From an optimization exercise on the open Yosys and OpenROAD flow, aimed at small area; shortcuts taken in it are not production practice.
At most, simulation tests tie the RTL to the original design; equivalence was not proved.
Not every run is shown, and edits may drop behaviour that the tests do not exercise.
Only the layout flow was run in run 4; the RTL was not checked for function there.
The clock input has no modelled driver; a real chip could not lean on it and would need a root buffer or a full tree.
Power is estimated from default activity; no workload was simulated.

`flow/config.mk`:
```
export PLATFORM = sky130hd
export DESIGN_NAME = directional_traffic_controller
export DESIGN_NICKNAME = directional_traffic_controller
export VERILOG_FILES = /design/flow/design.v
export SDC_FILE = /design/flow/constraint.sdc
export NUM_CORES = 4
export LEC_CHECK = 0
export CAP_MARGIN = 20
export CORE_MARGIN = 2
export CORE_UTILIZATION = 40
export SLEW_MARGIN = 20
```
`flow/constraint.sdc`:
```
create_clock -name core_clock -period 30.0 [get_ports {clk}]
set_input_delay 6.0000 -clock core_clock [delete_from_list [all_inputs] [get_ports {clk}]]
set_output_delay 6.0000 -clock core_clock [all_outputs]
set_load 0.01 [all_outputs]
```
`flow/design.v`:
```
module directional_traffic_controller (
    input wire clk, reset,
    input wire [1:0] north_ml_level, south_ml_level,
    input wire [1:0] east_ml_level, west_ml_level,
    input wire ml_prediction_valid,
    input wire emergency_override,
    input wire [1:0] emergency_direction,
    input wire [7:0] north_queue, south_queue,
    input wire [7:0] east_queue, west_queue,
    output wire [2:0] north_light, south_light, east_light, west_light,
    output wire [3:0] current_phase,
    output wire [31:0] phase_timer,
    output wire [1:0] current_mode
);
    function automatic [8:0] sub8(input [7:0] a, input [7:0] b, input bin);
        integer i;
        reg bw;
        begin
            bw = bin;
            for (i = 0; i < 8; i = i + 1) begin
                sub8[i] = a[i] ^ b[i] ^ bw;
                bw = (~a[i] & (b[i] | bw)) | (b[i] & bw);
            end
            sub8[8] = bw;
        end
    endfunction
    function automatic [7:0] sub7(input [6:0] a, input [6:0] b, input bin);
        integer i;
        reg bw;
        begin
            bw = bin;
            for (i = 0; i < 7; i = i + 1) begin
                sub7[i] = a[i] ^ b[i] ^ bw;
                bw = (~a[i] & (b[i] | bw)) | (b[i] & bw);
            end
            sub7[7] = bw;
        end
    endfunction
    function automatic [6:0] add7(input [6:0] a, input [6:0] b, input cin);
        integer i;
        reg cy;
        begin
            cy = cin;
            for (i = 0; i < 7; i = i + 1) begin
                add7[i] = a[i] ^ b[i] ^ cy;
                cy = (a[i] & b[i]) | (cy & (a[i] | b[i]));
            end
        end
    endfunction
    function automatic [6:0] inc7(input [6:0] a, input cin);
        integer i;
        reg cy;
        begin
            cy = cin;
            for (i = 0; i < 7; i = i + 1) begin
                inc7[i] = a[i] ^ cy;
                cy = cy & a[i];
            end
        end
    endfunction
    reg [2:0] ph;
    reg [5:0] r;
    reg [6:0] q;
    reg       adapt;
    reg [1:0] lvl_ns, lvl_ew;
    reg [6:0] tmr;
    reg       wrapq;
    reg       emq;
    reg       modeq;
    reg       jadv;
    reg [1:0] dirq;
    wire [8:0] ns_s = sub8(north_queue, south_queue, 1'b0);
    wire [8:0] ew_s = sub8(east_queue, west_queue, 1'b0);
    wire imb_ns = ns_s[8] ? ~(ns_s[7:0] > 8'd235) : (ns_s[7:0] > 8'd20);
    wire imb_ew = ew_s[8] ? ~(ew_s[7:0] > 8'd235) : (ew_s[7:0] > 8'd20);
    reg [6:0] d;
    always @(*) begin
        case (ph)
            3'd0: case ({adapt, lvl_ns, imb_ns})
                      4'b1000: d = 7'd30; 4'b1001: d = 7'd40;
                      4'b1010: d = 7'd40; 4'b1011: d = 7'd50;
                      4'b1100: d = 7'd50; 4'b1101: d = 7'd60;
                      4'b1110: d = 7'd60; 4'b1111: d = 7'd70;
                      default: d = 7'd20;
                  endcase
            3'd3: case ({adapt, lvl_ew, imb_ew})
                      4'b1000: d = 7'd30; 4'b1001: d = 7'd40;
                      4'b1010: d = 7'd40; 4'b1011: d = 7'd50;
                      4'b1100: d = 7'd50; 4'b1101: d = 7'd60;
                      4'b1110: d = 7'd60; 4'b1111: d = 7'd70;
                      default: d = 7'd20;
                  endcase
            3'd1, 3'd4: d = 7'd3;
            default: d = 7'd2;
        endcase
    end
    wire       rnz  = |r;
    wire       rhi  = r[5] & (r[4] | (r[3] & r[2] & r[1] & r[0]));   
    wire       rend = r[5] & r[4] & r[0];                            
    wire [7:0] df   = sub7(d, q, rnz);
    wire       wrap = df[7];
    wire       adv  = wrap | (~(|df[6:0]) & ~rnz);
    wire [6:0] tmr_n = wrap ? add7(df[6:0], 7'd81, rnz & ~rhi) : df[6:0];
    wire [1:0] max_ns = (north_ml_level > south_ml_level) ? north_ml_level : south_ml_level;
    wire [1:0] max_ew = (east_ml_level > west_ml_level) ? east_ml_level : west_ml_level;
    always @(posedge clk) begin
        dirq <= emergency_direction;
        if (ml_prediction_valid) begin
            lvl_ns <= max_ns;
            lvl_ew <= max_ew;
        end
    end
    always @(posedge clk or posedge reset) begin
        if (reset) begin
            adapt <= 1'b0;
        end else if (ml_prediction_valid) begin
            adapt <= 1'b1;
        end
    end
    always @(posedge clk or posedge reset) begin
        if (reset) begin
            ph    <= 3'd0;
            r     <= 6'd0;
            q     <= 7'd0;
            tmr   <= 7'd30;
            wrapq <= 1'b0;
            emq   <= 1'b0;
            modeq <= 1'b0;
            jadv  <= 1'b0;
        end else if (emergency_override) begin
            r     <= 6'd0;
            q     <= 7'd0;
            tmr   <= 7'd103;    
            wrapq <= 1'b0;
            emq   <= 1'b1;
            modeq <= 1'b0;
            jadv  <= 1'b0;
        end else begin
            tmr   <= tmr_n;
            wrapq <= wrap;
            emq   <= 1'b0;
            modeq <= adapt;
            jadv  <= adv;
            if (adv) begin
                case (ph)
                    3'd0: ph <= 3'd1;
                    3'd1: ph <= 3'd2;
                    3'd2: ph <= 3'd3;
                    3'd3: ph <= 3'd4;
                    3'd4: ph <= 3'd5;
                    default: ph <= 3'd0;
                endcase
                r  <= 6'd0;
                q  <= 7'd0;
            end else begin
                r  <= rend ? 6'd0 : inc7({1'b0, r}, 1'b1);
                q  <= inc7(q, rend);
            end
        end
    end
    wire ns_g = jadv ? (ph == 3'd1) : (ph == 3'd0);
    wire ns_y = jadv ? (ph == 3'd2) : (ph == 3'd1);
    wire ew_g = jadv ? (ph == 3'd4) : (ph == 3'd3);
    wire ew_y = jadv ? (ph == 3'd5) : (ph == 3'd4);
    assign north_light = emq ? {dirq != 2'd0, 1'b0, dirq == 2'd0} : {~(ns_g | ns_y), ns_y, ns_g};
    assign south_light = emq ? {dirq != 2'd1, 1'b0, dirq == 2'd1} : {~(ns_g | ns_y), ns_y, ns_g};
    assign east_light  = emq ? {dirq != 2'd2, 1'b0, dirq == 2'd2} : {~(ew_g | ew_y), ew_y, ew_g};
    assign west_light  = emq ? {dirq != 2'd3, 1'b0, dirq == 2'd3} : {~(ew_g | ew_y), ew_y, ew_g};
    assign current_phase = {1'b0, ph};
    assign current_mode  = {emq, modeq};
    assign phase_timer = {5'd0, wrapq, 1'b0, wrapq, 3'd0, wrapq, wrapq, wrapq, wrapq,
                          1'b0, wrapq, 1'b0, wrapq, wrapq, wrapq, 1'b0, emq, emq, emq, tmr};
endmodule
```
`flow/flow/run.sh`:
```
#!/bin/bash
# Standard layout, with the smallest buffer on every input and output port.
set -euo pipefail
export BUFFER_PORTS_ARGS="-buffer_cell sky130_fd_sc_hd__buf_1"
bash standard.sh finish > standard_flow.log 2>&1
```
`flow/standard.sh`:
```
#!/bin/bash
# synth_recipe.tcl (not shown) runs the flow's synth.tcl, then flattens the netlist and writes it again
# the make line also repeats each setting of config.mk as NAME=value (left out here)
make -C /OpenROAD-flow-scripts/flow DESIGN_CONFIG=/design/flow/config.mk WORK_HOME=/design/flow/orfs CLKGATE_MAP_FILE= SYNTH_SCRIPT=/design/flow/synth_recipe.tcl "${@:-finish}"
```
==> out/results.env, run 1 <==
WORST_SETUP_HOLD_PATH_CLK_SLEW_NS=0.07
BEGINNING_OF_THE_WORST_REGISTER_TO_REGISTER_PATH='r[0]'
DRC_ERRORS=0
YOSYS_WARNINGS=1
FILL_CELLS=729
MULTIINPUTGATEAREA_SQ_UM=1760
HOLD-WORST-SLACK_NS=0.546
FIRST_PASS_GRT_WIRE_LENGTH_UM=8490
LAYOUT.NETS=480
WORSTSETUPPATHTYPE='primary input to flip-flop'
MULTI_INPUT_CELLS=201
AREAGROWTHSYNTHTOFINISH_PCT=10.2
SYNTH_TOP_FAMILY_BY_AREA='adder cells'
NUMBER_OF_DIODES=0
TIMING.SETUP.TNS_NS=0
MAX_CAP_VIOLATIONS=0
VDD_DROP_MAX_V=0.0000199
GRT_OVERFLOW=0
GRT_SETUP_UNREPAIRED='no'
CTSRESIZECOUNT=0
BIGGESTCELLCATEGORY='multi-input combinational cells'
NUM_TAP_CELLS=99
POST_SYNTH_NUM_CELL_TYPES=49
CRIT_FANOUT=17
SYNTH.AREA.MUX_SHARE_PCT=2.58
MIN_FROM='r[0]'
SYNTH_SEQ_CELLS=34
SEQCELLAREA_SQ_UM=866
ROUTED_VIA_DENSITY=4.60
RRSETUPSLACK_NS=25.04
WORSTREG2REGEND='r[4]'
LAYOUT.CELLS.MOST_COMMON='sky130_fd_sc_hd__buf_1'
SYNTH_LARGEST_AREA_CELL='sky130_fd_sc_hd__dfrtp_1'
ASYNC_RESET_FF_SHARE_PCT=82.4
HOLD_ENDPOINT='r[0]'
TIMING.CRITICAL_PATH.TO_TYPE='flip-flop'
WORST_SLEW_MARGIN_REL_PCT=41.3
CLOCK_SINK_COUNT=34
NFLOPSANDLATCHES=34
ROUTEDWLPERCELL_UM=10.4
SHARE_OF_THE_SYNTHESIZED_AREA_IN_COMPOUND_GATES_AO_OA_AOI_OAI_PCT=9.92
LAYOUT.NON_CLOCK_INVERTERS=56
CP_SLOWEST_STAGE_DELAY_NS=0.81
SEQ_AREA_FRAC_SYNTH_PCT=28.4
TIMING_HOLD_VIOLATIONS_FINAL=0
SYNTH_TOP_AREA_SHARE_PCT=19.7
SETUP_VIOL=0
WORST_CLOCK_SKEW_NS=0.00524
CTS_BUFFERS=5
YS_DOMINANT_REG_CELL='sky130_fd_sc_hd__dfrtp_1'
POST_SYNTH_AND_OR_NAND_NOR_AREA_FRACTION_PCT=14.6
CRITPATHSLOWESTCELL='sky130_fd_sc_hd__nor3_1'
SYNTH.TOP_CELLS.BY_COUNT='56 x sky130_fd_sc_hd__inv_1, 33 x sky130_fd_sc_hd__ha_1, 30 x sky130_fd_sc_hd__buf_4'
LAYOUT_WORST_PATH_CYCLE_SHARE_PCT=44.0
POST-SYNTH-TOP-COUNT-CELL='sky130_fd_sc_hd__inv_1'
PATH_COMMON_CELL='sky130_fd_sc_hd__fa_1'
GRT_ANTENNA_BEFORE_REPAIR=0
SYNTH-ADDER-AREA-SHARE_PCT=27.3
VIAS=2207
CTS.ROOT.BUFFER_CELL='sky130_fd_sc_hd__clkbuf_8'
WORSTSETUPSTARTPOINTTYPE='primary input'
SYNTH.AVG_CELL_AREA_SQ_UM=9.60
CLOCK_BUFFERS=6
POST-CTS-SETUP-BUFFERS=0
ANTENNA_VIOLATING_NETS_POST_ROUTE=0
POWER.TOTAL_uW=212
SYNTH_AREA_LEADERS='sky130_fd_sc_hd__dfrtp_1 20%, sky130_fd_sc_hd__fa_1 14%, sky130_fd_sc_hd__ha_1 14%, sky130_fd_sc_hd__buf_4 7.4%, sky130_fd_sc_hd__inv_1 6.9%'
FIRST_GLOBAL_VIAS=1971
CTS_HTREE_LEVELS=2
CRIT_START='north_queue[0]'
OUTCOME='timing/DRC/antenna clean'
DP.FINAL_HPWL_UM=4170
LAYOUT_COMMON_CELLS='82 x sky130_fd_sc_hd__buf_1, 55 x sky130_fd_sc_hd__inv_1, 33 x sky130_fd_sc_hd__ha_1'
LAYOUT_SETUP_WS_NS=16.81
GP_CONGESTION=0.804
WORST_HOLD_PATH.NUM_CELLS=1
P_LEAK_uW=0.00165
CTSLONGESTPATHBUFFERS=2
START_UTIL_PCT=41.6
DIE_FOOTPRINT_SQ_UM=8350
TIMING.FINAL.CRIT_PERIOD_NS=13.19
==> run 1: layer usage <==
layer | GRT usage, % | wire length [um] | up-vias
met1 | 15.8 | 2260 | 1023
li1 | - | - | 1114
met3 | 3.15 | 248 | 6
met4 | 3.79 | 53 | 0
met5 | 0 | 0 | -
met2 | 20.5 | 2440 | 64
==> run 1: sequential cells by signal (all words and copies together) (netlist names) <==
register / cells
adapt: 1
dirq: 2
emq: 1
jadv: 1
lvl_ew: 2
lvl_ns: 2
modeq: 1
ph: 3
q: 7
r: 6
tmr: 7
wrapq: 1
==> run 1: cell families after synthesis <==
logic type | Yosys count
simple gates | 76
mux | 7
fa+ha+maj | 54
buf+inv | 95
xor+xnor | 6
other cells | 1
flops | 34
compound gates | 45
==> run 1: power breakdown <==
part | leakage, uW | switching (uW) | internal (uW)
Sequential | 0.000404 | 8.74 | 55.7
Combinational | 0.00119 | 63.5 | 49.4
Clock | 0.0000515 | 16.6 | 18.5
Total | 0.00165 | 88.8 | 124
==> run 1: critical path: cells and delay by family <==
family	cells	cell delay, ns
adders and majority gates	15	5.04
and+or+nand+nor	3	1.38
AOI/OAI and AO/OA	4	0.48
buffers and inverters	8	0.50
Figure 1. Placement by cell class (run 1).
(6 px per um)
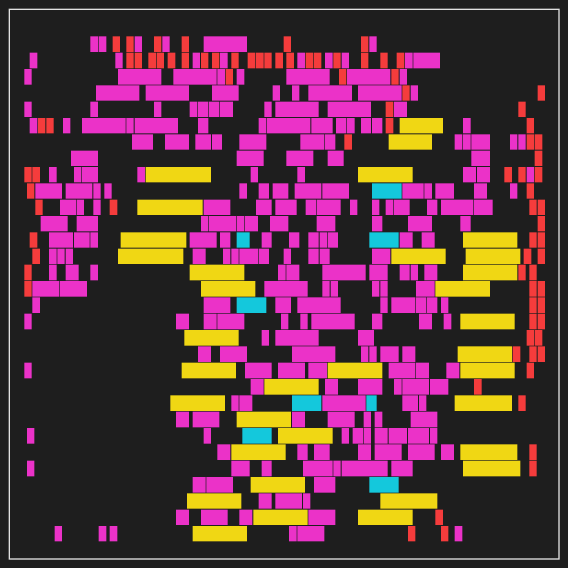
color	class	cells	share of their area
cyan	clock drivers and dummy loads	8	2.9%
magenta	all other logic	257	61%
yellow	flops	34	27%
red	other buffers and delay cells	82	9.5%
final core area utilization: 45.9%
share of cell area taken by flip-flops and latches: 25.7%
Site Rows: 31
core area: 7330 sq um
finished layout cell area: 3360 sq um

Figure 2. The whole layout, all layers (run 1).
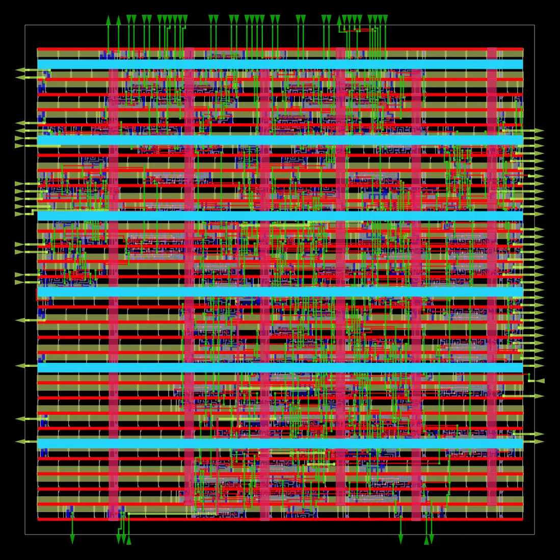
total wire length after detailed routing: 5010 um
ports placed on the boundary: 96
width of the chip: 91.4 um
non-filler instance count after layout: 480
die outline height: 91.4 um

Figure 3. Wires at chosen ports, followed through buffers (run 1).
(4 px per um)
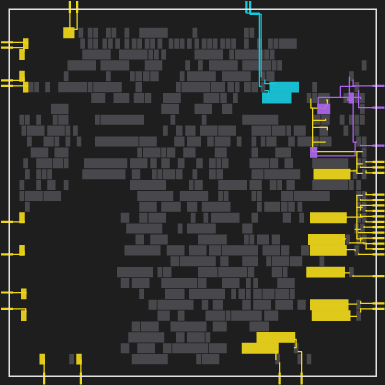
color	port	bits	direction	end cells	buffers	wire
cyan	`emergency_direction`	2	input	2	2	48.8 um
purple	`north_light`	3	output	3	3	68.5 um
yellow	`phase_timer`	32	output	21	20	205 um

Figure 4. Routed clock nets over the placement (run 1).
(6 px per um)
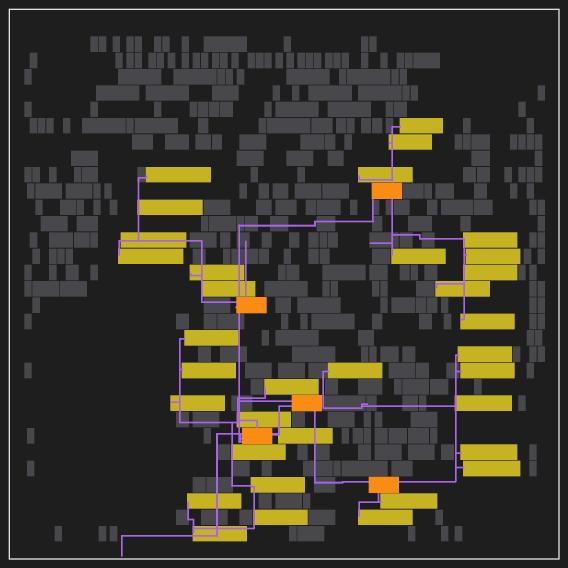
[orange] cells driving clock nets | count: 5
[yellow] flip-flops | count: 34
[purple] clock wires | length: 446 um
routed clock nets	6

Figure 5. Cell area per tile (run 1).
(4 px per um) 9 x 9 tiles, from white (low) to dark blue (high), 0 to 100% covered.
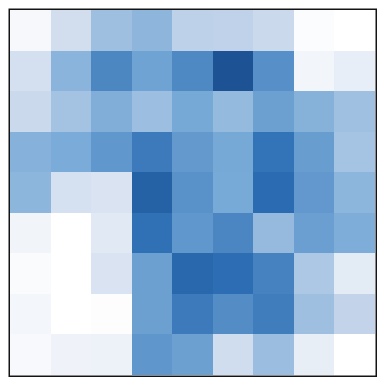

## Run 2: what changed since run 1
==> flow/run.sh (new file) <==
#!/bin/bash
# synth_recipe.tcl (not shown) runs the flow's synth.tcl, then flattens the netlist and writes it again
# the make line also repeats each setting of config.mk as NAME=value (left out here)
make -C /OpenROAD-flow-scripts/flow DESIGN_CONFIG=/design/flow/config.mk WORK_HOME=/design/flow/orfs CLKGATE_MAP_FILE= SYNTH_SCRIPT=/design/flow/synth_recipe.tcl finish
removed: flow/flow/run.sh
removed: flow/standard.sh
Figure 6. Cell area per tile (run 2).
(4 px per um) 9 x 9 tiles, from white (low) to dark blue (high), 0 to 100% covered.
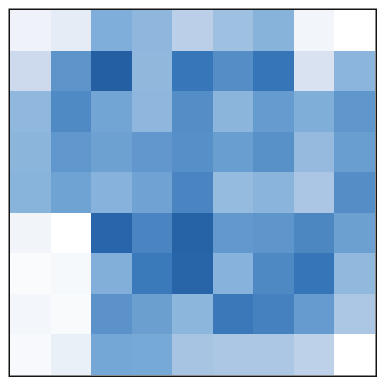
nearly empty tiles	3.7%
tiles over 75% full	4.9%
fullest tile	81%
mean over tiles	45%
final core area utilization: 52.7%
starting density of the core: 41.6%

Figure 7. Routed clock nets over the placement (run 2).
(6 px per um)
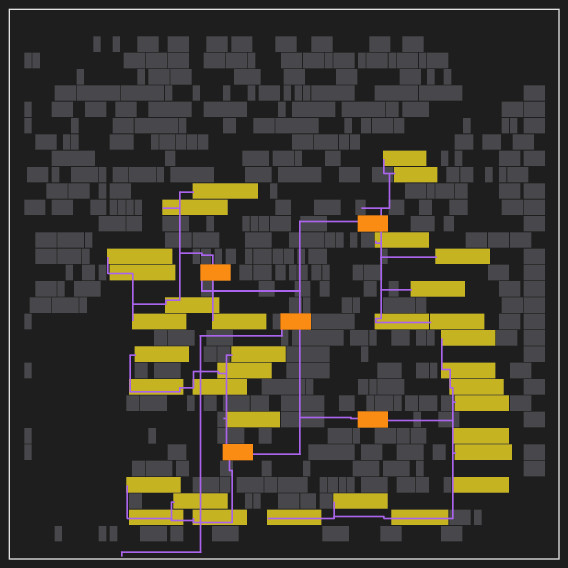
[orange] cells driving clock nets | count: 5
[yellow] flip-flops | count: 34
[purple] clock wires | length: 452 um
routed clock nets	6

==> run 2 against run 1 <==
  * Still clean on timing, DRC and antenna
  * Routed wire length is 7.3% higher
  * Sequential share of layout area down 3.3 points
  * Register-to-register slack better by 0.04 ns
  * Cell count unchanged
  * Fmax decreased by 3.2%
  * Setup slack got worse by 0.44 ns
  * Count of clock-buffer cells in the layout did not move
  * Sequential cell count stayed put
  * Clock power decreased by 9.1%
  * Critical path type unchanged
==> out/results.env, run 2 <==
DP.FINAL_HPWL_UM=4500
POST-SYNTH-TOP-COUNT-CELL='sky130_fd_sc_hd__inv_1'
TIMING.CRITICAL_PATH.TO_TYPE='flip-flop'
WORST_HOLD_PATH.NUM_CELLS=1
MAX_CAP_VIOLATIONS=0
DETAILROUTE.WIRELENGTH.MET2_UM=2640
SYNTH_LARGEST_AREA_CELL='sky130_fd_sc_hd__dfrtp_1'
WORST_SETUP_HOLD_PATH_CLK_SLEW_NS=0.07
SEQCELLAREA_SQ_UM=866
SYNTH_TOP_AREA_SHARE_PCT=19.7
GRT_UTIL_MET2_PCT=23.2
LAYOUT.NETS=480
DRC_ERRORS=0
FILL_CELLS=653
GRT_ANTENNA_BEFORE_REPAIR=0
SYNTH.AVG_CELL_AREA_SQ_UM=9.60
VIAS=2248
NON_FILLER_INSTANCE_COUNT_AFTER_LAYOUT=480
DIE_HEIGHT_UM=91.4
AREAGROWTHSYNTHTOFINISH_PCT=26.6
CRIT_FANOUT=17
SYNTH.TOP_CELLS.BY_COUNT='56 x sky130_fd_sc_hd__inv_1, 33 x sky130_fd_sc_hd__ha_1, 30 x sky130_fd_sc_hd__buf_4'
ANTENNA_VIOLATING_NETS_POST_ROUTE=0
GRT_OVERFLOW=0
OUTCOME='timing/DRC/antenna clean'
TIMING.CRITICAL_PATH.BUF_INV=7
LAYOUT_COMMON_CELLS='82 x sky130_fd_sc_hd__clkdlybuf4s50_1, 55 x sky130_fd_sc_hd__inv_1, 33 x sky130_fd_sc_hd__ha_1'
P_LEAK_uW=0.00186
BEGINNING_OF_THE_WORST_REGISTER_TO_REGISTER_PATH='r[0]'
SYNTH_TOP_FAMILY_BY_AREA='adder cells'
MULTIINPUTGATEAREA_SQ_UM=1760
ROWS=31
CORE_AREA_SQ_UM=7330
CTS_BUFFERS=5
CRITPATHTOPFAMILY='adder cells'
POWER.TOTAL_uW=227
YS_DOMINANT_REG_CELL='sky130_fd_sc_hd__dfrtp_1'
CRITPATHSLOWESTCELL='sky130_fd_sc_hd__nor3_1'
WORSTSETUPPATHTYPE='primary input to flip-flop'
ROUTED_VIA_DENSITY=4.68
GLOBAL_ROUTE.PEAK_USAGE_LAYER='met2'
HOLD-WORST-SLACK_NS=0.552
POST_SYNTH_NUM_CELL_TYPES=49
TIMING_HOLD_VIOLATIONS_FINAL=0
CHIPWIDTH_UM=91.4
TOP_LAYER_USED='met4'
CP_SLOWEST_STAGE_DELAY_NS=0.80
WORSTSETUPSTARTPOINTTYPE='primary input'
VDD_DROP_MAX_V=0.0000214
ASYNC_RESET_FF_SHARE_PCT=82.4
TIMING.FINAL.CRIT_PERIOD_NS=13.63
SYNTH.AREA.MUX_SHARE_PCT=2.58
GRTUSAGEMET3_PCT=2.99
POST-CTS-SETUP-BUFFERS=0
SYNTH_SEQ_CELLS=34
NUMBER_OF_DIODES=0
SHARE_OF_THE_SYNTHESIZED_AREA_IN_COMPOUND_GATES_AO_OA_AOI_OAI_PCT=9.92
MIN_FROM='r[0]'
FIRST_PASS_GRT_WIRE_LENGTH_UM=9380
GP_CONGESTION=0.794
LAYOUT_WORST_PATH_CYCLE_SHARE_PCT=45.4
SYNTH-ADDER-AREA-SHARE_PCT=27.3
WORST_SLEW_MARGIN_REL_PCT=42.5
CTS.ROOT.BUFFER_CELL='sky130_fd_sc_hd__clkbuf_8'
YOSYS_WARNINGS=1
SEQ_AREA_FRAC_SYNTH_PCT=28.4
LAYOUT.CELLS.MOST_COMMON='sky130_fd_sc_hd__clkdlybuf4s50_1'
Figure 8. Placement by cell class (run 2).
(6 px per um)
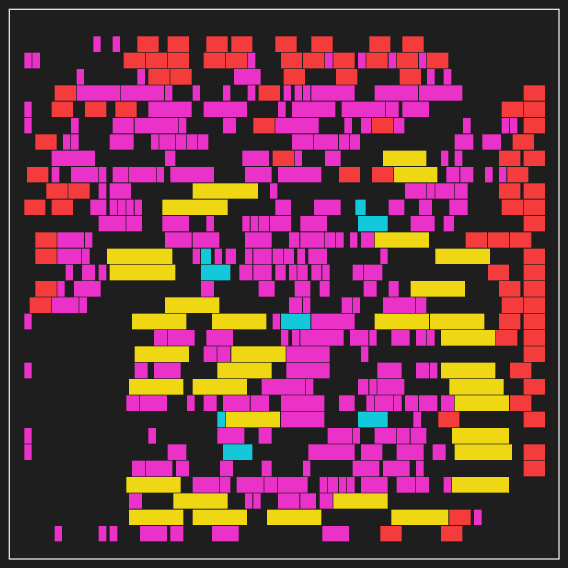
color	class	cells	share of their area
cyan	clock drivers and dummy loads	8	2.2%
magenta	all other logic	257	53%
red	other buffers and delay cells	82	22%
yellow	flops	34	23%

Figure 9. The whole layout, all layers (run 2).
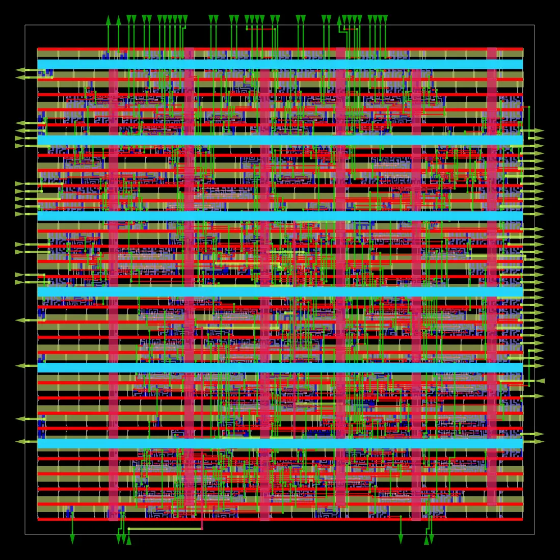
finished layout cell area: 3860 sq um
die footprint: 8350 sq um
total wire length after detailed routing: 5380 um

[run 2: cell counts after synthesis]
No cell type changed its count.
[run 2: final cells by class]
cell class                      count  share of cell area (%)
Clock buffer                        6                    1.88
Timing Repair Buffer               82                    21.2
Clock inverter                      2                   0.259
Multi-Input combinational cell    201                    45.6
Tap cell                           99                    3.20
Inverter                           56                    5.44
Sequential cell                    34                    22.4
[run 2: per-stage QoR]
stage | instance area [sq um] | utilization (%) | setup slack, ns
after floorplan | 3100 | - | 17.25
after global placement | 3780 | 51.6 | 16.21
after detailed placement | 3780 | 51.6 | 16.07
after CTS | 3860 | 52.7 | 16.31
after global routing | 3860 | 52.7 | 15.69
final | 3860 | 52.7 | 16.37
[run 2: worst paths after layout]
kind | to | slack (ns)
setup / recovery | r[5] | 16.37
hold / removal | r[0] | 0.55
setup reg to reg | r[5] | 25.08
hold reg to reg | r[0] | 0.55
max in group asynchronous | q[3] | 23.54
min in group asynchronous | r[3] | 6.08
[run 2: report_power, final]
group	switching (uW)	leakage (uW)	internal [uW]
logic	63.6	0.00141	66.9
clock network	15.9	0.0000450	16.0
registers	9.11	0.000404	55.7
total	88.5	0.00186	139
Figure 10. Wires at chosen ports, followed through buffers (run 2).
(4 px per um)
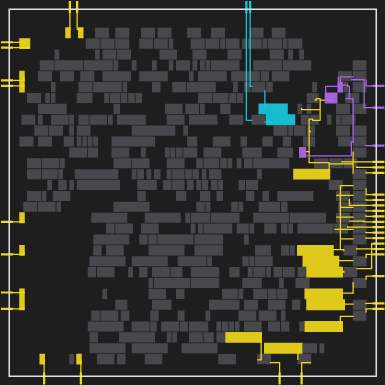

## Run 3: what changed since run 2
--- a/flow/config.mk
+++ b/flow/config.mk
@@ -6,4 +6,5 @@
 export NUM_CORES = 4
 export LEC_CHECK = 0
+export ABC_AREA = 1
 export CAP_MARGIN = 20
 export CORE_MARGIN = 2
Figure 11. Wires at chosen ports, followed through buffers (run 3).
(4 px per um)
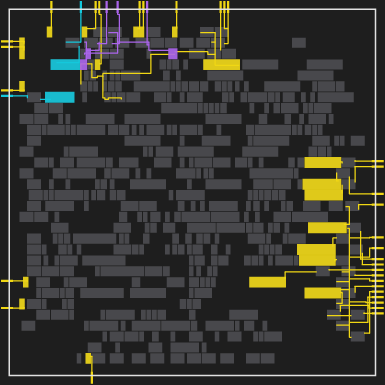
color	port	bits	direction	end cells	buffers	wire
cyan	`emergency_direction`	2	input	2	2	28.0 um
yellow	`phase_timer`	32	output	21	20	365 um
purple	`north_light`	3	output	3	3	71.1 um

Figure 12. Cell area per tile (run 3).
(4 px per um) 9 x 9 tiles, from white (low) to dark blue (high), 0 to 100% covered.
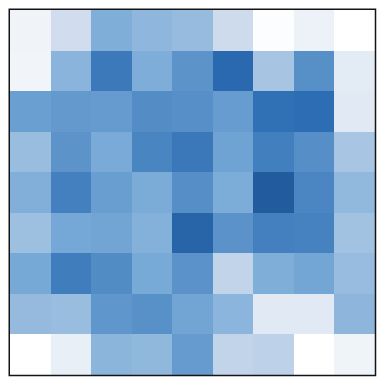
core area: 7290 sq um
starting density of the core: 41.7%

Figure 13. Placement by cell class (run 3).
(6 px per um)
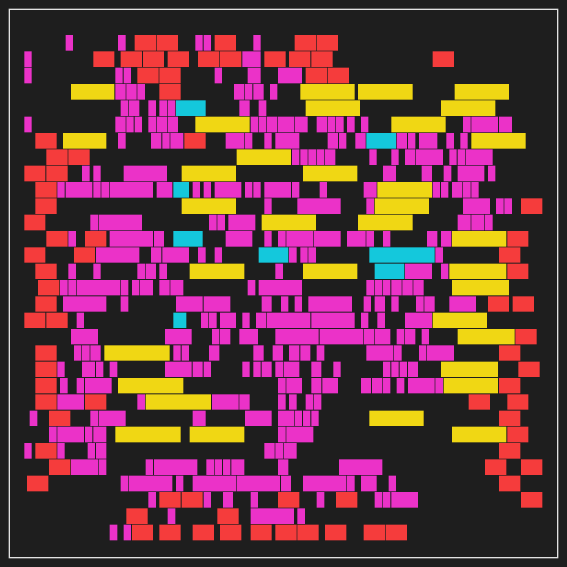
share of cell area taken by flip-flops and latches: 22.2%
final core area utilization: 53.4%
finished layout cell area: 3890 sq um

Figure 14. Routed clock nets over the placement (run 3).
(6 px per um)
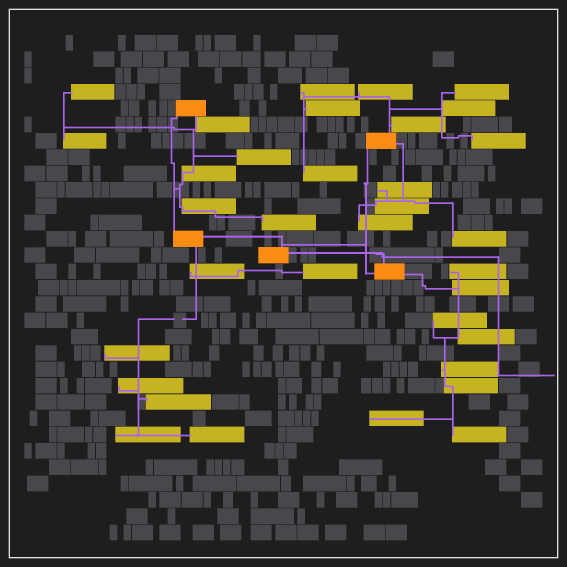
clock network fraction of total power: 16.4%
source-to-sink clock delay at the later pin of the worst-skew pair: 0.29 ns

==> run 3 against run 2 <==
  * Via count grew 2.9%
  * Hold slack lost 0.0051 ns
  * Global-route usage grew 0.31 points
  * Non-clock buffer count is the same
  * Still clean on timing, DRC and antenna
  * Count of clock-buffer cells in the layout shrank 1
  * Power grew 14%
  * Largest cell class unchanged
  * Sequential power grew 0.9%
  * Core utilization grew 0.66 points
==> out/results.env, run 3 <==
OUTCOME='timing/DRC/antenna clean'
HOLD_ENDPOINT='r[0]'
SHARE_OF_THE_SYNTHESIZED_AREA_IN_COMPOUND_GATES_AO_OA_AOI_OAI_PCT=8.48
POST-CTS-SETUP-BUFFERS=0
SYNTH-ADDER-AREA-SHARE_PCT=27.4
TIMING_HOLD_VIOLATIONS_FINAL=0
AREA_SHARE_NONCLK_BUFFERS_PCT=21.1
GRTUSAGEMET3_PCT=3.15
POST_SYNTH_NUM_CELL_TYPES=35
WORSTSETUPSTARTPOINTTYPE='primary input'
SYNTH_TOP_AREA_SHARE_PCT=19.8
WORSTSETUPPATHTYPE='primary input to flip-flop'
POWER.TOTAL_uW=259
TIMING.FINAL.CRIT_PERIOD_NS=13.13
LAYOUT_WORST_PATH_CYCLE_SHARE_PCT=43.8
BEGINNING_OF_THE_WORST_REGISTER_TO_REGISTER_PATH='ph[0]'
VDD_DROP_MAX_V=0.0000340
SYNTH_AREA_LEADERS='sky130_fd_sc_hd__dfrtp_1 20%, sky130_fd_sc_hd__fa_1 14%, sky130_fd_sc_hd__ha_1 14%, sky130_fd_sc_hd__inv_1 10%, sky130_fd_sc_hd__buf_4 7.9%'
CP_SLOWEST_STAGE_DELAY_NS=0.53
LARGESTPOWERGROUP='combinational logic'
DRT-TOTAL-WL_UM=5420
CLOCK_SINK_COUNT=34
ASYNC_RESET_FF_SHARE_PCT=82.4
MULTI_INPUT_CELLS=225
P_INT_uW=153
SEQ_AREA_FRAC_SYNTH_PCT=28.5
GRT_SETUP_UNREPAIRED='no'
CRIT_FANOUT=8
WORST_SLEW_MARGIN_REL_PCT=58.4
CLOCK_BUFFERS=5
POWER_CLOCK_uW=42.5
PRE_CTS_SLACK_NS=16.56
GRT_UTIL_MET2_PCT=23.8
AREAGROWTHSYNTHTOFINISH_PCT=28.1
CHIPWIDTH_UM=91.2
LAYOUT_SETUP_WS_NS=16.87
CTS_HTREE_LEVELS=2
BIGGESTREGSBYFLOPS='q (7), tmr (7), r (6)'
FILL_CELLS=697
SETUP_VIOL=0
SHARE_COMB_OF_TOTAL_POWER_PCT=58.4
CTS.ROOT.BUFFER_CELL='sky130_fd_sc_hd__clkbuf_8'
ANTENNA_VIOLATING_NETS_POST_ROUTE=0
NETSWITCHINGPOWER_uW=107
RRSETUPSLACK_NS=25.73
BOUNDARYPINS=96
NON_FILLER_INSTANCE_COUNT_AFTER_LAYOUT=532
CRITPATHSLOWESTCELL='sky130_fd_sc_hd__fa_1'
POST-SYNTH-TOP-COUNT-CELL='sky130_fd_sc_hd__inv_1'
POST_SYNTH_AND_OR_NAND_NOR_AREA_FRACTION_PCT=16.1
FRACTION_OF_AREA_IN_MULTI_INPUT_GATES_PCT=42.5
P_LEAK_uW=0.00192
MAX_CAP_VIOLATIONS=0
NUMBER_OF_DIODES=0
LAYOUT.NETS=532
POWER.SHARE.SWITCHING_PCT=41.1
BIGGESTCELLCATEGORY='multi-input combinational cells'
LAYOUT_COMMON_CELLS='82 x sky130_fd_sc_hd__clkdlybuf4s50_1, 81 x sky130_fd_sc_hd__inv_1, 45 x sky130_fd_sc_hd__nand2_1'
CTSLONGESTPATHBUFFERS=2
ROUTEDLENGTHMET1_UM=2520
YS_DOMINANT_REG_CELL='sky130_fd_sc_hd__dfrtp_1'
TIMING.SETUP.TNS_NS=0
WORSTREG2REGEND='q[2]'
LAYOUT.NON_CLOCK_BUFFERS=82
FIRST_GLOBAL_VIAS=2280
SEQ-POWER_uW=65.4
SEQCELLAREA_SQ_UM=866
VIAS=2314
WORST_CLOCK_SKEW_NS=0.00564
MET3_WIRE_LENGTH_UM=312
GP_CONGESTION=0.830
SYNTH.AVG_CELL_AREA_SQ_UM=8.33
ROUTEDWLPERCELL_UM=10.2
TIMING.CRITICAL_PATH.TO_TYPE='flip-flop'
ROUTED_VIA_DENSITY=4.35
SYNTH.TOP_CELLS.BY_COUNT='82 x sky130_fd_sc_hd__inv_1, 45 x sky130_fd_sc_hd__nand2_1, 33 x sky130_fd_sc_hd__ha_1'
DP.FINAL_HPWL_UM=4560
DPL-INSTANCE-AREA_SQ_UM=3780
TIMING.CRITICAL_PATH.BUF_INV=10
GRT_OVERFLOW=0
HOLD-WORST-SLACK_NS=0.547
PWR.GROUP.COMBINATIONAL_uW=151
LAYOUT.CELLS.MOST_COMMON='sky130_fd_sc_hd__clkdlybuf4s50_1'
-- run 3: cell types whose count changed after synthesis, moves of 4 or more --
cell and delta:
sky130_fd_sc_hd__a21oi_1 +4, sky130_fd_sc_hd__and2_1 -6, sky130_fd_sc_hd__and3_1 -5, sky130_fd_sc_hd__clkbuf_1 -7, sky130_fd_sc_hd__inv_1 +26, sky130_fd_sc_hd__nand2_1 +36
sky130_fd_sc_hd__nand2b_1 -8, sky130_fd_sc_hd__nand3_1 +11, sky130_fd_sc_hd__nor2_1 +8, sky130_fd_sc_hd__o211ai_1 +4, sky130_fd_sc_hd__o21ai_0 +10
-- run 3: worst max-delay path by stage --
| stage | to | cells after the start | startpoint | slack [ns] |
|---|---|---|---|---|
| 2_1_floorplan | r[0] | 37 | east_queue[0] | 17.43 |
| 3_3_place_gp | q[1] | 37 | south_queue[0] | 16.66 |
| 3_5_place_dp | q[6] | 37 | south_queue[0] | 16.56 |
| 4_1_cts | q[2] | 37 | south_queue[0] | 16.86 |
| 5_1_grt | q[2] | 38 | north_queue[0] | 16.37 |
| 6_report | q[2] | 37 | south_queue[0] | 16.87 |
Figure 15. The whole layout, all layers (run 3).
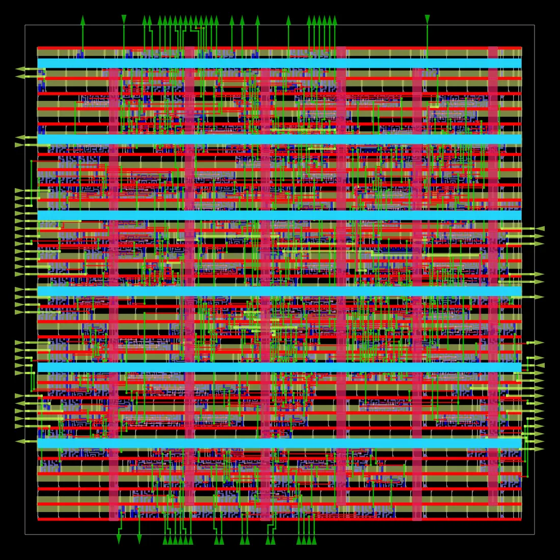

==> run 4: a larger rewrite; changed files in full <==
removed: flow/run.sh
==> flow/design.v <==
module directional_traffic_controller (
    input wire clk, reset,
    input wire [1:0] north_ml_level, south_ml_level,
    input wire [1:0] east_ml_level, west_ml_level,
    input wire ml_prediction_valid,
    input wire emergency_override,
    input wire [1:0] emergency_direction,
    input wire [7:0] north_queue, south_queue,
    input wire [7:0] east_queue, west_queue,
    output wire [2:0] north_light, south_light, east_light, west_light,
    output wire [3:0] current_phase,
    output wire [31:0] phase_timer,
    output wire [1:0] current_mode
);
    function automatic [8:0] sub8(input [7:0] a, input [7:0] b);
        integer i;
        reg bw;
        begin
            bw = 1'b0;
            for (i = 0; i < 8; i = i + 1) begin
                sub8[i] = a[i] ^ b[i] ^ bw;
                bw = (~a[i] & (b[i] | bw)) | (b[i] & bw);
            end
            sub8[8] = bw;
        end
    endfunction
    function automatic [6:0] add7(input [6:0] a, input [6:0] b, input cin);
        integer i;
        reg cy;
        begin
            cy = cin;
            for (i = 0; i < 7; i = i + 1) begin
                add7[i] = a[i] ^ b[i] ^ cy;
                cy = (a[i] & b[i]) | (cy & (a[i] | b[i]));
            end
        end
    endfunction
    function automatic [6:0] step7(input [6:0] a, input en, input down);
        integer i;
        reg cy;
        begin
            cy = en;
            for (i = 0; i < 7; i = i + 1) begin
                step7[i] = a[i] ^ cy;
                cy = cy & (a[i] ^ down);
            end
        end
    endfunction
    function automatic [6:0] base(input [2:0] p);
        case (p)
            3'd0, 3'd3: base = 7'd20;
            3'd1, 3'd4: base = 7'd3;
            default:    base = 7'd2;
        endcase
    endfunction
    reg [2:0] ph;
    reg [5:0] r;
    reg [6:0] w;
    reg       adapt;
    reg [1:0] lvl_ns, lvl_ew;
    reg [6:0] tmr;
    reg       wrapq;
    reg       emq;
    reg       modeq;
    reg       jadv;
    reg [1:0] dirq;
    wire [7:0] qa = ph[0] ? east_queue : north_queue;
    wire [7:0] qb = ph[0] ? west_queue : south_queue;
    wire [8:0] qs = sub8(qa, qb);
    wire imb_q = qs[8] ? ~(qs[7:0] > 8'd235) : (qs[7:0] > 8'd20);
    wire       green = (ph == 3'd0) | (ph == 3'd3);
    wire [1:0] lvl   = ph[0] ? lvl_ew : lvl_ns;
    wire       imb   = imb_q;
    reg  [4:0] k5;
    always @(*) begin
        case ({lvl, imb})
            3'b000: k5 = 5'd5;
            3'b001, 3'b010: k5 = 5'd10;
            3'b011, 3'b100: k5 = 5'd15;
            3'b101, 3'b110: k5 = 5'd20;
            default: k5 = 5'd25;
        endcase
        if (~(green & adapt)) k5 = 5'd0;
    end
    wire       rz   = ~|r;
    wire       rhi  = r[5] & (r[4] | (r[3] & r[2] & r[1] & r[0]));   
    wire       rend = r[5] & r[4] & r[0];                            
    wire [6:0] t    = add7(w, {1'b0, k5, 1'b0}, 1'b0);
    wire       wrap = t[6] & (t[5] | t[4] | t[3]);                   
    wire       adv  = wrap | (rz & ~|t);
    wire [6:0] tmr_n = wrap ? add7(t, 7'd81, ~rz & ~rhi) : t;
    wire [2:0] nph = (ph == 3'd5) ? 3'd0 : ph + 3'd1;
    wire [1:0] max_ns = (north_ml_level > south_ml_level) ? north_ml_level : south_ml_level;
    wire [1:0] max_ew = (east_ml_level > west_ml_level) ? east_ml_level : west_ml_level;
    always @(posedge clk) begin
        dirq <= emergency_direction;
        if (ml_prediction_valid) begin
            lvl_ns <= max_ns;
            lvl_ew <= max_ew;
        end
    end
    always @(posedge clk or posedge reset) begin
        if (reset) begin
            adapt <= 1'b0;
        end else if (ml_prediction_valid) begin
            adapt <= 1'b1;
        end
    end
    always @(posedge clk or posedge reset) begin
        if (reset) begin
            ph    <= 3'd0;
            r     <= 6'd0;
            w     <= 7'd20;
            tmr   <= 7'd30;
            wrapq <= 1'b0;
            emq   <= 1'b0;
            modeq <= 1'b0;
            jadv  <= 1'b0;
        end else if (emergency_override) begin
            r     <= 6'd0;
            w     <= base(ph);
            tmr   <= 7'd103;    
            wrapq <= 1'b0;
            emq   <= 1'b1;
            modeq <= 1'b0;
            jadv  <= 1'b0;
        end else begin
            tmr   <= tmr_n;
            wrapq <= wrap;
            emq   <= 1'b0;
            modeq <= adapt;
            jadv  <= adv;
            if (adv) begin
                ph <= nph;
                r  <= 6'd0;
                w  <= base(nph);
            end else begin
                r  <= rend ? 6'd0 : step7({1'b0, r}, 1'b1, 1'b0);
                w  <= step7(w, rz, 1'b1);
            end
        end
    end
    wire ns_g = jadv ? (ph == 3'd1) : (ph == 3'd0);
    wire ns_y = jadv ? (ph == 3'd2) : (ph == 3'd1);
    wire ew_g = jadv ? (ph == 3'd4) : (ph == 3'd3);
    wire ew_y = jadv ? (ph == 3'd5) : (ph == 3'd4);
    assign north_light = emq ? {dirq != 2'd0, 1'b0, dirq == 2'd0} : {~(ns_g | ns_y), ns_y, ns_g};
    assign south_light = emq ? {dirq != 2'd1, 1'b0, dirq == 2'd1} : {~(ns_g | ns_y), ns_y, ns_g};
    assign east_light  = emq ? {dirq != 2'd2, 1'b0, dirq == 2'd2} : {~(ew_g | ew_y), ew_y, ew_g};
    assign west_light  = emq ? {dirq != 2'd3, 1'b0, dirq == 2'd3} : {~(ew_g | ew_y), ew_y, ew_g};
    assign current_phase = {1'b0, ph};
    assign current_mode  = {emq, modeq};
    assign phase_timer = {5'd0, wrapq, 1'b0, wrapq, 3'd0, wrapq, wrapq, wrapq, wrapq,
                          1'b0, wrapq, 1'b0, wrapq, wrapq, wrapq, 1'b0, emq, emq, emq, tmr};
endmodule
==> flow/flow/run.sh <==
#!/bin/bash
# Standard synthesis, then the combinational logic re-mapped by ABC for area
# (registers untouched), then the standard layout with the smallest buffer
# (buf_1) on every input and output port. Each tool's output goes to its own log.
set -euo pipefail
export BUFFER_PORTS_ARGS="-buffer_cell sky130_fd_sc_hd__buf_1"
R=orfs/results/${FLOW_PLATFORM}/directional_traffic_controller/base
LIB=${FLOW_HOME}/platforms/${FLOW_PLATFORM}/lib/sky130_fd_sc_hd__tt_025C_1v80.lib
YOSYS=$(command -v yosys || echo ${FLOW_HOME}/../tools/install/yosys/bin/yosys)

bash standard.sh synth > 1_standard_synth.log 2>&1
cp $R/1_2_yosys.v $R/1_2_yosys_standard.v
sed -e "s#LIBFILE#${LIB}#g" -e "s#INFILE#$R/1_2_yosys_standard.v#" \
    -e "s#OUTFILE#$R/1_2_yosys.v#" -e "s#TOPNAME#${FLOW_TOP}#" \
    -e "s#ABCSCRIPT#$PWD/flow/area.abc#" flow/remap.ys > remap_run.ys
${YOSYS} -l 2_remap.log remap_run.ys > /dev/null 2>&1
rm -f $R/1_synth.odb $R/1_synth.sdc
bash standard.sh synth > 3_standard_resynth.log 2>&1
bash standard.sh finish > 4_standard_finish.log 2>&1
==> flow/flow/area.abc <==
strash
balance -l
resub -K 6 -l
rewrite -l
resub -K 6 -N 2 -l
refactor -l
resub -K 8 -l
balance -l
resub -K 8 -N 2 -l
rewrite -l
resub -K 10 -l
rewrite -z -l
resub -K 10 -N 2 -l
balance -l
resub -K 12 -l
refactor -z -l
resub -K 12 -N 2 -l
rewrite -z -l
balance -l
dch -f
amap
==> flow/flow/remap.ys <==
# Re-map the combinational logic of the standard synthesis for area.
# Registers (and tie cells) are kept as they are, with their names.
read_liberty -ignore_miss_func -ignore_miss_dir LIBFILE
blackbox sky130_fd_sc_hd__df* sky130_fd_sc_hd__edf* sky130_fd_sc_hd__sdf* sky130_fd_sc_hd__sedf* sky130_fd_sc_hd__dl* sky130_fd_sc_hd__conb*
read_verilog INFILE
hierarchy -top TOPNAME
flatten
opt -purge
abc -liberty LIBFILE -dont_use *lpflow* -dont_use *probe* -script ABCSCRIPT
opt_clean -purge
hilomap -singleton -hicell sky130_fd_sc_hd__conb_1 HI -locell sky130_fd_sc_hd__conb_1 LO
insbuf -buf sky130_fd_sc_hd__buf_4 A X
splitnets
opt_clean -purge
stat -liberty LIBFILE
write_verilog -noexpr -noattr -nohex -nodec OUTFILE
==> flow/standard.sh <==
#!/bin/bash
# synth_recipe.tcl (not shown) runs the flow's synth.tcl, then flattens the netlist and writes it again
# the make line also repeats each setting of config.mk as NAME=value (left out here)
make -C /OpenROAD-flow-scripts/flow DESIGN_CONFIG=/design/flow/config.mk WORK_HOME=/design/flow/orfs CLKGATE_MAP_FILE= SYNTH_SCRIPT=/design/flow/synth_recipe.tcl "${@:-finish}"
==> flow/config.mk <==
export PLATFORM = sky130hd
export DESIGN_NAME = directional_traffic_controller
export DESIGN_NICKNAME = directional_traffic_controller
export VERILOG_FILES = /design/flow/design.v
export SDC_FILE = /design/flow/constraint.sdc
export NUM_CORES = 4
export LEC_CHECK = 0
export CAP_MARGIN = 20
export CORE_MARGIN = 2
export CORE_UTILIZATION = 40
export SLEW_MARGIN = 20
Figure 16. The whole layout, all layers (run 4).
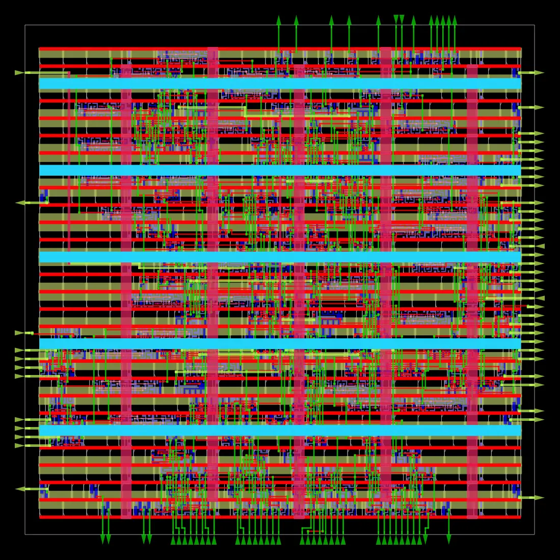
die outline height: 79.9 um
width of the chip: 79.9 um
finished layout cell area: 2590 sq um
total wire length after detailed routing: 4660 um

Figure 17. Placement by cell class (run 4).
(8 px per um)
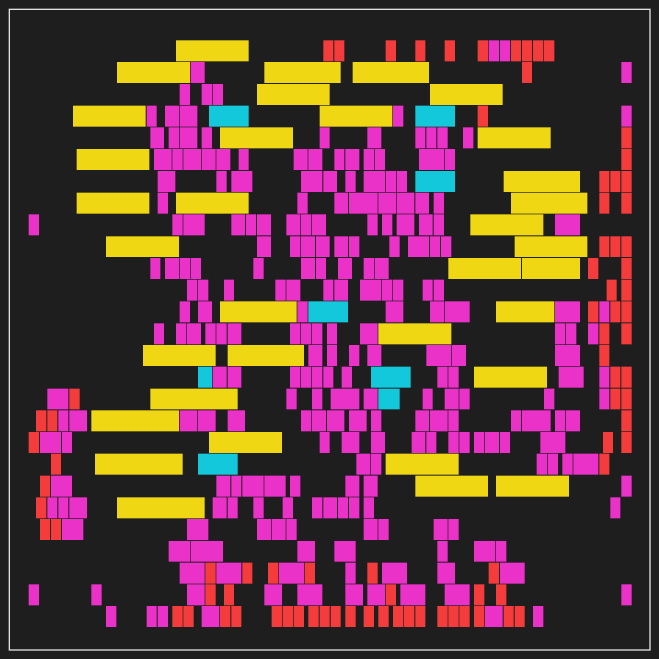
color	class	cells	share of their area
yellow	flops	34	35%
magenta	all other logic	247	49%
cyan	clock drivers and dummy loads	8	3.8%
red	other buffers and delay cells	82	12%

Figure 18. Routed clock nets over the placement (run 4).
(8 px per um)
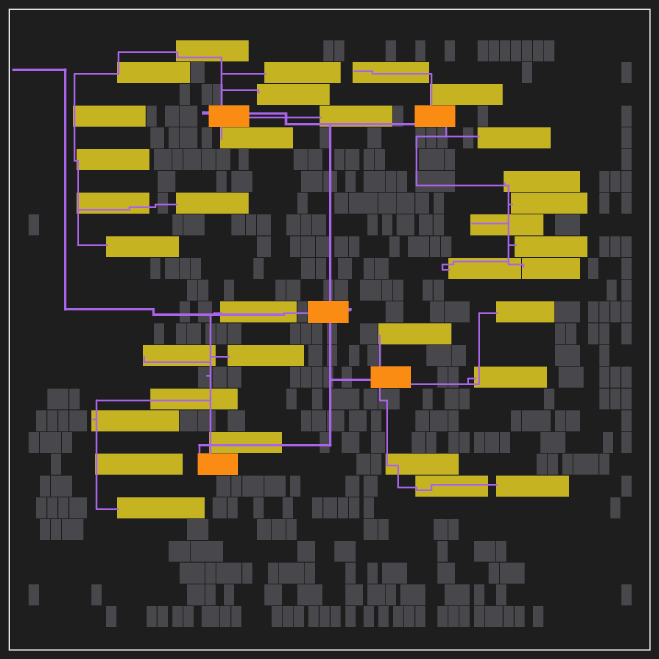
[orange] cells driving clock nets | count: 5
[yellow] flip-flops | count: 34
[purple] clock wires | length: 459 um
routed clock nets	6
flops lie	spread over the die
power attributed to the clock group: 35.1 uW
clock network fraction of total power: 15.6%
Clock Skews: 0.00470 ns

Figure 19. Cell area per tile (run 4).
(4 px per um) 8 x 8 tiles, from white (low) to dark blue (high), 0 to 100% covered.
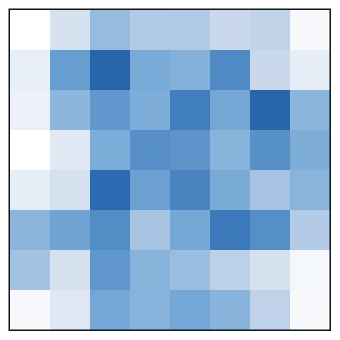
starting density of the core: 41.6%
core area: 5540 sq um
final core area utilization: 46.8%

==> run 4 against run 3 <==
  * Still clean
  * Critical path depth decreased by 4
  * Sequential share of layout area increased by 11 points
  * Routed wire length decreased by 14%
  * Setup slack improved by 1.9 ns
  * Critical endpoint is now w[4]
  * Largest cell class unchanged
==> out/results.env, run 4 <==
FINAL-MAX-SLEW-VIOLATION-COUNT=0
FIRST_PASS_GRT_WIRE_LENGTH_UM=7960
SETUP_VIOL=0
SHARE_COMB_OF_TOTAL_POWER_PCT=53.0
NUMPORTBUFFERS=82
PATH_COMMON_CELL='sky130_fd_sc_hd__nand2_1'
CP_DATA_REQUIRED_TIME_NS=30.21
OUTCOME='timing/DRC/antenna clean'
LAYOUT_WORST_PATH_CYCLE_SHARE_PCT=37.5
VDD_DROP_MAX_V=0.0000276
DP.FINAL_HPWL_UM=3660
NETSWITCHINGPOWER_uW=104
MAX_CAP_VIOLATIONS=0
TIMING.CRITICAL_PATH.TO_TYPE='flip-flop'
GP_CONGESTION=0.848
ROWS=27
TIMING.FINAL.CRIT_PERIOD_NS=11.25
GRT_SETUP_UNREPAIRED='no'
CP_SLOWEST_STAGE_DELAY_NS=0.43
FIRST_GLOBAL_VIAS=1917
NUMBER_OF_DIODES=0
CLOCK_SINK_COUNT=34
LAYOUT.CELLS.MOST_COMMON='sky130_fd_sc_hd__buf_1'
WORSTSETUPPATHTYPE='primary input to flip-flop'
CRITICAL_PATH_ARRIVAL_NS=11.46
BIGGESTREGSBYFLOPS='tmr (7), w (7), r (6)'
LAYOUT.NETS=416
WORSTSETUPSTARTPOINTTYPE='primary input'
CTS-HOLD-FIX-BUFFERS=0
FINAL_LAYOUT_SIZE_SUFFIX_GT1_SHARE_PCT=4.04
SYNTH.AVG_CELL_AREA_SQ_UM=7.63
WORST_SLEW_MARGIN_REL_PCT=38.0
CTS_BUFFERS=5
PATH_DEPTH_OF_THE_WORST_REG2REG_PATH=33
VIAS=2195
POST-CTS-SETUP-BUFFERS=0
DRTITER0DRC=88
CTSRESIZECOUNT=0
LAYOUT_COMMON_CELLS='82 x sky130_fd_sc_hd__buf_1, 53 x sky130_fd_sc_hd__nor2_1, 35 x sky130_fd_sc_hd__nand2_1'
POWER.SHARE.SWITCHING_PCT=46.0
CTS.ROOT.BUFFER_CELL='sky130_fd_sc_hd__clkbuf_8'
P_INT_uW=122
CTS_TREE='built'
CRITPATHSLOWESTCELL='sky130_fd_sc_hd__or4_1'
WORST_HOLD_PATH.NUM_CELLS=1
CLK_LATENCY_NS=0.29
LARGESTPOWERGROUP='combinational logic'
PWR.GROUP.COMBINATIONAL_uW=119
DRC_ERRORS=0
ROUTEDWLPERCELL_UM=10.5
MIN_FROM='adapt'
DIE_FOOTPRINT_SQ_UM=6380
LAYOUT_SETUP_WS_NS=18.75
CRITPATHTOPFAMILY='compound AO/OA/AOI/OAI gates'
P_LEAK_uW=0.000992
CTS_HTREE_LEVELS=2
CTSLONGESTPATHBUFFERS=2
PIN_COUNT_OF_THE_BIGGEST_NET_ENTERING_GLOBAL_ROUTING=29
SEQ_POWER_SHARE_PCT=31.5
ROUTED_VIA_DENSITY=4.95
YOSYS_WARNINGS=1
PWR_DENSITY_CELL_nW_PER_UM2=86.9
BOUNDARYPINS=96
BEGINNING_OF_THE_WORST_REGISTER_TO_REGISTER_PATH='ph[0]'
HOLD_ENDPOINT='adapt'
CRIT_FANOUT=6
DRT_FIRST_PASS_ITERS=4
SEQ-POWER_uW=70.9
ANTENNA_VIOLATING_NETS_POST_ROUTE=0
HOLD-WORST-SLACK_NS=0.500
SYN_INST=302
TIMING.SETUP.TNS_NS=0
WORST_SETUP_HOLD_PATH_CLK_SLEW_NS=0.07
PRE_CTS_SLACK_NS=18.47
TIGHTESTPINTRANSITION_NS=0.907
HOLDCRITPATHCLASS='flip-flop to flip-flop'
GRT_OVERFLOW=0
TIMING.CRITICAL_PATH.BUF_INV=3
GRT_ANTENNA_BEFORE_REPAIR=0
AREAGROWTHSYNTHTOFINISH_PCT=12.6
GRT_USE_TOTAL_PCT=15.7
MAXCLOCKFREQUENCY_GHz=0.0889
RRSETUPSLACK_NS=22.79
POST_SYNTH_INSTANCE_AREA_SQ_UM=2300
WORSTREG2REGEND='w[4]'
TIMING_HOLD_VIOLATIONS_FINAL=0
[run 4: worst max path at each step]
stage	start	to	slack (ns)	depth (start not counted)
4_1_cts	east_queue[1]	w[2]	18.74	33
5_1_grt	east_queue[1]	w[4]	18.03	33
3_5_place_dp	east_queue[1]	w[2]	18.47	33
6_report	east_queue[1]	w[4]	18.75	33
3_3_place_gp	south_queue[1]	w[4]	18.62	32
2_1_floorplan	south_queue[1]	w[2]	19.18	31
[run 4: layout make-up]
class | instances | area, sq um
Multi-Input combinational cell | 219 | 1130
Clock inverter | 2 | 12.5
Inverter | 28 | 105
Sequential cell | 34 | 868
Timing Repair Buffer | 82 | 308
Tap cell | 72 | 90.1
Clock buffer | 6 | 82.6
Fill cell | 584 | 2950
[run 4: per-stage QoR]
stage                     total power, uW  cells  cell area (sq um)
after floorplan                       169    314               2350
after global placement                189    435               2500
after detailed placement              191    435               2500
after CTS                             227    443               2590
after global routing                  250    443               2590
final                                 225    443               2590
[run 4: routing by layer]
metal | share of wire (%) | vias to the layer above | track usage [%]
li1 | - | 1153 | -
met3 | 6.3 | 6 | 4.07
met1 | 46 | 969 | 19.7
met4 | 1.5 | 0 | 5.08
met5 | 0 | - | 0
met2 | 46 | 67 | 26.3
Figure 20. Wires at chosen ports, followed through buffers (run 4).
(6 px per um)
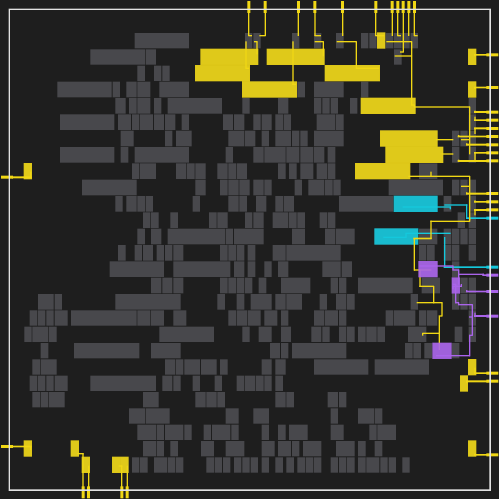

## Run 5: what changed since run 4
--- a/flow/design.v
+++ b/flow/design.v
@@ -56,12 +56,10 @@
     reg [2:0] ph;
     reg [5:0] r;
-    reg [6:0] w;
+    reg [6:0] qc;
     reg       adapt;
     reg [1:0] lvl_ns, lvl_ew;
     reg [6:0] tmr;
-    reg       wrapq;
     reg       emq;
     reg       modeq;
-    reg       jadv;
     reg [1:0] dirq;
     wire [7:0] qa = ph[0] ? east_queue : north_queue;
@@ -72,19 +70,20 @@
     wire [1:0] lvl   = ph[0] ? lvl_ew : lvl_ns;
     wire       imb   = imb_q;
-    reg  [4:0] k5;
+    reg  [6:0] dt;
     always @(*) begin
-        case ({lvl, imb})
-            3'b000: k5 = 5'd5;
-            3'b001, 3'b010: k5 = 5'd10;
-            3'b011, 3'b100: k5 = 5'd15;
-            3'b101, 3'b110: k5 = 5'd20;
-            default: k5 = 5'd25;
-        endcase
-        if (~(green & adapt)) k5 = 5'd0;
+        if (green & adapt)
+            case ({lvl, imb})
+                3'b000: dt = 7'd30;
+                3'b001, 3'b010: dt = 7'd40;
+                3'b011, 3'b100: dt = 7'd50;
+                3'b101, 3'b110: dt = 7'd60;
+                default: dt = 7'd70;
+            endcase
+        else dt = base(ph);
     end
     wire       rz   = ~|r;
     wire       rhi  = r[5] & (r[4] | (r[3] & r[2] & r[1] & r[0]));   
     wire       rend = r[5] & r[4] & r[0];                            
-    wire [6:0] t    = add7(w, {1'b0, k5, 1'b0}, 1'b0);
+    wire [6:0] t    = add7(dt, ~qc, 1'b1);
     wire       wrap = t[6] & (t[5] | t[4] | t[3]);                   
     wire       adv  = wrap | (rz & ~|t);
@@ -111,34 +110,31 @@
             ph    <= 3'd0;
             r     <= 6'd0;
-            w     <= 7'd20;
+            qc    <= 7'd0;
             tmr   <= 7'd30;
-            wrapq <= 1'b0;
             emq   <= 1'b0;
             modeq <= 1'b0;
-            jadv  <= 1'b0;
         end else if (emergency_override) begin
             r     <= 6'd0;
-            w     <= base(ph);
+            qc    <= 7'd0;
             tmr   <= 7'd103;    
-            wrapq <= 1'b0;
             emq   <= 1'b1;
             modeq <= 1'b0;
-            jadv  <= 1'b0;
         end else begin
             tmr   <= tmr_n;
-            wrapq <= wrap;
             emq   <= 1'b0;
             modeq <= adapt;
-            jadv  <= adv;
             if (adv) begin
                 ph <= nph;
                 r  <= 6'd0;
-                w  <= base(nph);
+                qc <= 7'd0;
             end else begin
                 r  <= rend ? 6'd0 : step7({1'b0, r}, 1'b1, 1'b0);
-                w  <= step7(w, rz, 1'b1);
+                qc <= step7(qc, rz, 1'b0);
             end
         end
     end
+    wire cz    = rz & ~|qc;
+    wire jadv  = cz & ~emq & ~(tmr[4] & ~tmr[5] & ~tmr[6]);    
+    wire wrapq = cz & ~emq & (tmr[5] | tmr[6]);                
     wire ns_g = jadv ? (ph == 3'd1) : (ph == 3'd0);
     wire ns_y = jadv ? (ph == 3'd2) : (ph == 3'd1);
--- a/flow/flow/run.sh
+++ b/flow/flow/run.sh
@@ -2,7 +2,11 @@
 # Standard synthesis, then the combinational logic re-mapped by ABC for area
 # (registers untouched), then the standard layout with the smallest buffer
-# (buf_1) on every input and output port. Each tool's output goes to its own log.
+# (buf_1) on every input and output port, one tie cell for all constant
+# outputs, and a clock tree of small buffers. Each tool's output goes to its
+# own log in this folder.
 set -euo pipefail
 export BUFFER_PORTS_ARGS="-buffer_cell sky130_fd_sc_hd__buf_1"
+export SKIP_REPAIR_TIE_FANOUT=0
+export CTS_ARGS="-sink_clustering_enable -repair_clock_nets -dont_use_dummy_load -buf_list sky130_fd_sc_hd__clkbuf_8 -root_buf sky130_fd_sc_hd__clkbuf_8 -sink_clustering_size 40 -sink_clustering_max_diameter 200"
 R=orfs/results/${FLOW_PLATFORM}/directional_traffic_controller/base
 LIB=${FLOW_HOME}/platforms/${FLOW_PLATFORM}/lib/sky130_fd_sc_hd__tt_025C_1v80.lib
Figure 21. Wires at chosen ports, followed through buffers (run 5).
(6 px per um)
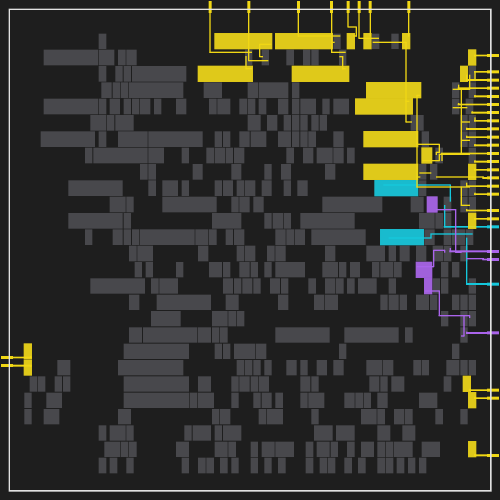
color	port	bits	direction	end cells	buffers	wire
yellow	`phase_timer`	32	output	21	20	250 um
cyan	`emergency_direction`	2	input	2	2	50.1 um
purple	`north_light`	3	output	3	3	48.5 um

Figure 22. Placement by cell class (run 5).
(8 px per um)
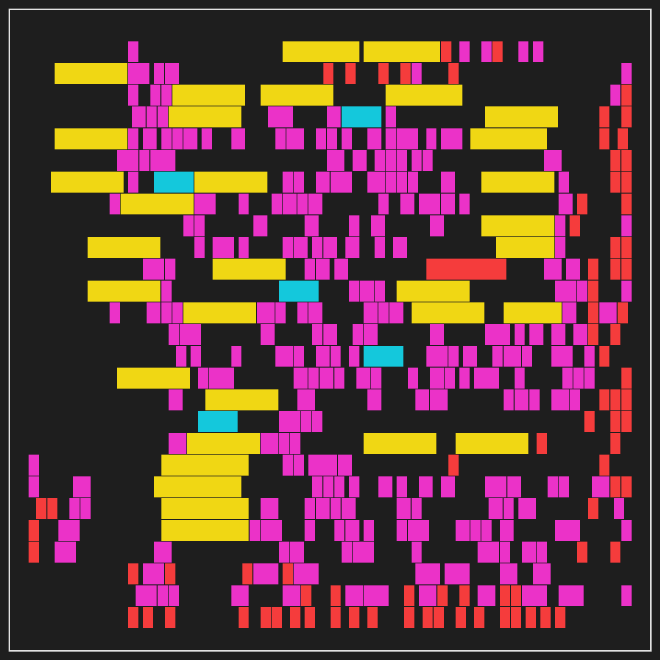
color	class	cells	share of their area
yellow	flops	32	33%
cyan	cells driving clock nets	5	2.8%
red	other buffers and delay cells	83	13%
magenta	all other logic	260	51%
Site Rows: 27
share of cell area taken by flip-flops and latches: 31.5%
finished layout cell area: 2590 sq um
final core area utilization: 46.7%

Figure 23. Routed clock nets over the placement (run 5).
(8 px per um)
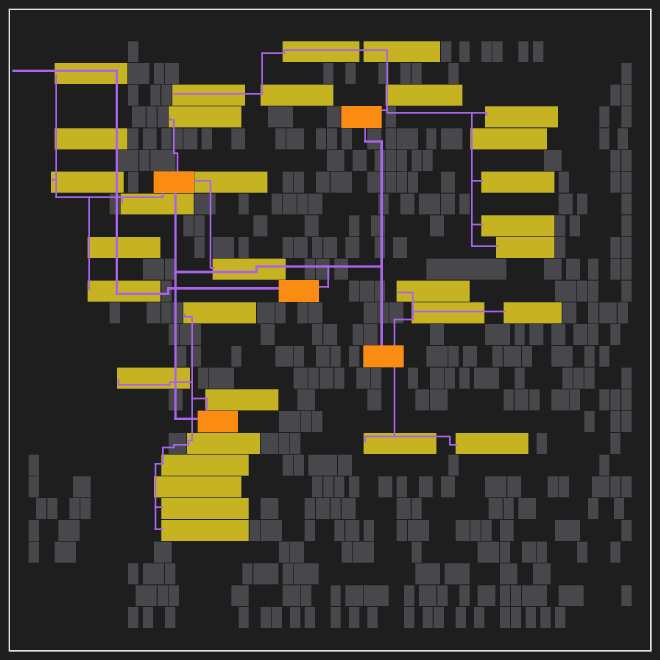
[yellow] flip-flops | count: 32
[orange] cells driving clock nets | count: 5
[purple] clock wires | length: 411 um
routed clock nets	6
clock network fraction of total power: 9.5%
Clock Skews: 0.0170 ns

Figure 24. Cell area per tile (run 5).
(4 px per um) 8 x 8 tiles, from white (low) to dark blue (high), 0 to 100% covered.
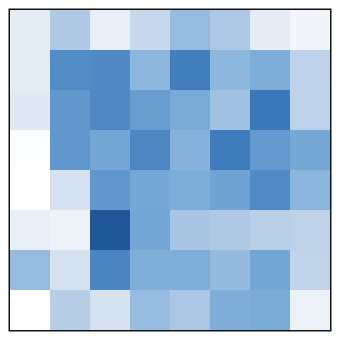
starting density of the core: 41.7%

==> run 5 against run 4 <==
  * Synthesized cell count grew 4.3%
  * Synthesized area grew 0.27%
  * Clock skew grew 0.012 ns
  * Largest cell class unchanged
==> out/results.env, run 5 <==
LAYOUT.CELLS.MOST_COMMON='sky130_fd_sc_hd__buf_1'
GRT_UTIL_MET2_PCT=27.0
DETAILROUTE.WIRELENGTH.MET2_UM=2120
FIRST_PASS_GRT_WIRE_LENGTH_UM=8010
CTS_BUFFERS=5
P_LEAK_uW=0.000997
ROUTED_VIA_DENSITY=4.89
SETUP_VIOL=0
CORE_AREA_SQ_UM=5540
GLOBAL_ROUTE.PEAK_USAGE_LAYER='met2'
CLK_LATENCY_NS=0.29
FIRST_GLOBAL_VIAS=1916
ROUTEDLENGTHMET1_UM=2210
CTS_HTREE_LEVELS=2
PIN_COUNT_OF_THE_BIGGEST_NET_ENTERING_GLOBAL_ROUTING=27
CTSLONGESTPATHBUFFERS=2
HOLD_ENDPOINT='r[1]'
DIE_FOOTPRINT_SQ_UM=6400
PRE_CTS_SLACK_NS=18.37
DRTITER0DRC=68
LAYOUT_WORST_PATH_CYCLE_SHARE_PCT=37.9
SYNTH.AVG_CELL_AREA_SQ_UM=7.34
NUMBER_OF_DIODES=0
MAXCLOCKFREQUENCY_GHz=0.0880
WORST_SLEW_MARGIN_REL_PCT=55.5
AREAGROWTHSYNTHTOFINISH_PCT=12.0
WORST_SETUP_HOLD_PATH_CLK_SLEW_NS=0.06
HOLDCRITPATHCLASS='flip-flop to flip-flop'
PWR_DENSITY_CELL_nW_PER_UM2=116
DP.FINAL_HPWL_UM=3780
WORST_HOLD_PATH.NUM_CELLS=1
MIN_FROM='r[1]'
CRITICAL_PATH_ARRIVAL_NS=11.56
NUMPORTBUFFERS=82
PATH_DEPTH_OF_THE_WORST_REG2REG_PATH=41
FINAL_LAYOUT_SIZE_SUFFIX_GT1_SHARE_PCT=2.63
CRITPATHSLOWESTCELL='sky130_fd_sc_hd__or2_0'
CTSRESIZECOUNT=0
FILL_CELLS=603
DPL-INSTANCE-AREA_SQ_UM=2490
BEGINNING_OF_THE_WORST_REGISTER_TO_REGISTER_PATH='ph[0]'
LAYOUT_SETUP_WS_NS=18.64
NON_FILLER_INSTANCE_COUNT_AFTER_LAYOUT=452
CTS.ROOT.BUFFER_CELL='sky130_fd_sc_hd__clkbuf_8'
ROUTEDWLPERCELL_UM=10.4
CHIPWIDTH_UM=80.0
GP_CONGESTION=0.826
POST-CTS-SETUP-BUFFERS=0
SYN_INST=315
FINAL-MAX-SLEW-VIOLATION-COUNT=0
TIMING.SETUP.TNS_NS=0
CRIT_FANOUT=9
POWER.TOTAL_uW=299
HOLD-WORST-SLACK_NS=0.483
DRT-TOTAL-WL_UM=4720
LAYOUT_COMMON_CELLS='82 x sky130_fd_sc_hd__buf_1, 50 x sky130_fd_sc_hd__nor2_1, 38 x sky130_fd_sc_hd__nand2_1'
GRT_SETUP_UNREPAIRED='no'
TIMING.FINAL.CRIT_PERIOD_NS=11.36
MAX_CAP_VIOLATIONS=0
CTS-HOLD-FIX-BUFFERS=0
BIGGESTREGSBYFLOPS='qc (7), tmr (7), r (6)'
MET3_WIRE_LENGTH_UM=304
VIAS=2210
CP_SLOWEST_STAGE_DELAY_NS=0.41
GRT_USE_TOTAL_PCT=15.8
ANTENNA_VIOLATING_NETS_POST_ROUTE=0
LAYOUT.NETS=428
TOP_LAYER_USED='met4'
RRSETUPSLACK_NS=22.84
TIMING.CRITICAL_PATH.TO_TYPE='flip-flop'
DIE_HEIGHT_UM=80.0
OUTCOME='timing/DRC/antenna clean'
WORSTSETUPSTARTPOINTTYPE='primary input'
GRT_ANTENNA_BEFORE_REPAIR=0
WORSTREG2REGEND='r[1]'
DRC_ERRORS=0
CTS_TREE='built'
BOUNDARYPINS=96
## run 5: layout make-up
class | count | area, sq um | share of cell area (%)
Clock buffer | 5 | 68.8 | 2.66
Inverter | 33 | 124 | 4.79
Multi-Input combinational cell | 227 | 1150 | 44.6
Sequential cell | 32 | 816 | 31.5
Tap cell | 72 | 90.1 | 3.48
Timing Repair Buffer | 83 | 335 | 13.0
## run 5: worst max-delay path by stage
stage,from,to,slack [ns]
global route,east_queue[1],r[1],17.78
CTS,east_queue[1],r[1],18.62
detailed placement,east_queue[1],r[1],18.37
floorplan,east_queue[1],r[1],19.27
global placement,east_queue[1],r[2],18.55
finish,east_queue[1],r[1],18.64
## run 5: power by group
part	total [uW]	internal (uW)	switching, uW
clock network	28.5	14.8	13.6
logic	207	70.4	136
registers	64.4	55.4	9.03
total	299	141	159
## run 5: worst max-delay path: cells and delay by family
kind,cells,cell delay (ns)
buffers and inverters,3,0.37
AND/OR/NAND/NOR,23,2.52
AO/OA/AOI/OAI,15,2.65
Figure 25. The whole layout, all layers (run 5).
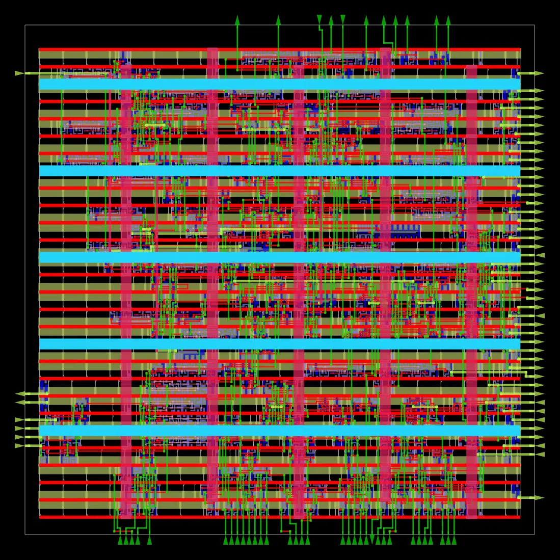

## Run 6: what changed since run 5
--- a/flow/flow/run.sh
+++ b/flow/flow/run.sh
@@ -7,6 +7,6 @@
 set -euo pipefail
 export BUFFER_PORTS_ARGS="-buffer_cell sky130_fd_sc_hd__buf_1"
-export SKIP_REPAIR_TIE_FANOUT=0
-export CTS_ARGS="-sink_clustering_enable -repair_clock_nets -dont_use_dummy_load -buf_list sky130_fd_sc_hd__clkbuf_8 -root_buf sky130_fd_sc_hd__clkbuf_8 -sink_clustering_size 40 -sink_clustering_max_diameter 200"
+export SKIP_REPAIR_TIE_FANOUT=1
+export CTS_ARGS="-sink_clustering_enable -repair_clock_nets -dont_use_dummy_load -buf_list sky130_fd_sc_hd__clkbuf_4 -root_buf sky130_fd_sc_hd__clkbuf_4 -sink_clustering_size 12 -sink_clustering_max_diameter 60"
 R=orfs/results/${FLOW_PLATFORM}/directional_traffic_controller/base
 LIB=${FLOW_HOME}/platforms/${FLOW_PLATFORM}/lib/sky130_fd_sc_hd__tt_025C_1v80.lib
Figure 26. The whole layout, all layers (run 6).
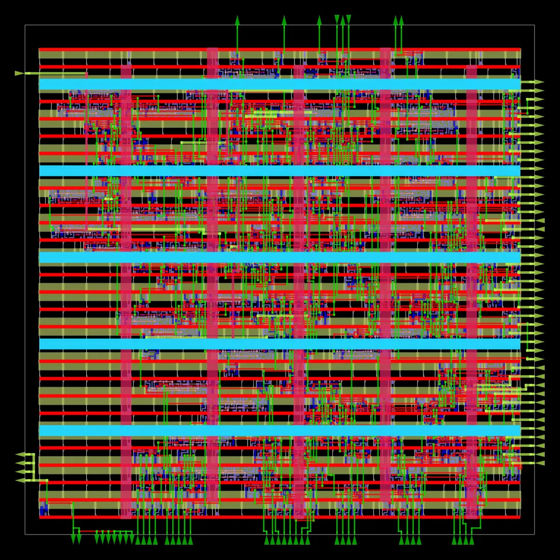
die outline height: 80.0 um
non-filler instance count after layout: 439

Figure 27. Placement by cell class (run 6).
(8 px per um)
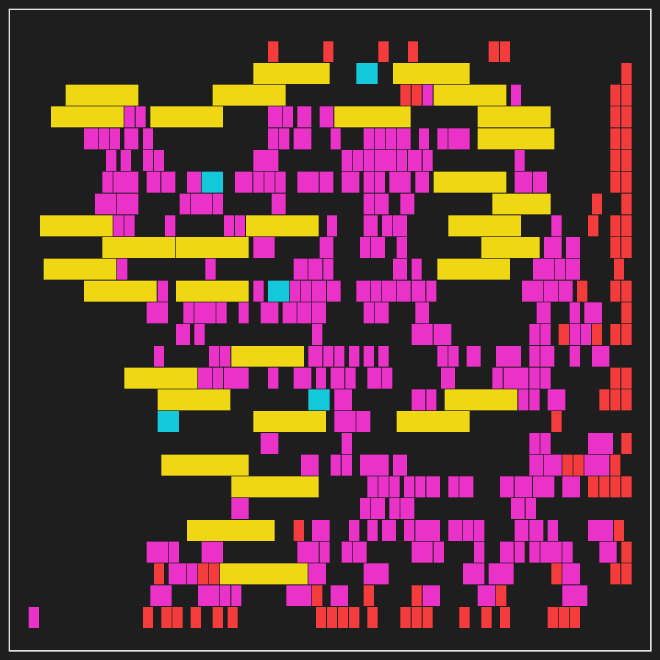
color	class	cells	share of their area
yellow	flops	32	34%
cyan	cells driving clock nets	5	1.6%
magenta	all other logic	248	51%
red	other buffers and delay cells	82	13%
share of cell area taken by flip-flops and latches: 32.8%
final core area utilization: 44.8%
finished layout cell area: 2480 sq um

==> run 6 against run 5 <==
  * Largest cell class unchanged
  * Routed wire length barely moved
  * Setup slack improved by 0.10 ns
  * Hold slack gained 0.0055 ns
==> out/results.env, run 6 <==
CRITPATHTOPFAMILY='compound AO/OA/AOI/OAI gates'
CTSRESIZECOUNT=0
WORST_SETUP_HOLD_PATH_CLK_SLEW_NS=0.09
VDD_DROP_MAX_V=0.0000544
POST-CTS-SETUP-BUFFERS=0
LAYOUT_COMMON_CELLS='82 x sky130_fd_sc_hd__buf_1, 50 x sky130_fd_sc_hd__nor2_1, 38 x sky130_fd_sc_hd__nand2_1'
WORSTSETUPSTARTPOINTTYPE='primary input'
P_INT_uW=133
LAYOUT_WORST_PATH_CYCLE_SHARE_PCT=37.5
GRT_SETUP_UNREPAIRED='no'
FIRST_PASS_GRT_WIRE_LENGTH_UM=7770
ROUTED_VIA_DENSITY=5.01
OUTCOME='timing/DRC/antenna clean'
LAYOUT.NETS=415
CTSLONGESTPATHBUFFERS=2
GRT_USE_TOTAL_PCT=15.3
LAYOUT.CELLS.MOST_COMMON='sky130_fd_sc_hd__buf_1'
DETAILROUTE.WIRELENGTH.MET2_UM=2100
CP_SLOWEST_STAGE_DELAY_NS=0.40
CTS.ROOT.BUFFER_CELL='sky130_fd_sc_hd__clkbuf_4'
GP_CONGESTION=0.784
GRT_OVERFLOW=0
CRITPATHSLOWESTCELL='sky130_fd_sc_hd__or2_0'
CTS-HOLD-FIX-BUFFERS=0
WORST_SLEW_MARGIN_REL_PCT=38.1
PIN_COUNT_OF_THE_BIGGEST_NET_ENTERING_GLOBAL_ROUTING=27
TIMING.FINAL.CRIT_PERIOD_NS=11.26
WORST_CLOCK_SKEW_NS=0.0272
GRT_ANTENNA_BEFORE_REPAIR=0
VIAS=2198
MAXCLOCKFREQUENCY_GHz=0.0888
CTS_HTREE_LEVELS=2
FINAL-MAX-SLEW-VIOLATION-COUNT=0
PATH_COMMON_CELL='sky130_fd_sc_hd__nand2_1'
SYN_INST=315
POWER.TOTAL_uW=293
DRT_FIRST_PASS_ITERS=4
DRT-TOTAL-WL_UM=4710
FINAL_LAYOUT_SIZE_SUFFIX_GT1_SHARE_PCT=2.45
POST_SYNTH_INSTANCE_AREA_SQ_UM=2310
START_UTIL_PCT=41.7
TIMING_HOLD_VIOLATIONS_FINAL=0
SHARE_COMB_OF_TOTAL_POWER_PCT=70.7
DRTITER0DRC=68
SETUP_VIOL=0
ROUTEDWLPERCELL_UM=10.7
HOLDCRITPATHCLASS='flip-flop to flip-flop'
TIGHTESTPINTRANSITION_NS=0.923
PWR.GROUP.COMBINATIONAL_uW=207
TIMING.SETUP.TNS_NS=0
CRIT_FANOUT=9
MET3_WIRE_LENGTH_UM=270
DRC_ERRORS=0
ROUTEDLENGTHMET1_UM=2260
CHIPWIDTH_UM=80.0
AREAGROWTHSYNTHTOFINISH_PCT=7.47
LARGESTPOWERGROUP='combinational logic'
PWR_DENSITY_CELL_nW_PER_UM2=118
DP.FINAL_HPWL_UM=3750
TIMING.CRITICAL_PATH.BUF_INV=3
CTS_TREE='built'
TOP_LAYER_USED='met4'
SEQ_POWER_SHARE_PCT=22.2
ROWS=27
DIE_FOOTPRINT_SQ_UM=6400
DPL-INSTANCE-AREA_SQ_UM=2450
BOUNDARYPINS=96
ANTENNA_VIOLATING_NETS_POST_ROUTE=0
CTS_BUFFERS=5
FIRST_GLOBAL_VIAS=1874
CP_DATA_REQUIRED_TIME_NS=30.23
POWER.SHARE.SWITCHING_PCT=54.5
YOSYS_WARNINGS=1
NUMBER_OF_DIODES=0
P_LEAK_uW=0.000932
WORSTSETUPPATHTYPE='primary input to flip-flop'
CORE_AREA_SQ_UM=5540
SEQ-POWER_uW=64.9
Figure 28. Wires at chosen ports, followed through buffers (run 6).
(6 px per um)
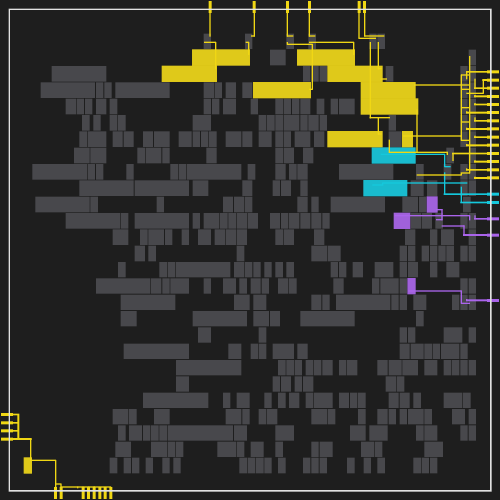
color	port	bits	direction	end cells	buffers	wire
yellow	`phase_timer`	32	output	10	20	255 um
cyan	`emergency_direction`	2	input	2	2	47.2 um
purple	`north_light`	3	output	3	3	44.1 um
number of buffers inserted by port buffering: 82

Figure 29. Routed clock nets over the placement (run 6).
(8 px per um)
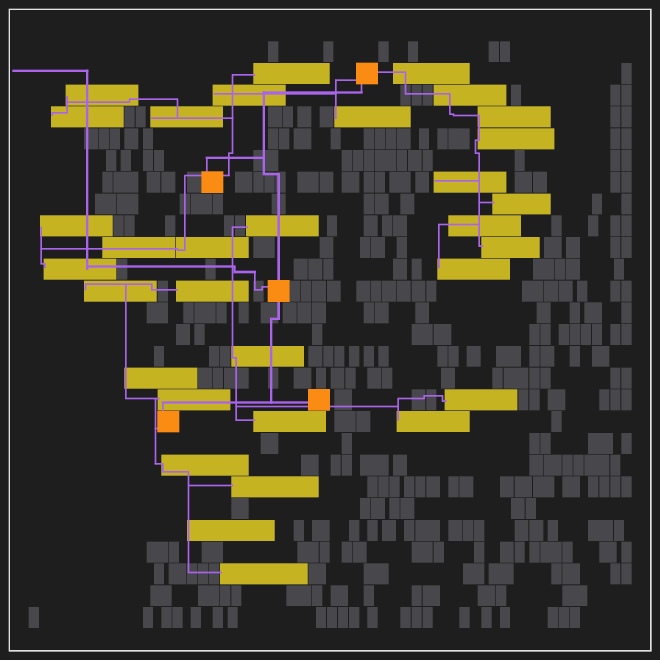
power attributed to the clock group: 20.9 uW
clock network fraction of total power: 7.2%

-- run 6: final timing paths --
kind,to,slack [ns],startpoint,depth (start not counted)
min in group asynchronous,emq,5.71,reset,2
max in group asynchronous,adapt,23.83,reset,2
worst min register to register,r[1],0.49,r[1],1
worst max-delay path,r[1],18.74,east_queue[1],41
worst max register to register,r[1],22.87,ph[0],41
worst min-delay path,r[1],0.49,r[1],1
-- run 6: stage by stage --
stage | hold slack, ns | util [%] | setup slack [ns]
final | 0.489 | 44.8 | 18.74
after global routing | 0.534 | 44.8 | 17.95
after CTS | 0.490 | 44.8 | 18.79
after detailed placement | 0.475 | 44.2 | 18.47
after global placement | 0.467 | 44.2 | 18.68
after floorplan | 0.450 | - | 19.27
-- run 6: metal layers --
metal	up-vias	track usage, %
met5	-	0
met4	0	5.76
met3	8	3.51
met2	61	26.2
met1	957	18.7
li1	1172	-
-- run 6: layout make-up --
class | instances | area (sq um) | share of cell area, %
sequential | 32 | 816 | 32.8
tap | 72 | 90.1 | 3.63
clock buffer | 5 | 37.5 | 1.51
timing repair buffer | 82 | 308 | 12.4
inverter | 33 | 124 | 4.99
multi-input combinational | 215 | 1110 | 44.6
Figure 30. Cell area per tile (run 6).
(4 px per um) 8 x 8 tiles, from white (low) to dark blue (high), 0 to 100% covered.
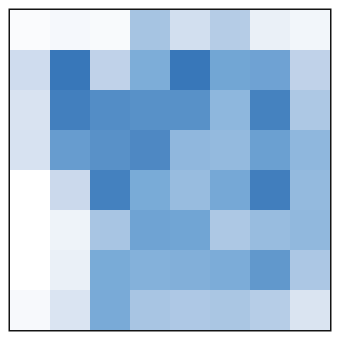

## Run 7: what changed since run 6
--- a/flow/design.v
+++ b/flow/design.v
@@ -48,9 +48,10 @@
     endfunction
     function automatic [6:0] base(input [2:0] p);
-        case (p)
-            3'd0, 3'd3: base = 7'd20;
-            3'd1, 3'd4: base = 7'd3;
-            default:    base = 7'd2;
-        endcase
+        reg g, y;
+        begin
+            g = ~p[2] & ~(p[1] ^ p[0]);
+            y = (~p[1] & (p[2] ^ p[0]));
+            base = {2'b00, g, 1'b0, g, ~g, y};
+        end
     endfunction
     reg [2:0] ph;
@@ -67,5 +68,5 @@
     wire [8:0] qs = sub8(qa, qb);
     wire imb_q = qs[8] ? ~(qs[7:0] > 8'd235) : (qs[7:0] > 8'd20);
-    wire       green = (ph == 3'd0) | (ph == 3'd3);
+    wire       green = ~ph[2] & ~(ph[1] ^ ph[0]);               
     wire [1:0] lvl   = ph[0] ? lvl_ew : lvl_ns;
     wire       imb   = imb_q;
@@ -89,5 +90,5 @@
     wire       adv  = wrap | (rz & ~|t);
     wire [6:0] tmr_n = wrap ? add7(t, 7'd81, ~rz & ~rhi) : t;
-    wire [2:0] nph = (ph == 3'd5) ? 3'd0 : ph + 3'd1;
+    wire [2:0] nph = {(ph[1] & ph[0]) | (ph[2] & ~ph[0]), ~ph[2] & (ph[1] ^ ph[0]), ~ph[0]};
     wire [1:0] max_ns = (north_ml_level > south_ml_level) ? north_ml_level : south_ml_level;
     wire [1:0] max_ew = (east_ml_level > west_ml_level) ? east_ml_level : west_ml_level;
@@ -137,8 +138,8 @@
     wire jadv  = cz & ~emq & ~(tmr[4] & ~tmr[5] & ~tmr[6]);    
     wire wrapq = cz & ~emq & (tmr[5] | tmr[6]);                
-    wire ns_g = jadv ? (ph == 3'd1) : (ph == 3'd0);
-    wire ns_y = jadv ? (ph == 3'd2) : (ph == 3'd1);
-    wire ew_g = jadv ? (ph == 3'd4) : (ph == 3'd3);
-    wire ew_y = jadv ? (ph == 3'd5) : (ph == 3'd4);
+    wire ns_g = ~ph[2] & ~ph[1] & ~(ph[0] ^ jadv);                           
+    wire ns_y = ~ph[2] & (jadv ? (ph[1] & ~ph[0]) : (~ph[1] & ph[0]));       
+    wire ew_g = jadv ? (ph[2] & ~ph[0]) : (ph[1] & ph[0]);                   
+    wire ew_y = ph[2] & ~(ph[0] ^ jadv);                                     
     assign north_light = emq ? {dirq != 2'd0, 1'b0, dirq == 2'd0} : {~(ns_g | ns_y), ns_y, ns_g};
     assign south_light = emq ? {dirq != 2'd1, 1'b0, dirq == 2'd1} : {~(ns_g | ns_y), ns_y, ns_g};
==> flow/flow/run.sh (replaced) <==
#!/bin/bash
# Standard synthesis, then the combinational logic re-mapped by ABC for area
# (registers untouched; the smallest of a few ABC scripts is kept), then the
# standard layout with the smallest buffer (buf_1) on every input and output
# port, one tie cell for all constant outputs, and a clock tree of small
# buffers. Each tool's output goes to its own log in this folder.
set -euo pipefail
export BUFFER_PORTS_ARGS="-buffer_cell sky130_fd_sc_hd__buf_1"
export SKIP_REPAIR_TIE_FANOUT=1
export CTS_ARGS="-sink_clustering_enable -repair_clock_nets -dont_use_dummy_load -buf_list sky130_fd_sc_hd__clkbuf_4 -root_buf sky130_fd_sc_hd__clkbuf_4 -sink_clustering_size 12 -sink_clustering_max_diameter 60"
R=orfs/results/${FLOW_PLATFORM}/directional_traffic_controller/base
LIB=${FLOW_HOME}/platforms/${FLOW_PLATFORM}/lib/sky130_fd_sc_hd__tt_025C_1v80.lib
YOSYS=$(command -v yosys || echo ${FLOW_HOME}/../tools/install/yosys/bin/yosys)

bash standard.sh synth > 1_standard_synth.log 2>&1
cp $R/1_2_yosys.v $R/1_2_yosys_standard.v
best=""; best_area=""
for s in flow/area*.abc; do
  n=$(basename $s .abc)
  sed -e "s#LIBFILE#${LIB}#g" -e "s#INFILE#$R/1_2_yosys_standard.v#" \
      -e "s#OUTFILE#$R/remap_$n.v#" -e "s#TOPNAME#${FLOW_TOP}#" \
      -e "s#ABCSCRIPT#$PWD/$s#" flow/remap.ys > remap_$n.ys
  if ${YOSYS} -l 2_remap_$n.log remap_$n.ys > /dev/null 2>&1; then
    a=$(grep "Chip area for module" 2_remap_$n.log | tail -1 | awk '{print $NF}')
    echo "$n $a" >> 2_remap_areas.log
    if [[ -z "$best" ]] || awk -v a="$a" -v b="$best_area" 'BEGIN{exit !(a < b)}'; then
      best=$n; best_area=$a
    fi
  fi
done
echo "chosen $best $best_area" >> 2_remap_areas.log
if [[ -n "$best" ]]; then
  cp $R/remap_$best.v $R/1_2_yosys.v
  rm -f $R/1_synth.odb $R/1_synth.sdc
  bash standard.sh synth > 3_standard_resynth.log 2>&1
fi
bash standard.sh finish > 4_standard_finish.log 2>&1
==> flow/flow/area1.abc (new file) <==
strash
balance -l
resub -K 6 -l
rewrite -l
resub -K 6 -N 2 -l
refactor -l
resub -K 8 -l
balance -l
resub -K 8 -N 2 -l
rewrite -l
resub -K 10 -l
rewrite -z -l
resub -K 10 -N 2 -l
balance -l
resub -K 12 -l
refactor -z -l
resub -K 12 -N 2 -l
rewrite -z -l
balance -l
dch -f
amap
==> flow/flow/area2.abc (new file) <==
strash
balance -l
resub -K 6 -l
rewrite -l
resub -K 6 -N 2 -l
refactor -l
resub -K 8 -l
balance -l
resub -K 8 -N 2 -l
rewrite -l
resub -K 10 -l
rewrite -z -l
resub -K 10 -N 2 -l
balance -l
resub -K 12 -l
refactor -z -l
resub -K 12 -N 2 -l
rewrite -z -l
balance -l
balance -l
resub -K 6 -l
rewrite -l
resub -K 6 -N 2 -l
refactor -l
resub -K 8 -l
balance -l
resub -K 8 -N 2 -l
rewrite -l
resub -K 10 -l
rewrite -z -l
resub -K 10 -N 2 -l
balance -l
resub -K 12 -l
refactor -z -l
resub -K 12 -N 2 -l
rewrite -z -l
balance -l
dch -f
amap
==> flow/flow/area3.abc (new file) <==
strash
balance -l
resub -K 6 -l
rewrite -l
resub -K 6 -N 2 -l
refactor -l
resub -K 8 -l
balance -l
resub -K 8 -N 2 -l
rewrite -l
resub -K 10 -l
rewrite -z -l
resub -K 10 -N 2 -l
balance -l
resub -K 12 -l
refactor -z -l
resub -K 12 -N 2 -l
rewrite -z -l
balance -l
dch -f
amap -m
==> flow/flow/area4.abc (new file) <==
strash
balance -l
resub -K 6 -l
rewrite -l
resub -K 6 -N 2 -l
refactor -l
resub -K 8 -l
balance -l
resub -K 8 -N 2 -l
rewrite -l
resub -K 10 -l
rewrite -z -l
resub -K 10 -N 2 -l
balance -l
resub -K 12 -l
refactor -z -l
resub -K 12 -N 2 -l
rewrite -z -l
balance -l
dch
amap
removed: flow/flow/area.abc
Figure 31. Cell area per tile (run 7).
(4 px per um) 8 x 8 tiles, from white (low) to dark blue (high), 0 to 100% covered.
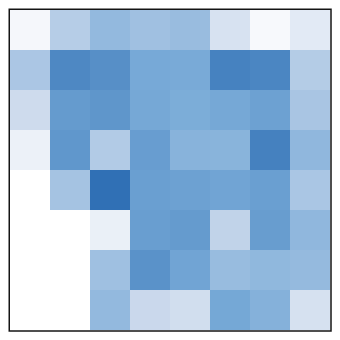
emptiest ninth of the die	bottom left
mean over tiles	38%
fullest tile	74%
final core area utilization: 45.4%
starting density of the core: 41.8%

Figure 32. The whole layout, all layers (run 7).
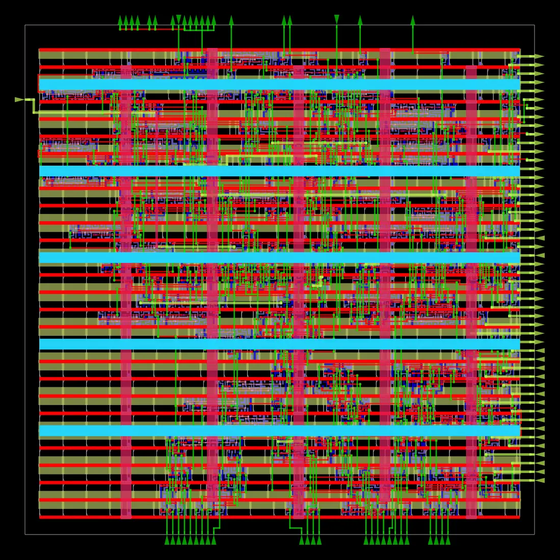
die outline height: 80.1 um
total wire length after detailed routing: 4880 um
die footprint: 6410 sq um
non-filler instance count after layout: 436
width of the chip: 80.1 um

==> run 7 against run 6 <==
  * Still clean
  * Die area increased by 0.15%
  * Synthesized area increased by 0.16%
  * Combinational power decreased by 26%
  * Count of clock-buffer cells in the layout unchanged
  * Clock skew decreased by 0.0039 ns
  * Register-to-register slack improved by 0.07 ns
  * Setup slack improved by 0.051 ns
  * First-iteration DRC count increased by 21%
  * Design area increased by 1.3%
  * Via count increased by 1.5%
  * Critical path type unchanged
  * Critical endpoint unchanged
==> out/results.env, run 7 <==
BIGGESTCELLCATEGORY='multi-input combinational cells'
GP_CONGESTION=0.813
PIN_COUNT_OF_THE_BIGGEST_NET_ENTERING_GLOBAL_ROUTING=27
WORSTSETUPSTARTPOINTTYPE='primary input'
AREA_SHARE_NONCLK_BUFFERS_PCT=13.3
HOLDCRITPATHCLASS='flip-flop to flip-flop'
GRT_SETUP_UNREPAIRED='no'
FIRST_GLOBAL_VIAS=1893
TIMING.CRITICAL_PATH.TO_TYPE='flip-flop'
CTS-HOLD-FIX-BUFFERS=0
LAYOUT.NON_CLOCK_INVERTERS=32
FINAL_LAYOUT_SIZE_SUFFIX_GT1_SHARE_PCT=2.75
OUTCOME='timing/DRC/antenna clean'
MAXCLOCKFREQUENCY_GHz=0.0892
NUMPORTBUFFERS=82
YOSYS_WARNINGS=1
P_INT_uW=117
SH_SEQ_AREA_PCT=32.4
DP_CELLS=430
NUM_TAP_CELLS=72
CRITPATHSLOWESTCELL='sky130_fd_sc_hd__or4_1'
POST_SYNTH_INSTANCE_AREA_SQ_UM=2310
CTSRESIZECOUNT=0
DRTITER0DRC=82
POST-CTS-SETUP-BUFFERS=0
POWER.SHARE.SWITCHING_PCT=51.1
DP.FINAL_HPWL_UM=3830
GRT_USE_TOTAL_PCT=15.8
ROWS=27
CRITICAL_PATH_ARRIVAL_NS=11.45
SYN_INST=311
PATH_COMMON_CELL='sky130_fd_sc_hd__nand2_1'
SYNTH.AVG_CELL_AREA_SQ_UM=7.44
CLOCK_SINK_COUNT=32
SHARE_COMB_OF_TOTAL_POWER_PCT=64.4
SEQ-POWER_uW=64.0
ANTENNA_VIOLATING_NETS_POST_ROUTE=0
CP_DATA_REQUIRED_TIME_NS=30.23
LAYOUT.NETS=412
NUMBER_OF_DIODES=0
LAYOUT_COMMON_CELLS='82 x sky130_fd_sc_hd__buf_1, 48 x sky130_fd_sc_hd__nor2_1, 41 x sky130_fd_sc_hd__nand2_1'
CTS_BUFFERS=5
DRC_ERRORS=0
TIGHTESTPINTRANSITION_NS=0.643
CORE_AREA_SQ_UM=5540
SEQCELLAREA_SQ_UM=816
VIAS=2231
P_LEAK_uW=0.000958
CP_SLOWEST_STAGE_DELAY_NS=0.39
SETUP_VIOL=0
LAYOUT_WORST_PATH_CYCLE_SHARE_PCT=37.4
BIGGESTREGSBYFLOPS='qc (7), tmr (7), r (6)'
WORST_SLEW_MARGIN_REL_PCT=57.2
LAYOUT.NON_CLOCK_BUFFERS=83
DRT_FIRST_PASS_ITERS=5
NFLOPSANDLATCHES=32
GRT_ANTENNA_BEFORE_REPAIR=0
CTSLONGESTPATHBUFFERS=2
FIRST_PASS_GRT_WIRE_LENGTH_UM=8160
SEQ_POWER_SHARE_PCT=26.8
CLOCK_BUFFERS=5
MAX_CAP_VIOLATIONS=0
CTS_TREE='built'
BOUNDARYPINS=96
MULTIINPUTGATEAREA_SQ_UM=1120
MULTI_INPUT_CELLS=212
Figure 33. Wires at chosen ports, followed through buffers (run 7).
(6 px per um)
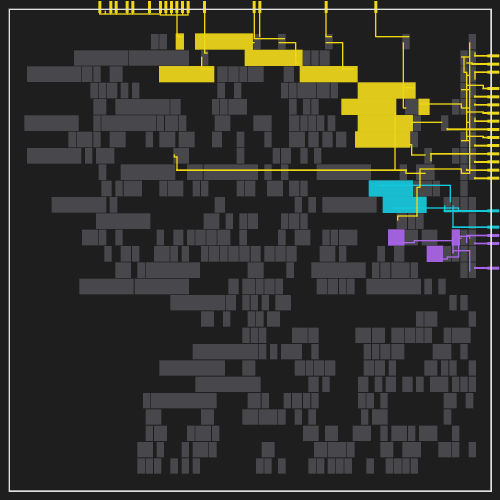
color	port	bits	direction	end cells	buffers	wire
purple	`north_light`	3	output	3	3	39.0 um
yellow	`phase_timer`	32	output	10	20	288 um
cyan	`emergency_direction`	2	input	2	2	43.5 um

Figure 34. Routed clock nets over the placement (run 7).
(8 px per um)
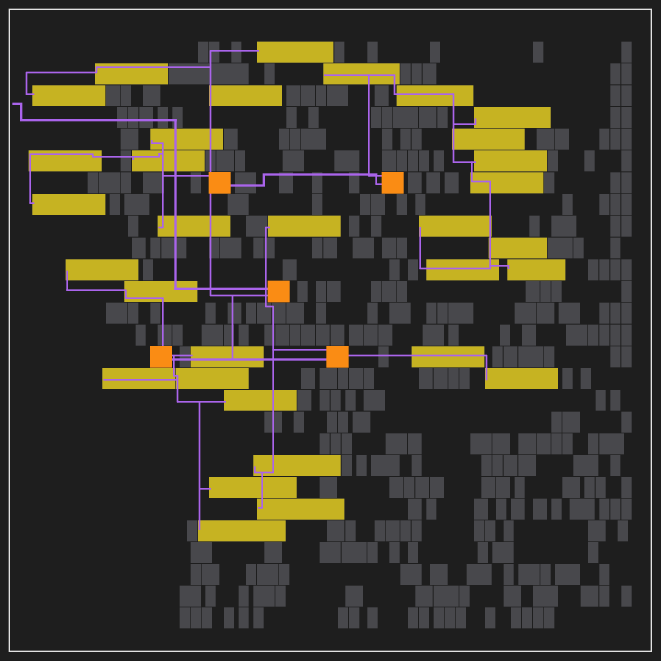
clock network fraction of total power: 8.8%
source-to-sink clock delay at the later pin of the worst-skew pair: 0.33 ns
Clock Skews: 0.0233 ns

-- run 7: critical path: cells and delay by family --
family                 cells  cell delay [ns]
AOI/OAI and AO/OA         15             2.92
buffers and inverters      2             0.14
and+or+nand+nor           22             2.39
-- run 7: path summary, 6_finish.rpt --
path,start,to,slack (ns),cells past startpoint
worst max-delay path,west_queue[0],r[1],18.79,39
worst min-delay path,adapt,adapt,0.49,1
worst max register to register,ph[0],r[1],22.94,40
worst min register to register,adapt,adapt,0.49,1
max in group asynchronous,reset,ph[0],24.04,3
min in group asynchronous,reset,r[5],5.56,2
-- run 7: stage by stage --
step	area, sq um	worst slack (ns)	utilization, %	hold WS (ns)
final	2510	18.79	45.4	0.488
after global routing	2510	17.95	45.4	0.510
after CTS	2490	18.87	44.9	0.493
after detailed placement	2450	18.55	44.2	0.475
after global placement	2450	18.79	44.2	0.472
after floorplan	2310	19.34	-	0.450
-- run 7: per-layer routing --
metal | wire length [um] | global-route usage, %
met5 | 0 | 0
met4 | 21 | 3.39
met3 | 338 | 3.37
met2 | 2230 | 26.5
met1 | 2290 | 21.0
Figure 35. Placement by cell class (run 7).
(8 px per um)
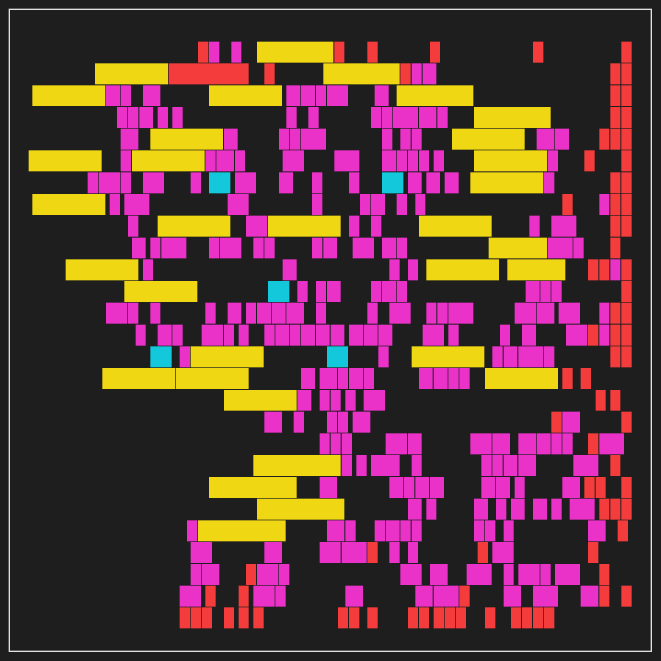

## Run 8: what changed since run 7
--- a/flow/flow/run.sh
+++ b/flow/flow/run.sh
@@ -9,4 +9,5 @@
 export SKIP_REPAIR_TIE_FANOUT=1
 export CTS_ARGS="-sink_clustering_enable -repair_clock_nets -dont_use_dummy_load -buf_list sky130_fd_sc_hd__clkbuf_4 -root_buf sky130_fd_sc_hd__clkbuf_4 -sink_clustering_size 12 -sink_clustering_max_diameter 60"
+export POST_CTS_TCL="$PWD/flow/post_cts.tcl"
 R=orfs/results/${FLOW_PLATFORM}/directional_traffic_controller/base
 LIB=${FLOW_HOME}/platforms/${FLOW_PLATFORM}/lib/sky130_fd_sc_hd__tt_025C_1v80.lib
==> flow/flow/post_cts.tcl (new file) <==
set block [ord::get_db_block]
set port_net [[$block findBTerm clk] getNet]
set port_loads [$port_net getITerms]
if {[llength $port_loads] == 1} {
  set root [[lindex $port_loads 0] getInst]
  set root_out [[$root findITerm X] getNet]
  set leaves {}
  set ok 1
  foreach it [$root_out getITerms] {
    if {[$it getInst] == $root} { continue }
    if {![string match "sky130_fd_sc_hd__clkbuf_*" [[[$it getInst] getMaster] getName]]} { set ok 0 }
    lappend leaves $it
  }
  if {$ok && [llength $leaves] >= 1 && [llength $leaves] <= 4} {
    foreach it $leaves {
      $it disconnect
      $it connect $port_net
    }
    odb::dbInst_destroy $root
    odb::dbNet_destroy $root_out
    puts "post_cts: removed clock root buffer, clock port drives [llength $leaves] buffers"
  }
}
estimate_parasitics -placement
--- a/flow/flow/remap.ys
+++ b/flow/flow/remap.ys
@@ -8,4 +8,7 @@
 opt -purge
 abc -liberty LIBFILE -dont_use *lpflow* -dont_use *probe* -script ABCSCRIPT
+# the reset inverter drives every register's reset pin: give it a stronger
+# inverter of the same area
+chtype -set sky130_fd_sc_hd__inv_2 w:reset %co1 t:sky130_fd_sc_hd__clkinv_1 t:sky130_fd_sc_hd__inv_1 %u %i
 opt_clean -purge
 hilomap -singleton -hicell sky130_fd_sc_hd__conb_1 HI -locell sky130_fd_sc_hd__conb_1 LO
Figure 36. Placement by cell class (run 8).
(8 px per um)
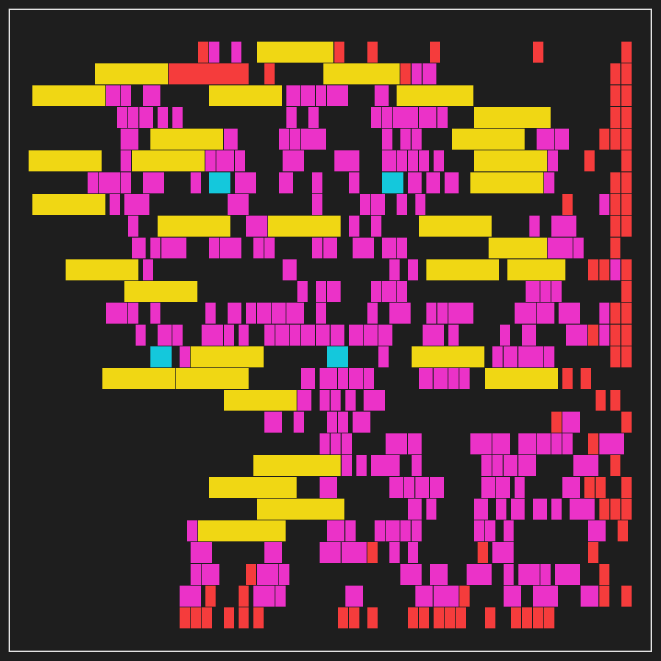
color	class	cells	share of their area
cyan	cells driving clock nets	4	1.2%
red	other buffers and delay cells	83	14%
yellow	flops	32	34%
magenta	all other logic	244	51%

Figure 37. Cell area per tile (run 8).
(4 px per um) 8 x 8 tiles, from white (low) to dark blue (high), 0 to 100% covered.
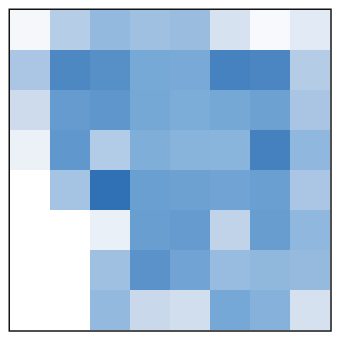
emptiest ninth of the die	bottom left
fullest tile	74%
nearly empty tiles	11%
mean over tiles	38%
final core area utilization: 45.3%

Figure 38. The whole layout, all layers (run 8).
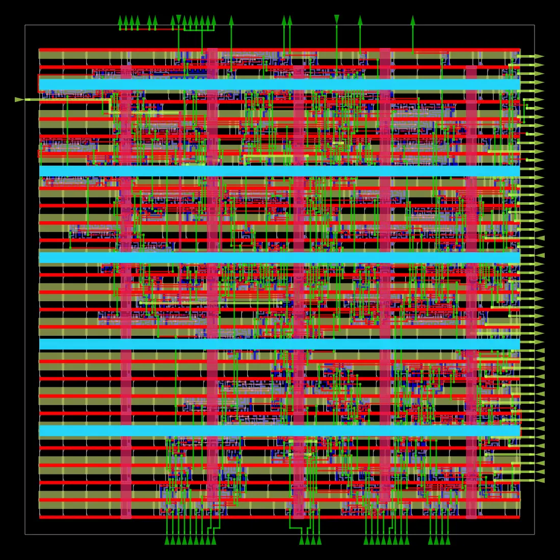
finished layout cell area: 2510 sq um
total wire length after detailed routing: 4850 um
non-filler instance count after layout: 435

Figure 39. Routed clock nets over the placement (run 8).
(8 px per um)
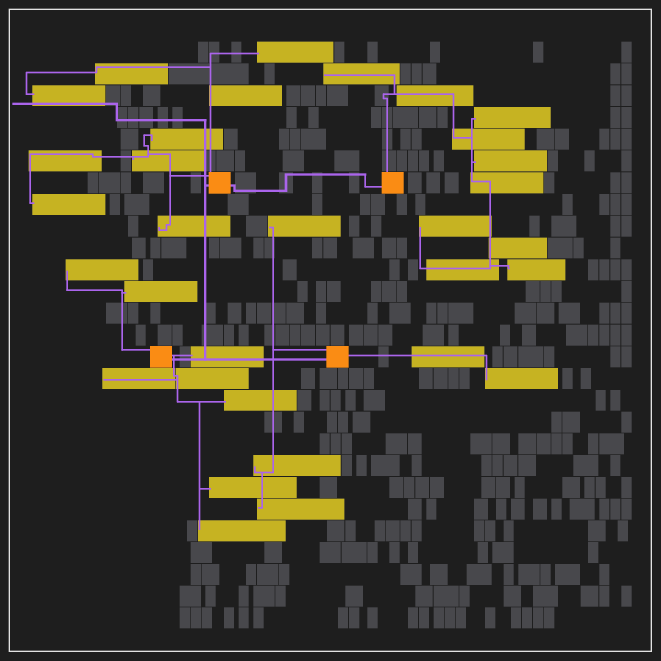
[yellow] flip-flops | count: 32
[purple] clock wires | length: 410 um
[orange] cells driving clock nets | count: 4
routed clock nets	5

==> run 8 against run 7 <==
  * Still clean on timing, DRC and antenna
  * Routed wire length down 0.72%
  * Global-route usage down 0.26 points
  * Combinational power about the same
  * Synthesized area unchanged
  * Non-clock buffer count unchanged
  * Design area down 0.30%
  * Critical path type unchanged
  * Highest routed layer unchanged
==> out/results.env, run 8 <==
OUTCOME='timing/DRC/antenna clean'
DIE_HEIGHT_UM=80.1
TIMING_HOLD_VIOLATIONS_FINAL=0
GRT_USE_TOTAL_PCT=15.5
CP_DATA_REQUIRED_TIME_NS=30.07
DP_CELLS=430
GRT_ANTENNA_BEFORE_REPAIR=0
POWER.TOTAL_uW=235
GRT_OVERFLOW=0
AREAGROWTHSYNTHTOFINISH_PCT=8.32
LAYOUT.CELLS.MOST_COMMON='sky130_fd_sc_hd__buf_1'
GRT_SETUP_UNREPAIRED='no'
TIGHTESTPINTRANSITION_NS=0.645
CLK_LATENCY_NS=0.16
BIGGESTREGSBYFLOPS='qc (7), tmr (7), r (6)'
LARGESTPOWERGROUP='combinational logic'
CRITPATHTOPFAMILY='compound AO/OA/AOI/OAI gates'
NUMBER_OF_DIODES=0
CORE_AREA_SQ_UM=5540
CLOCK_SINK_COUNT=32
CP_SLOWEST_STAGE_DELAY_NS=0.39
FIRST_PASS_GRT_WIRE_LENGTH_UM=8090
PWR_DENSITY_CELL_nW_PER_UM2=93.8
CRIT_FANOUT=9
PIN_COUNT_OF_THE_BIGGEST_NET_ENTERING_GLOBAL_ROUTING=27
P_INT_uW=115
POST_SYNTH_INSTANCE_AREA_SQ_UM=2310
WORST_SETUP_HOLD_PATH_CLK_SLEW_NS=0.10
SYN_INST=311
LAYOUT.NETS=411
VIAS=2228
LAYOUT_COMMON_CELLS='82 x sky130_fd_sc_hd__buf_1, 48 x sky130_fd_sc_hd__nor2_1, 41 x sky130_fd_sc_hd__nand2_1'
DIE_FOOTPRINT_SQ_UM=6410
DRC_ERRORS=0
LAYOUT_WORST_PATH_CYCLE_SHARE_PCT=37.9
DRT_FIRST_PASS_ITERS=4
ROWS=27
MAX_CAP_VIOLATIONS=0
MAXCLOCKFREQUENCY_GHz=0.0878
P_LEAK_uW=0.000954
MULTIINPUTGATEAREA_SQ_UM=1120
HOLD-WORST-SLACK_NS=0.487
CRITPATHSLOWESTCELL='sky130_fd_sc_hd__or4_1'
YOSYS_WARNINGS=1
WORSTSETUPPATHTYPE='primary input to flip-flop'
GP_CONGESTION=0.813
HOLDCRITPATHCLASS='flip-flop to flip-flop'
ROUTEDWLPERCELL_UM=11.1
TIMING.FINAL.CRIT_PERIOD_NS=11.38
SEQ_POWER_SHARE_PCT=27.2
TIMING.CRITICAL_PATH.TO_TYPE='flip-flop'
CHIPWIDTH_UM=80.1
SEQCELLAREA_SQ_UM=816
NUMPORTBUFFERS=82
WORST_SLEW_MARGIN_REL_PCT=57.0
TIMING.SETUP.TNS_NS=0
FINAL_LAYOUT_SIZE_SUFFIX_GT1_SHARE_PCT=2.48
RRSETUPSLACK_NS=22.92
START_UTIL_PCT=41.8
LAYOUT_SETUP_WS_NS=18.62
POWER_CLOCK_uW=17.3
WORSTSETUPSTARTPOINTTYPE='primary input'
PRE_CTS_SLACK_NS=18.55
POWER.SHARE.SWITCHING_PCT=51.0
SYNTH.AVG_CELL_AREA_SQ_UM=7.44
FIRST_GLOBAL_VIAS=1895
DPL-INSTANCE-AREA_SQ_UM=2450
NETSWITCHINGPOWER_uW=120
ROUTED_VIA_DENSITY=5.12
PWR.GROUP.COMBINATIONAL_uW=154
DRTITER0DRC=65
PATH_COMMON_CELL='sky130_fd_sc_hd__nand2_1'
ANTENNA_VIOLATING_NETS_POST_ROUTE=0
CRITICAL_PATH_ARRIVAL_NS=11.45
WORST_CLOCK_SKEW_NS=0.0220
FILL_CELLS=587
CLOCK_NETWORK_FRACTION_OF_TOTAL_POWER_PCT=7.3
DP.FINAL_HPWL_UM=3830
SHARE_COMB_OF_TOTAL_POWER_PCT=65.5
SETUP_VIOL=0
VDD_DROP_MAX_V=0.0000413
FINAL-MAX-SLEW-VIOLATION-COUNT=0
SEQ-POWER_uW=64.0
TIMING.CRITICAL_PATH.BUF_INV=2
BOUNDARYPINS=96
## run 8: final timing paths
path / from / endpoint / depth (start not counted)
worst max-delay path: west_queue[0] / r[1] / 39
worst min register to register: adapt / adapt / 1
min in group asynchronous: reset / r[5] / 2
max in group asynchronous: reset / ph[0] / 3
worst min-delay path: adapt / adapt / 1
worst max register to register: ph[0] / r[1] / 40
## run 8: worst register-to-register path: cells and delay by family, from the launching register on
family	cells	cell delay, ns
AND/OR/NAND/NOR	23	2.46
buffers and inverters	2	0.77
AO/OA/AOI/OAI	15	3.03
flip-flops	1	0.76
## run 8: layout make-up
class,count,area share (%)
Multi-Input combinational cell,212,44.5
Clock buffer,4,1.20
Inverter,32,4.79
Sequential cell,32,32.5
Tap cell,72,3.59
Timing Repair Buffer,83,13.4
## run 8: layer usage
layer	part of all wire [%]	GRT usage, %	vias to the layer above
met2	45	26.3	62
met1	48	20.9	993
met4	0.97	2.88	0
li1	-	-	1168
met3	5.7	3.03	5
met5	0	0	-
Figure 40. Wires at chosen ports, followed through buffers (run 8).
(6 px per um)
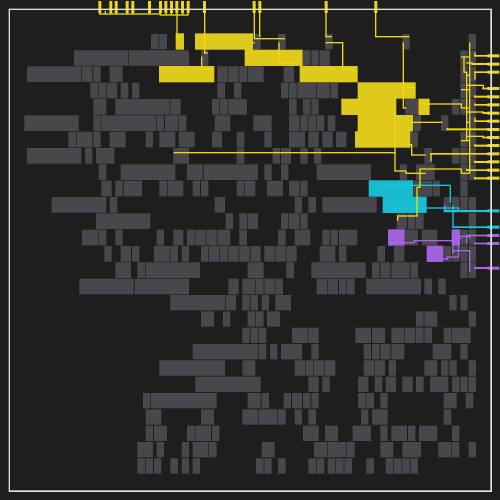

## Run 9: what changed since run 8
--- a/flow/flow/remap.ys
+++ b/flow/flow/remap.ys
@@ -8,7 +8,4 @@
 opt -purge
 abc -liberty LIBFILE -dont_use *lpflow* -dont_use *probe* -script ABCSCRIPT
-# the reset inverter drives every register's reset pin: give it a stronger
-# inverter of the same area
-chtype -set sky130_fd_sc_hd__inv_2 w:reset %co1 t:sky130_fd_sc_hd__clkinv_1 t:sky130_fd_sc_hd__inv_1 %u %i
 opt_clean -purge
 hilomap -singleton -hicell sky130_fd_sc_hd__conb_1 HI -locell sky130_fd_sc_hd__conb_1 LO
@@ -16,4 +13,12 @@
 splitnets
 opt_clean -purge
+write_verilog -noexpr -noattr -nohex -nodec OUTFILE
+# The reset inverter drives every register's reset pin: give it a stronger
+# inverter of the same area.
+design -reset
+read_liberty -lib LIBFILE
+read_verilog OUTFILE
+hierarchy -top TOPNAME
+chtype -set sky130_fd_sc_hd__inv_2 w:reset %co1 t:sky130_fd_sc_hd__clkinv_1 t:sky130_fd_sc_hd__inv_1 %u %i
 stat -liberty LIBFILE
 write_verilog -noexpr -noattr -nohex -nodec OUTFILE
Figure 41. Wires at chosen ports, followed through buffers (run 9).
(6 px per um)
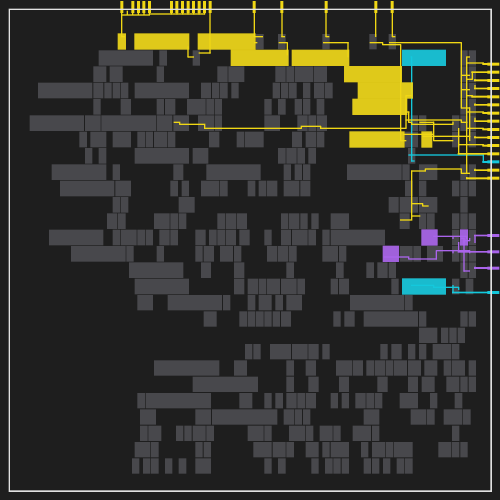
color	port	bits	direction	end cells	buffers	wire
purple	`north_light`	3	output	3	3	43.1 um
yellow	`phase_timer`	32	output	10	20	311 um
cyan	`emergency_direction`	2	input	2	2	47.6 um

Figure 42. Cell area per tile (run 9).
(4 px per um) 8 x 8 tiles, from white (low) to dark blue (high), 0 to 100% covered.
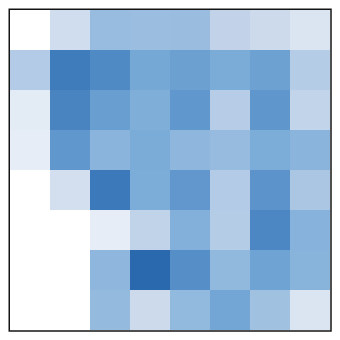
final core area utilization: 44.8%

Figure 43. Placement by cell class (run 9).
(8 px per um)
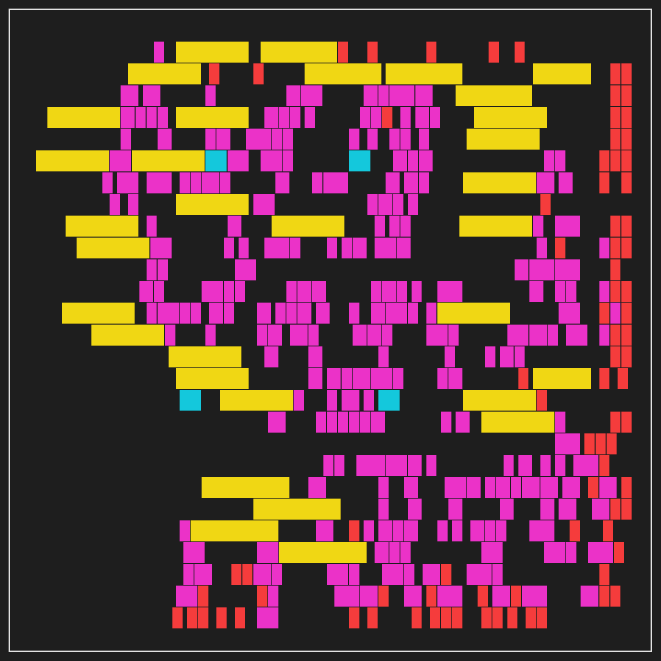
color	class	cells	share of their area
magenta	all other logic	244	52%
cyan	cells driving clock nets	4	1.3%
yellow	flops	32	34%
red	other buffers and delay cells	82	13%

Figure 44. Routed clock nets over the placement (run 9).
(8 px per um)
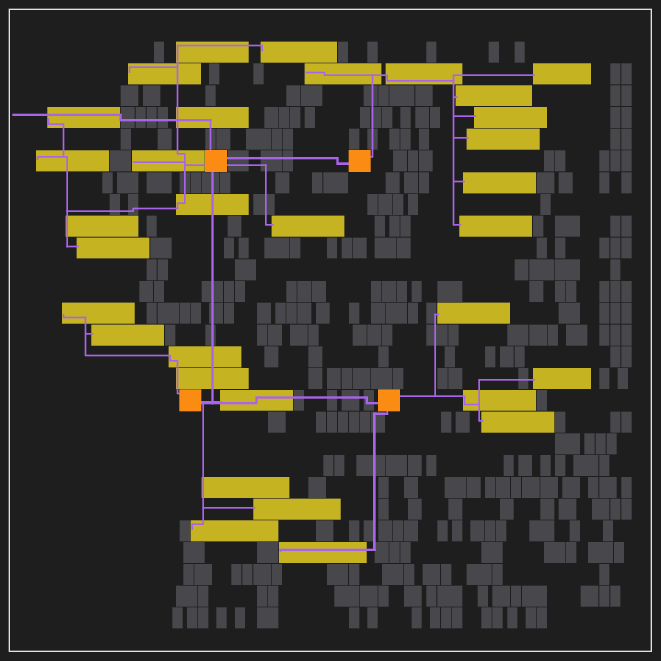
[orange] cells driving clock nets | count: 4
[yellow] flip-flops | count: 32
[purple] clock wires | length: 399 um
flops lie	spread over the die
power attributed to the clock group: 17.1 uW
Clock Skews: 0.0324 ns
clock network fraction of total power: 7.3%
source-to-sink clock delay at the later pin of the worst-skew pair: 0.17 ns

==> run 9 against run 8 <==
  * Die area unchanged
  * Synthesized cell count unchanged
  * Power decreased by 0.84%
  * Critical path depth increased by 1
  * Design area decreased by 1.1%
  * Core utilization decreased by 0.50 points
  * Sequential share of layout area increased by 0.36 points
  * Global-route usage decreased by 0.41 points
  * Via count decreased by 2.5%
  * Hold slack about the same
  * Routed wire length decreased by 1.5%
  * Critical path type unchanged
  * Highest routed layer unchanged
==> out/results.env, run 9 <==
HOLD_ENDPOINT='adapt'
BIGGESTREGSBYFLOPS='qc (7), tmr (7), r (6)'
SEQCELLAREA_SQ_UM=816
SYNTH.AVG_CELL_AREA_SQ_UM=7.44
P_LEAK_uW=0.000944
GRT_USE_TOTAL_PCT=15.1
NUMPORTBUFFERS=82
MULTIINPUTGATEAREA_SQ_UM=1120
GP_CONGESTION=0.817
WORSTSETUPPATHTYPE='primary input to flip-flop'
WORSTREG2REGEND='r[1]'
YOSYS_WARNINGS=1
WORST_HOLD_PATH.NUM_CELLS=1
BOUNDARYPINS=96
GRT_ANTENNA_BEFORE_REPAIR=0
AREAGROWTHSYNTHTOFINISH_PCT=7.14
TIGHTESTPINTRANSITION_NS=0.633
GRT_OVERFLOW=0
NON_FILLER_INSTANCE_COUNT_AFTER_LAYOUT=434
DIE_FOOTPRINT_SQ_UM=6410
CRIT_START='south_queue[1]'
DIE_HEIGHT_UM=80.1
CRITPATHTOPFAMILY='compound AO/OA/AOI/OAI gates'
CORE_AREA_SQ_UM=5540
ROWS=27
RRSETUPSLACK_NS=23.02
DRT-TOTAL-WL_UM=4770
LAYOUT_COMMON_CELLS='82 x sky130_fd_sc_hd__buf_1, 48 x sky130_fd_sc_hd__nor2_1, 41 x sky130_fd_sc_hd__nand2_1'
CRITICAL_PATH_ARRIVAL_NS=11.37
TIMING_HOLD_VIOLATIONS_FINAL=0
POST_SYNTH_INSTANCE_AREA_SQ_UM=2310
PWR_DENSITY_CELL_nW_PER_UM2=94.1
LAYOUT.CELLS.MOST_COMMON='sky130_fd_sc_hd__buf_1'
DP_CELLS=430
SETUP_VIOL=0
WORSTSETUPSTARTPOINTTYPE='primary input'
DRC_ERRORS=0
PATH_DEPTH=40
FINAL_LAYOUT_SIZE_SUFFIX_GT1_SHARE_PCT=2.49
SYN_INST=311
VDD_DROP_MAX_V=0.0000460
ROUTED_VIA_DENSITY=5.01
START_UTIL_PCT=41.8
CLOCK_SINK_COUNT=32
DP.FINAL_HPWL_UM=3840
TIMING.CRITICAL_PATH.TO_TYPE='flip-flop'
HOLDCRITPATHCLASS='flip-flop to flip-flop'
ANTENNA_VIOLATING_NETS_POST_ROUTE=0
FILL_CELLS=576
CRITPATHCAPTURE='r[1]'
VIAS=2173
WORST_SETUP_HOLD_PATH_CLK_SLEW_NS=0.11
FIRST_GLOBAL_VIAS=1888
PIN_COUNT_OF_THE_BIGGEST_NET_ENTERING_GLOBAL_ROUTING=27
HOLD-WORST-SLACK_NS=0.488
PATH_COMMON_CELL='sky130_fd_sc_hd__nand2_1'
DRT_FIRST_PASS_ITERS=5
FINAL-MAX-SLEW-VIOLATION-COUNT=0
MAX_CAP_VIOLATIONS=0
BEGINNING_OF_THE_WORST_REGISTER_TO_REGISTER_PATH='ph[0]'
DRTITER0DRC=57
FIRST_PASS_GRT_WIRE_LENGTH_UM=7820
TIMING.FINAL.CRIT_PERIOD_NS=11.28
OUTCOME='timing/DRC/antenna clean'
MAXCLOCKFREQUENCY_GHz=0.0886
TIMING.SETUP.TNS_NS=0
WORST_SLEW_MARGIN_REL_PCT=57.8
CRITPATHSLOWESTCELL='sky130_fd_sc_hd__or4_1'
ROUTEDWLPERCELL_UM=11.0
CHIPWIDTH_UM=80.1
MIN_FROM='adapt'
CP_DATA_REQUIRED_TIME_NS=30.09
CRIT_FANOUT=9
CP_SLOWEST_STAGE_DELAY_NS=0.39
GRT_SETUP_UNREPAIRED='no'
LAYOUT.NETS=410
PATH_DEPTH_OF_THE_WORST_REG2REG_PATH=40
TIMING.CRITICAL_PATH.BUF_INV=2
LAYOUT_WORST_PATH_CYCLE_SHARE_PCT=37.6
NUMBER_OF_DIODES=0
run 9: changes by cell type in the layout (fill, tap and decap cells not counted), sizes merged:
cell / delta
clkinv: -1
inv: +1
buf: -1
run 9: area by class of cell:
class | instances | area share, %
multi-input combinational | 212 | 45.0
sequential | 32 | 32.9
timing repair buffer | 82 | 12.4
inverter | 32 | 4.84
tap | 72 | 3.63
clock buffer | 4 | 1.21
run 9: worst reg2reg max path, delay by kind of cell (launching register included):
kind            cells  cell delay, ns
compound gates     15            2.99
simple gates       23            2.43
buf+inv             2            0.76
flops               1            0.75
run 9: through the flow:
step / instance area [sq um] / total power [uW] / setup slack [ns]
after floorplan: 2310 / 195 / 19.34
after global placement: 2450 / 216 / 18.80
after detailed placement: 2450 / 217 / 18.58
after global routing: 2480 / 263 / 17.89
final: 2480 / 233 / 18.72
run 9: power by group:
group	internal (uW)	switching, uW	total, uW
clock network	6.38	10.7	17.1
registers	54.6	9.37	64.0
logic	53.9	98.4	152
total	115	118	233
run 9: per-layer routing:
layer	part of all wire, %	track usage, %
met2	44	26.0
met1	49	19.4
met5	0	0
met4	0.98	3.22
met3	5.8	3.60

[afterwards: timing with drivers on the ports]
The flow's constraints put no driver on any port. The routed layouts listed below were extracted and timed again, unchanged, in two steps. Step 1 (the two cells are an assumption about what drives the block):
set clk [get_ports {clk}]
set_driving_cell -lib_cell sky130_fd_sc_hd__clkbuf_16 $clk
set_driving_cell -lib_cell sky130_fd_sc_hd__buf_2 [delete_from_list [all_inputs] $clk]
Step 2 adds t to the input delays and takes it off the output delays; t is the mean of the earliest and latest rising clock arrival at the registers after step 1. Input paths then give back, and output paths get back, about the clock's delay inside the block. Three values: no drivers, after step 1, after step 2; two values: the first two.
run	t (ns)	setup WS [ns]	latest minus earliest clock arrival (ns)	worst slew at a driven data input, ns
run 1	0.310	16.810 / 16.809 / 16.499	0.005 / 0.006	0.04
run 2	0.312	16.371 / 16.374 / 16.062	0.008 / 0.008	0.04
run 3	0.313	16.871 / 16.863 / 16.550	0.006 / 0.006	0.04
run 4	0.313	18.748 / 18.755 / 18.442	0.005 / 0.004	0.03
run 5	0.305	18.636 / 18.639 / 18.333	0.017 / 0.017	0.03
run 6	0.347	18.736 / 18.740 / 18.394	0.028 / 0.027	0.04
run 7	0.338	18.787 / 18.790 / 18.452	0.023 / 0.023	0.03
run 8	0.192	18.616 / 18.638 / 18.446	0.022 / 0.022	0.03
run 9	0.198	18.719 / 18.740 / 18.542	0.032 / 0.032	0.04
After both steps setup and hold are still met in every run listed. For run 6, which loses most, drivers alone change the setup slack by +0.004 ns; drivers and shift together by -0.342 ns.
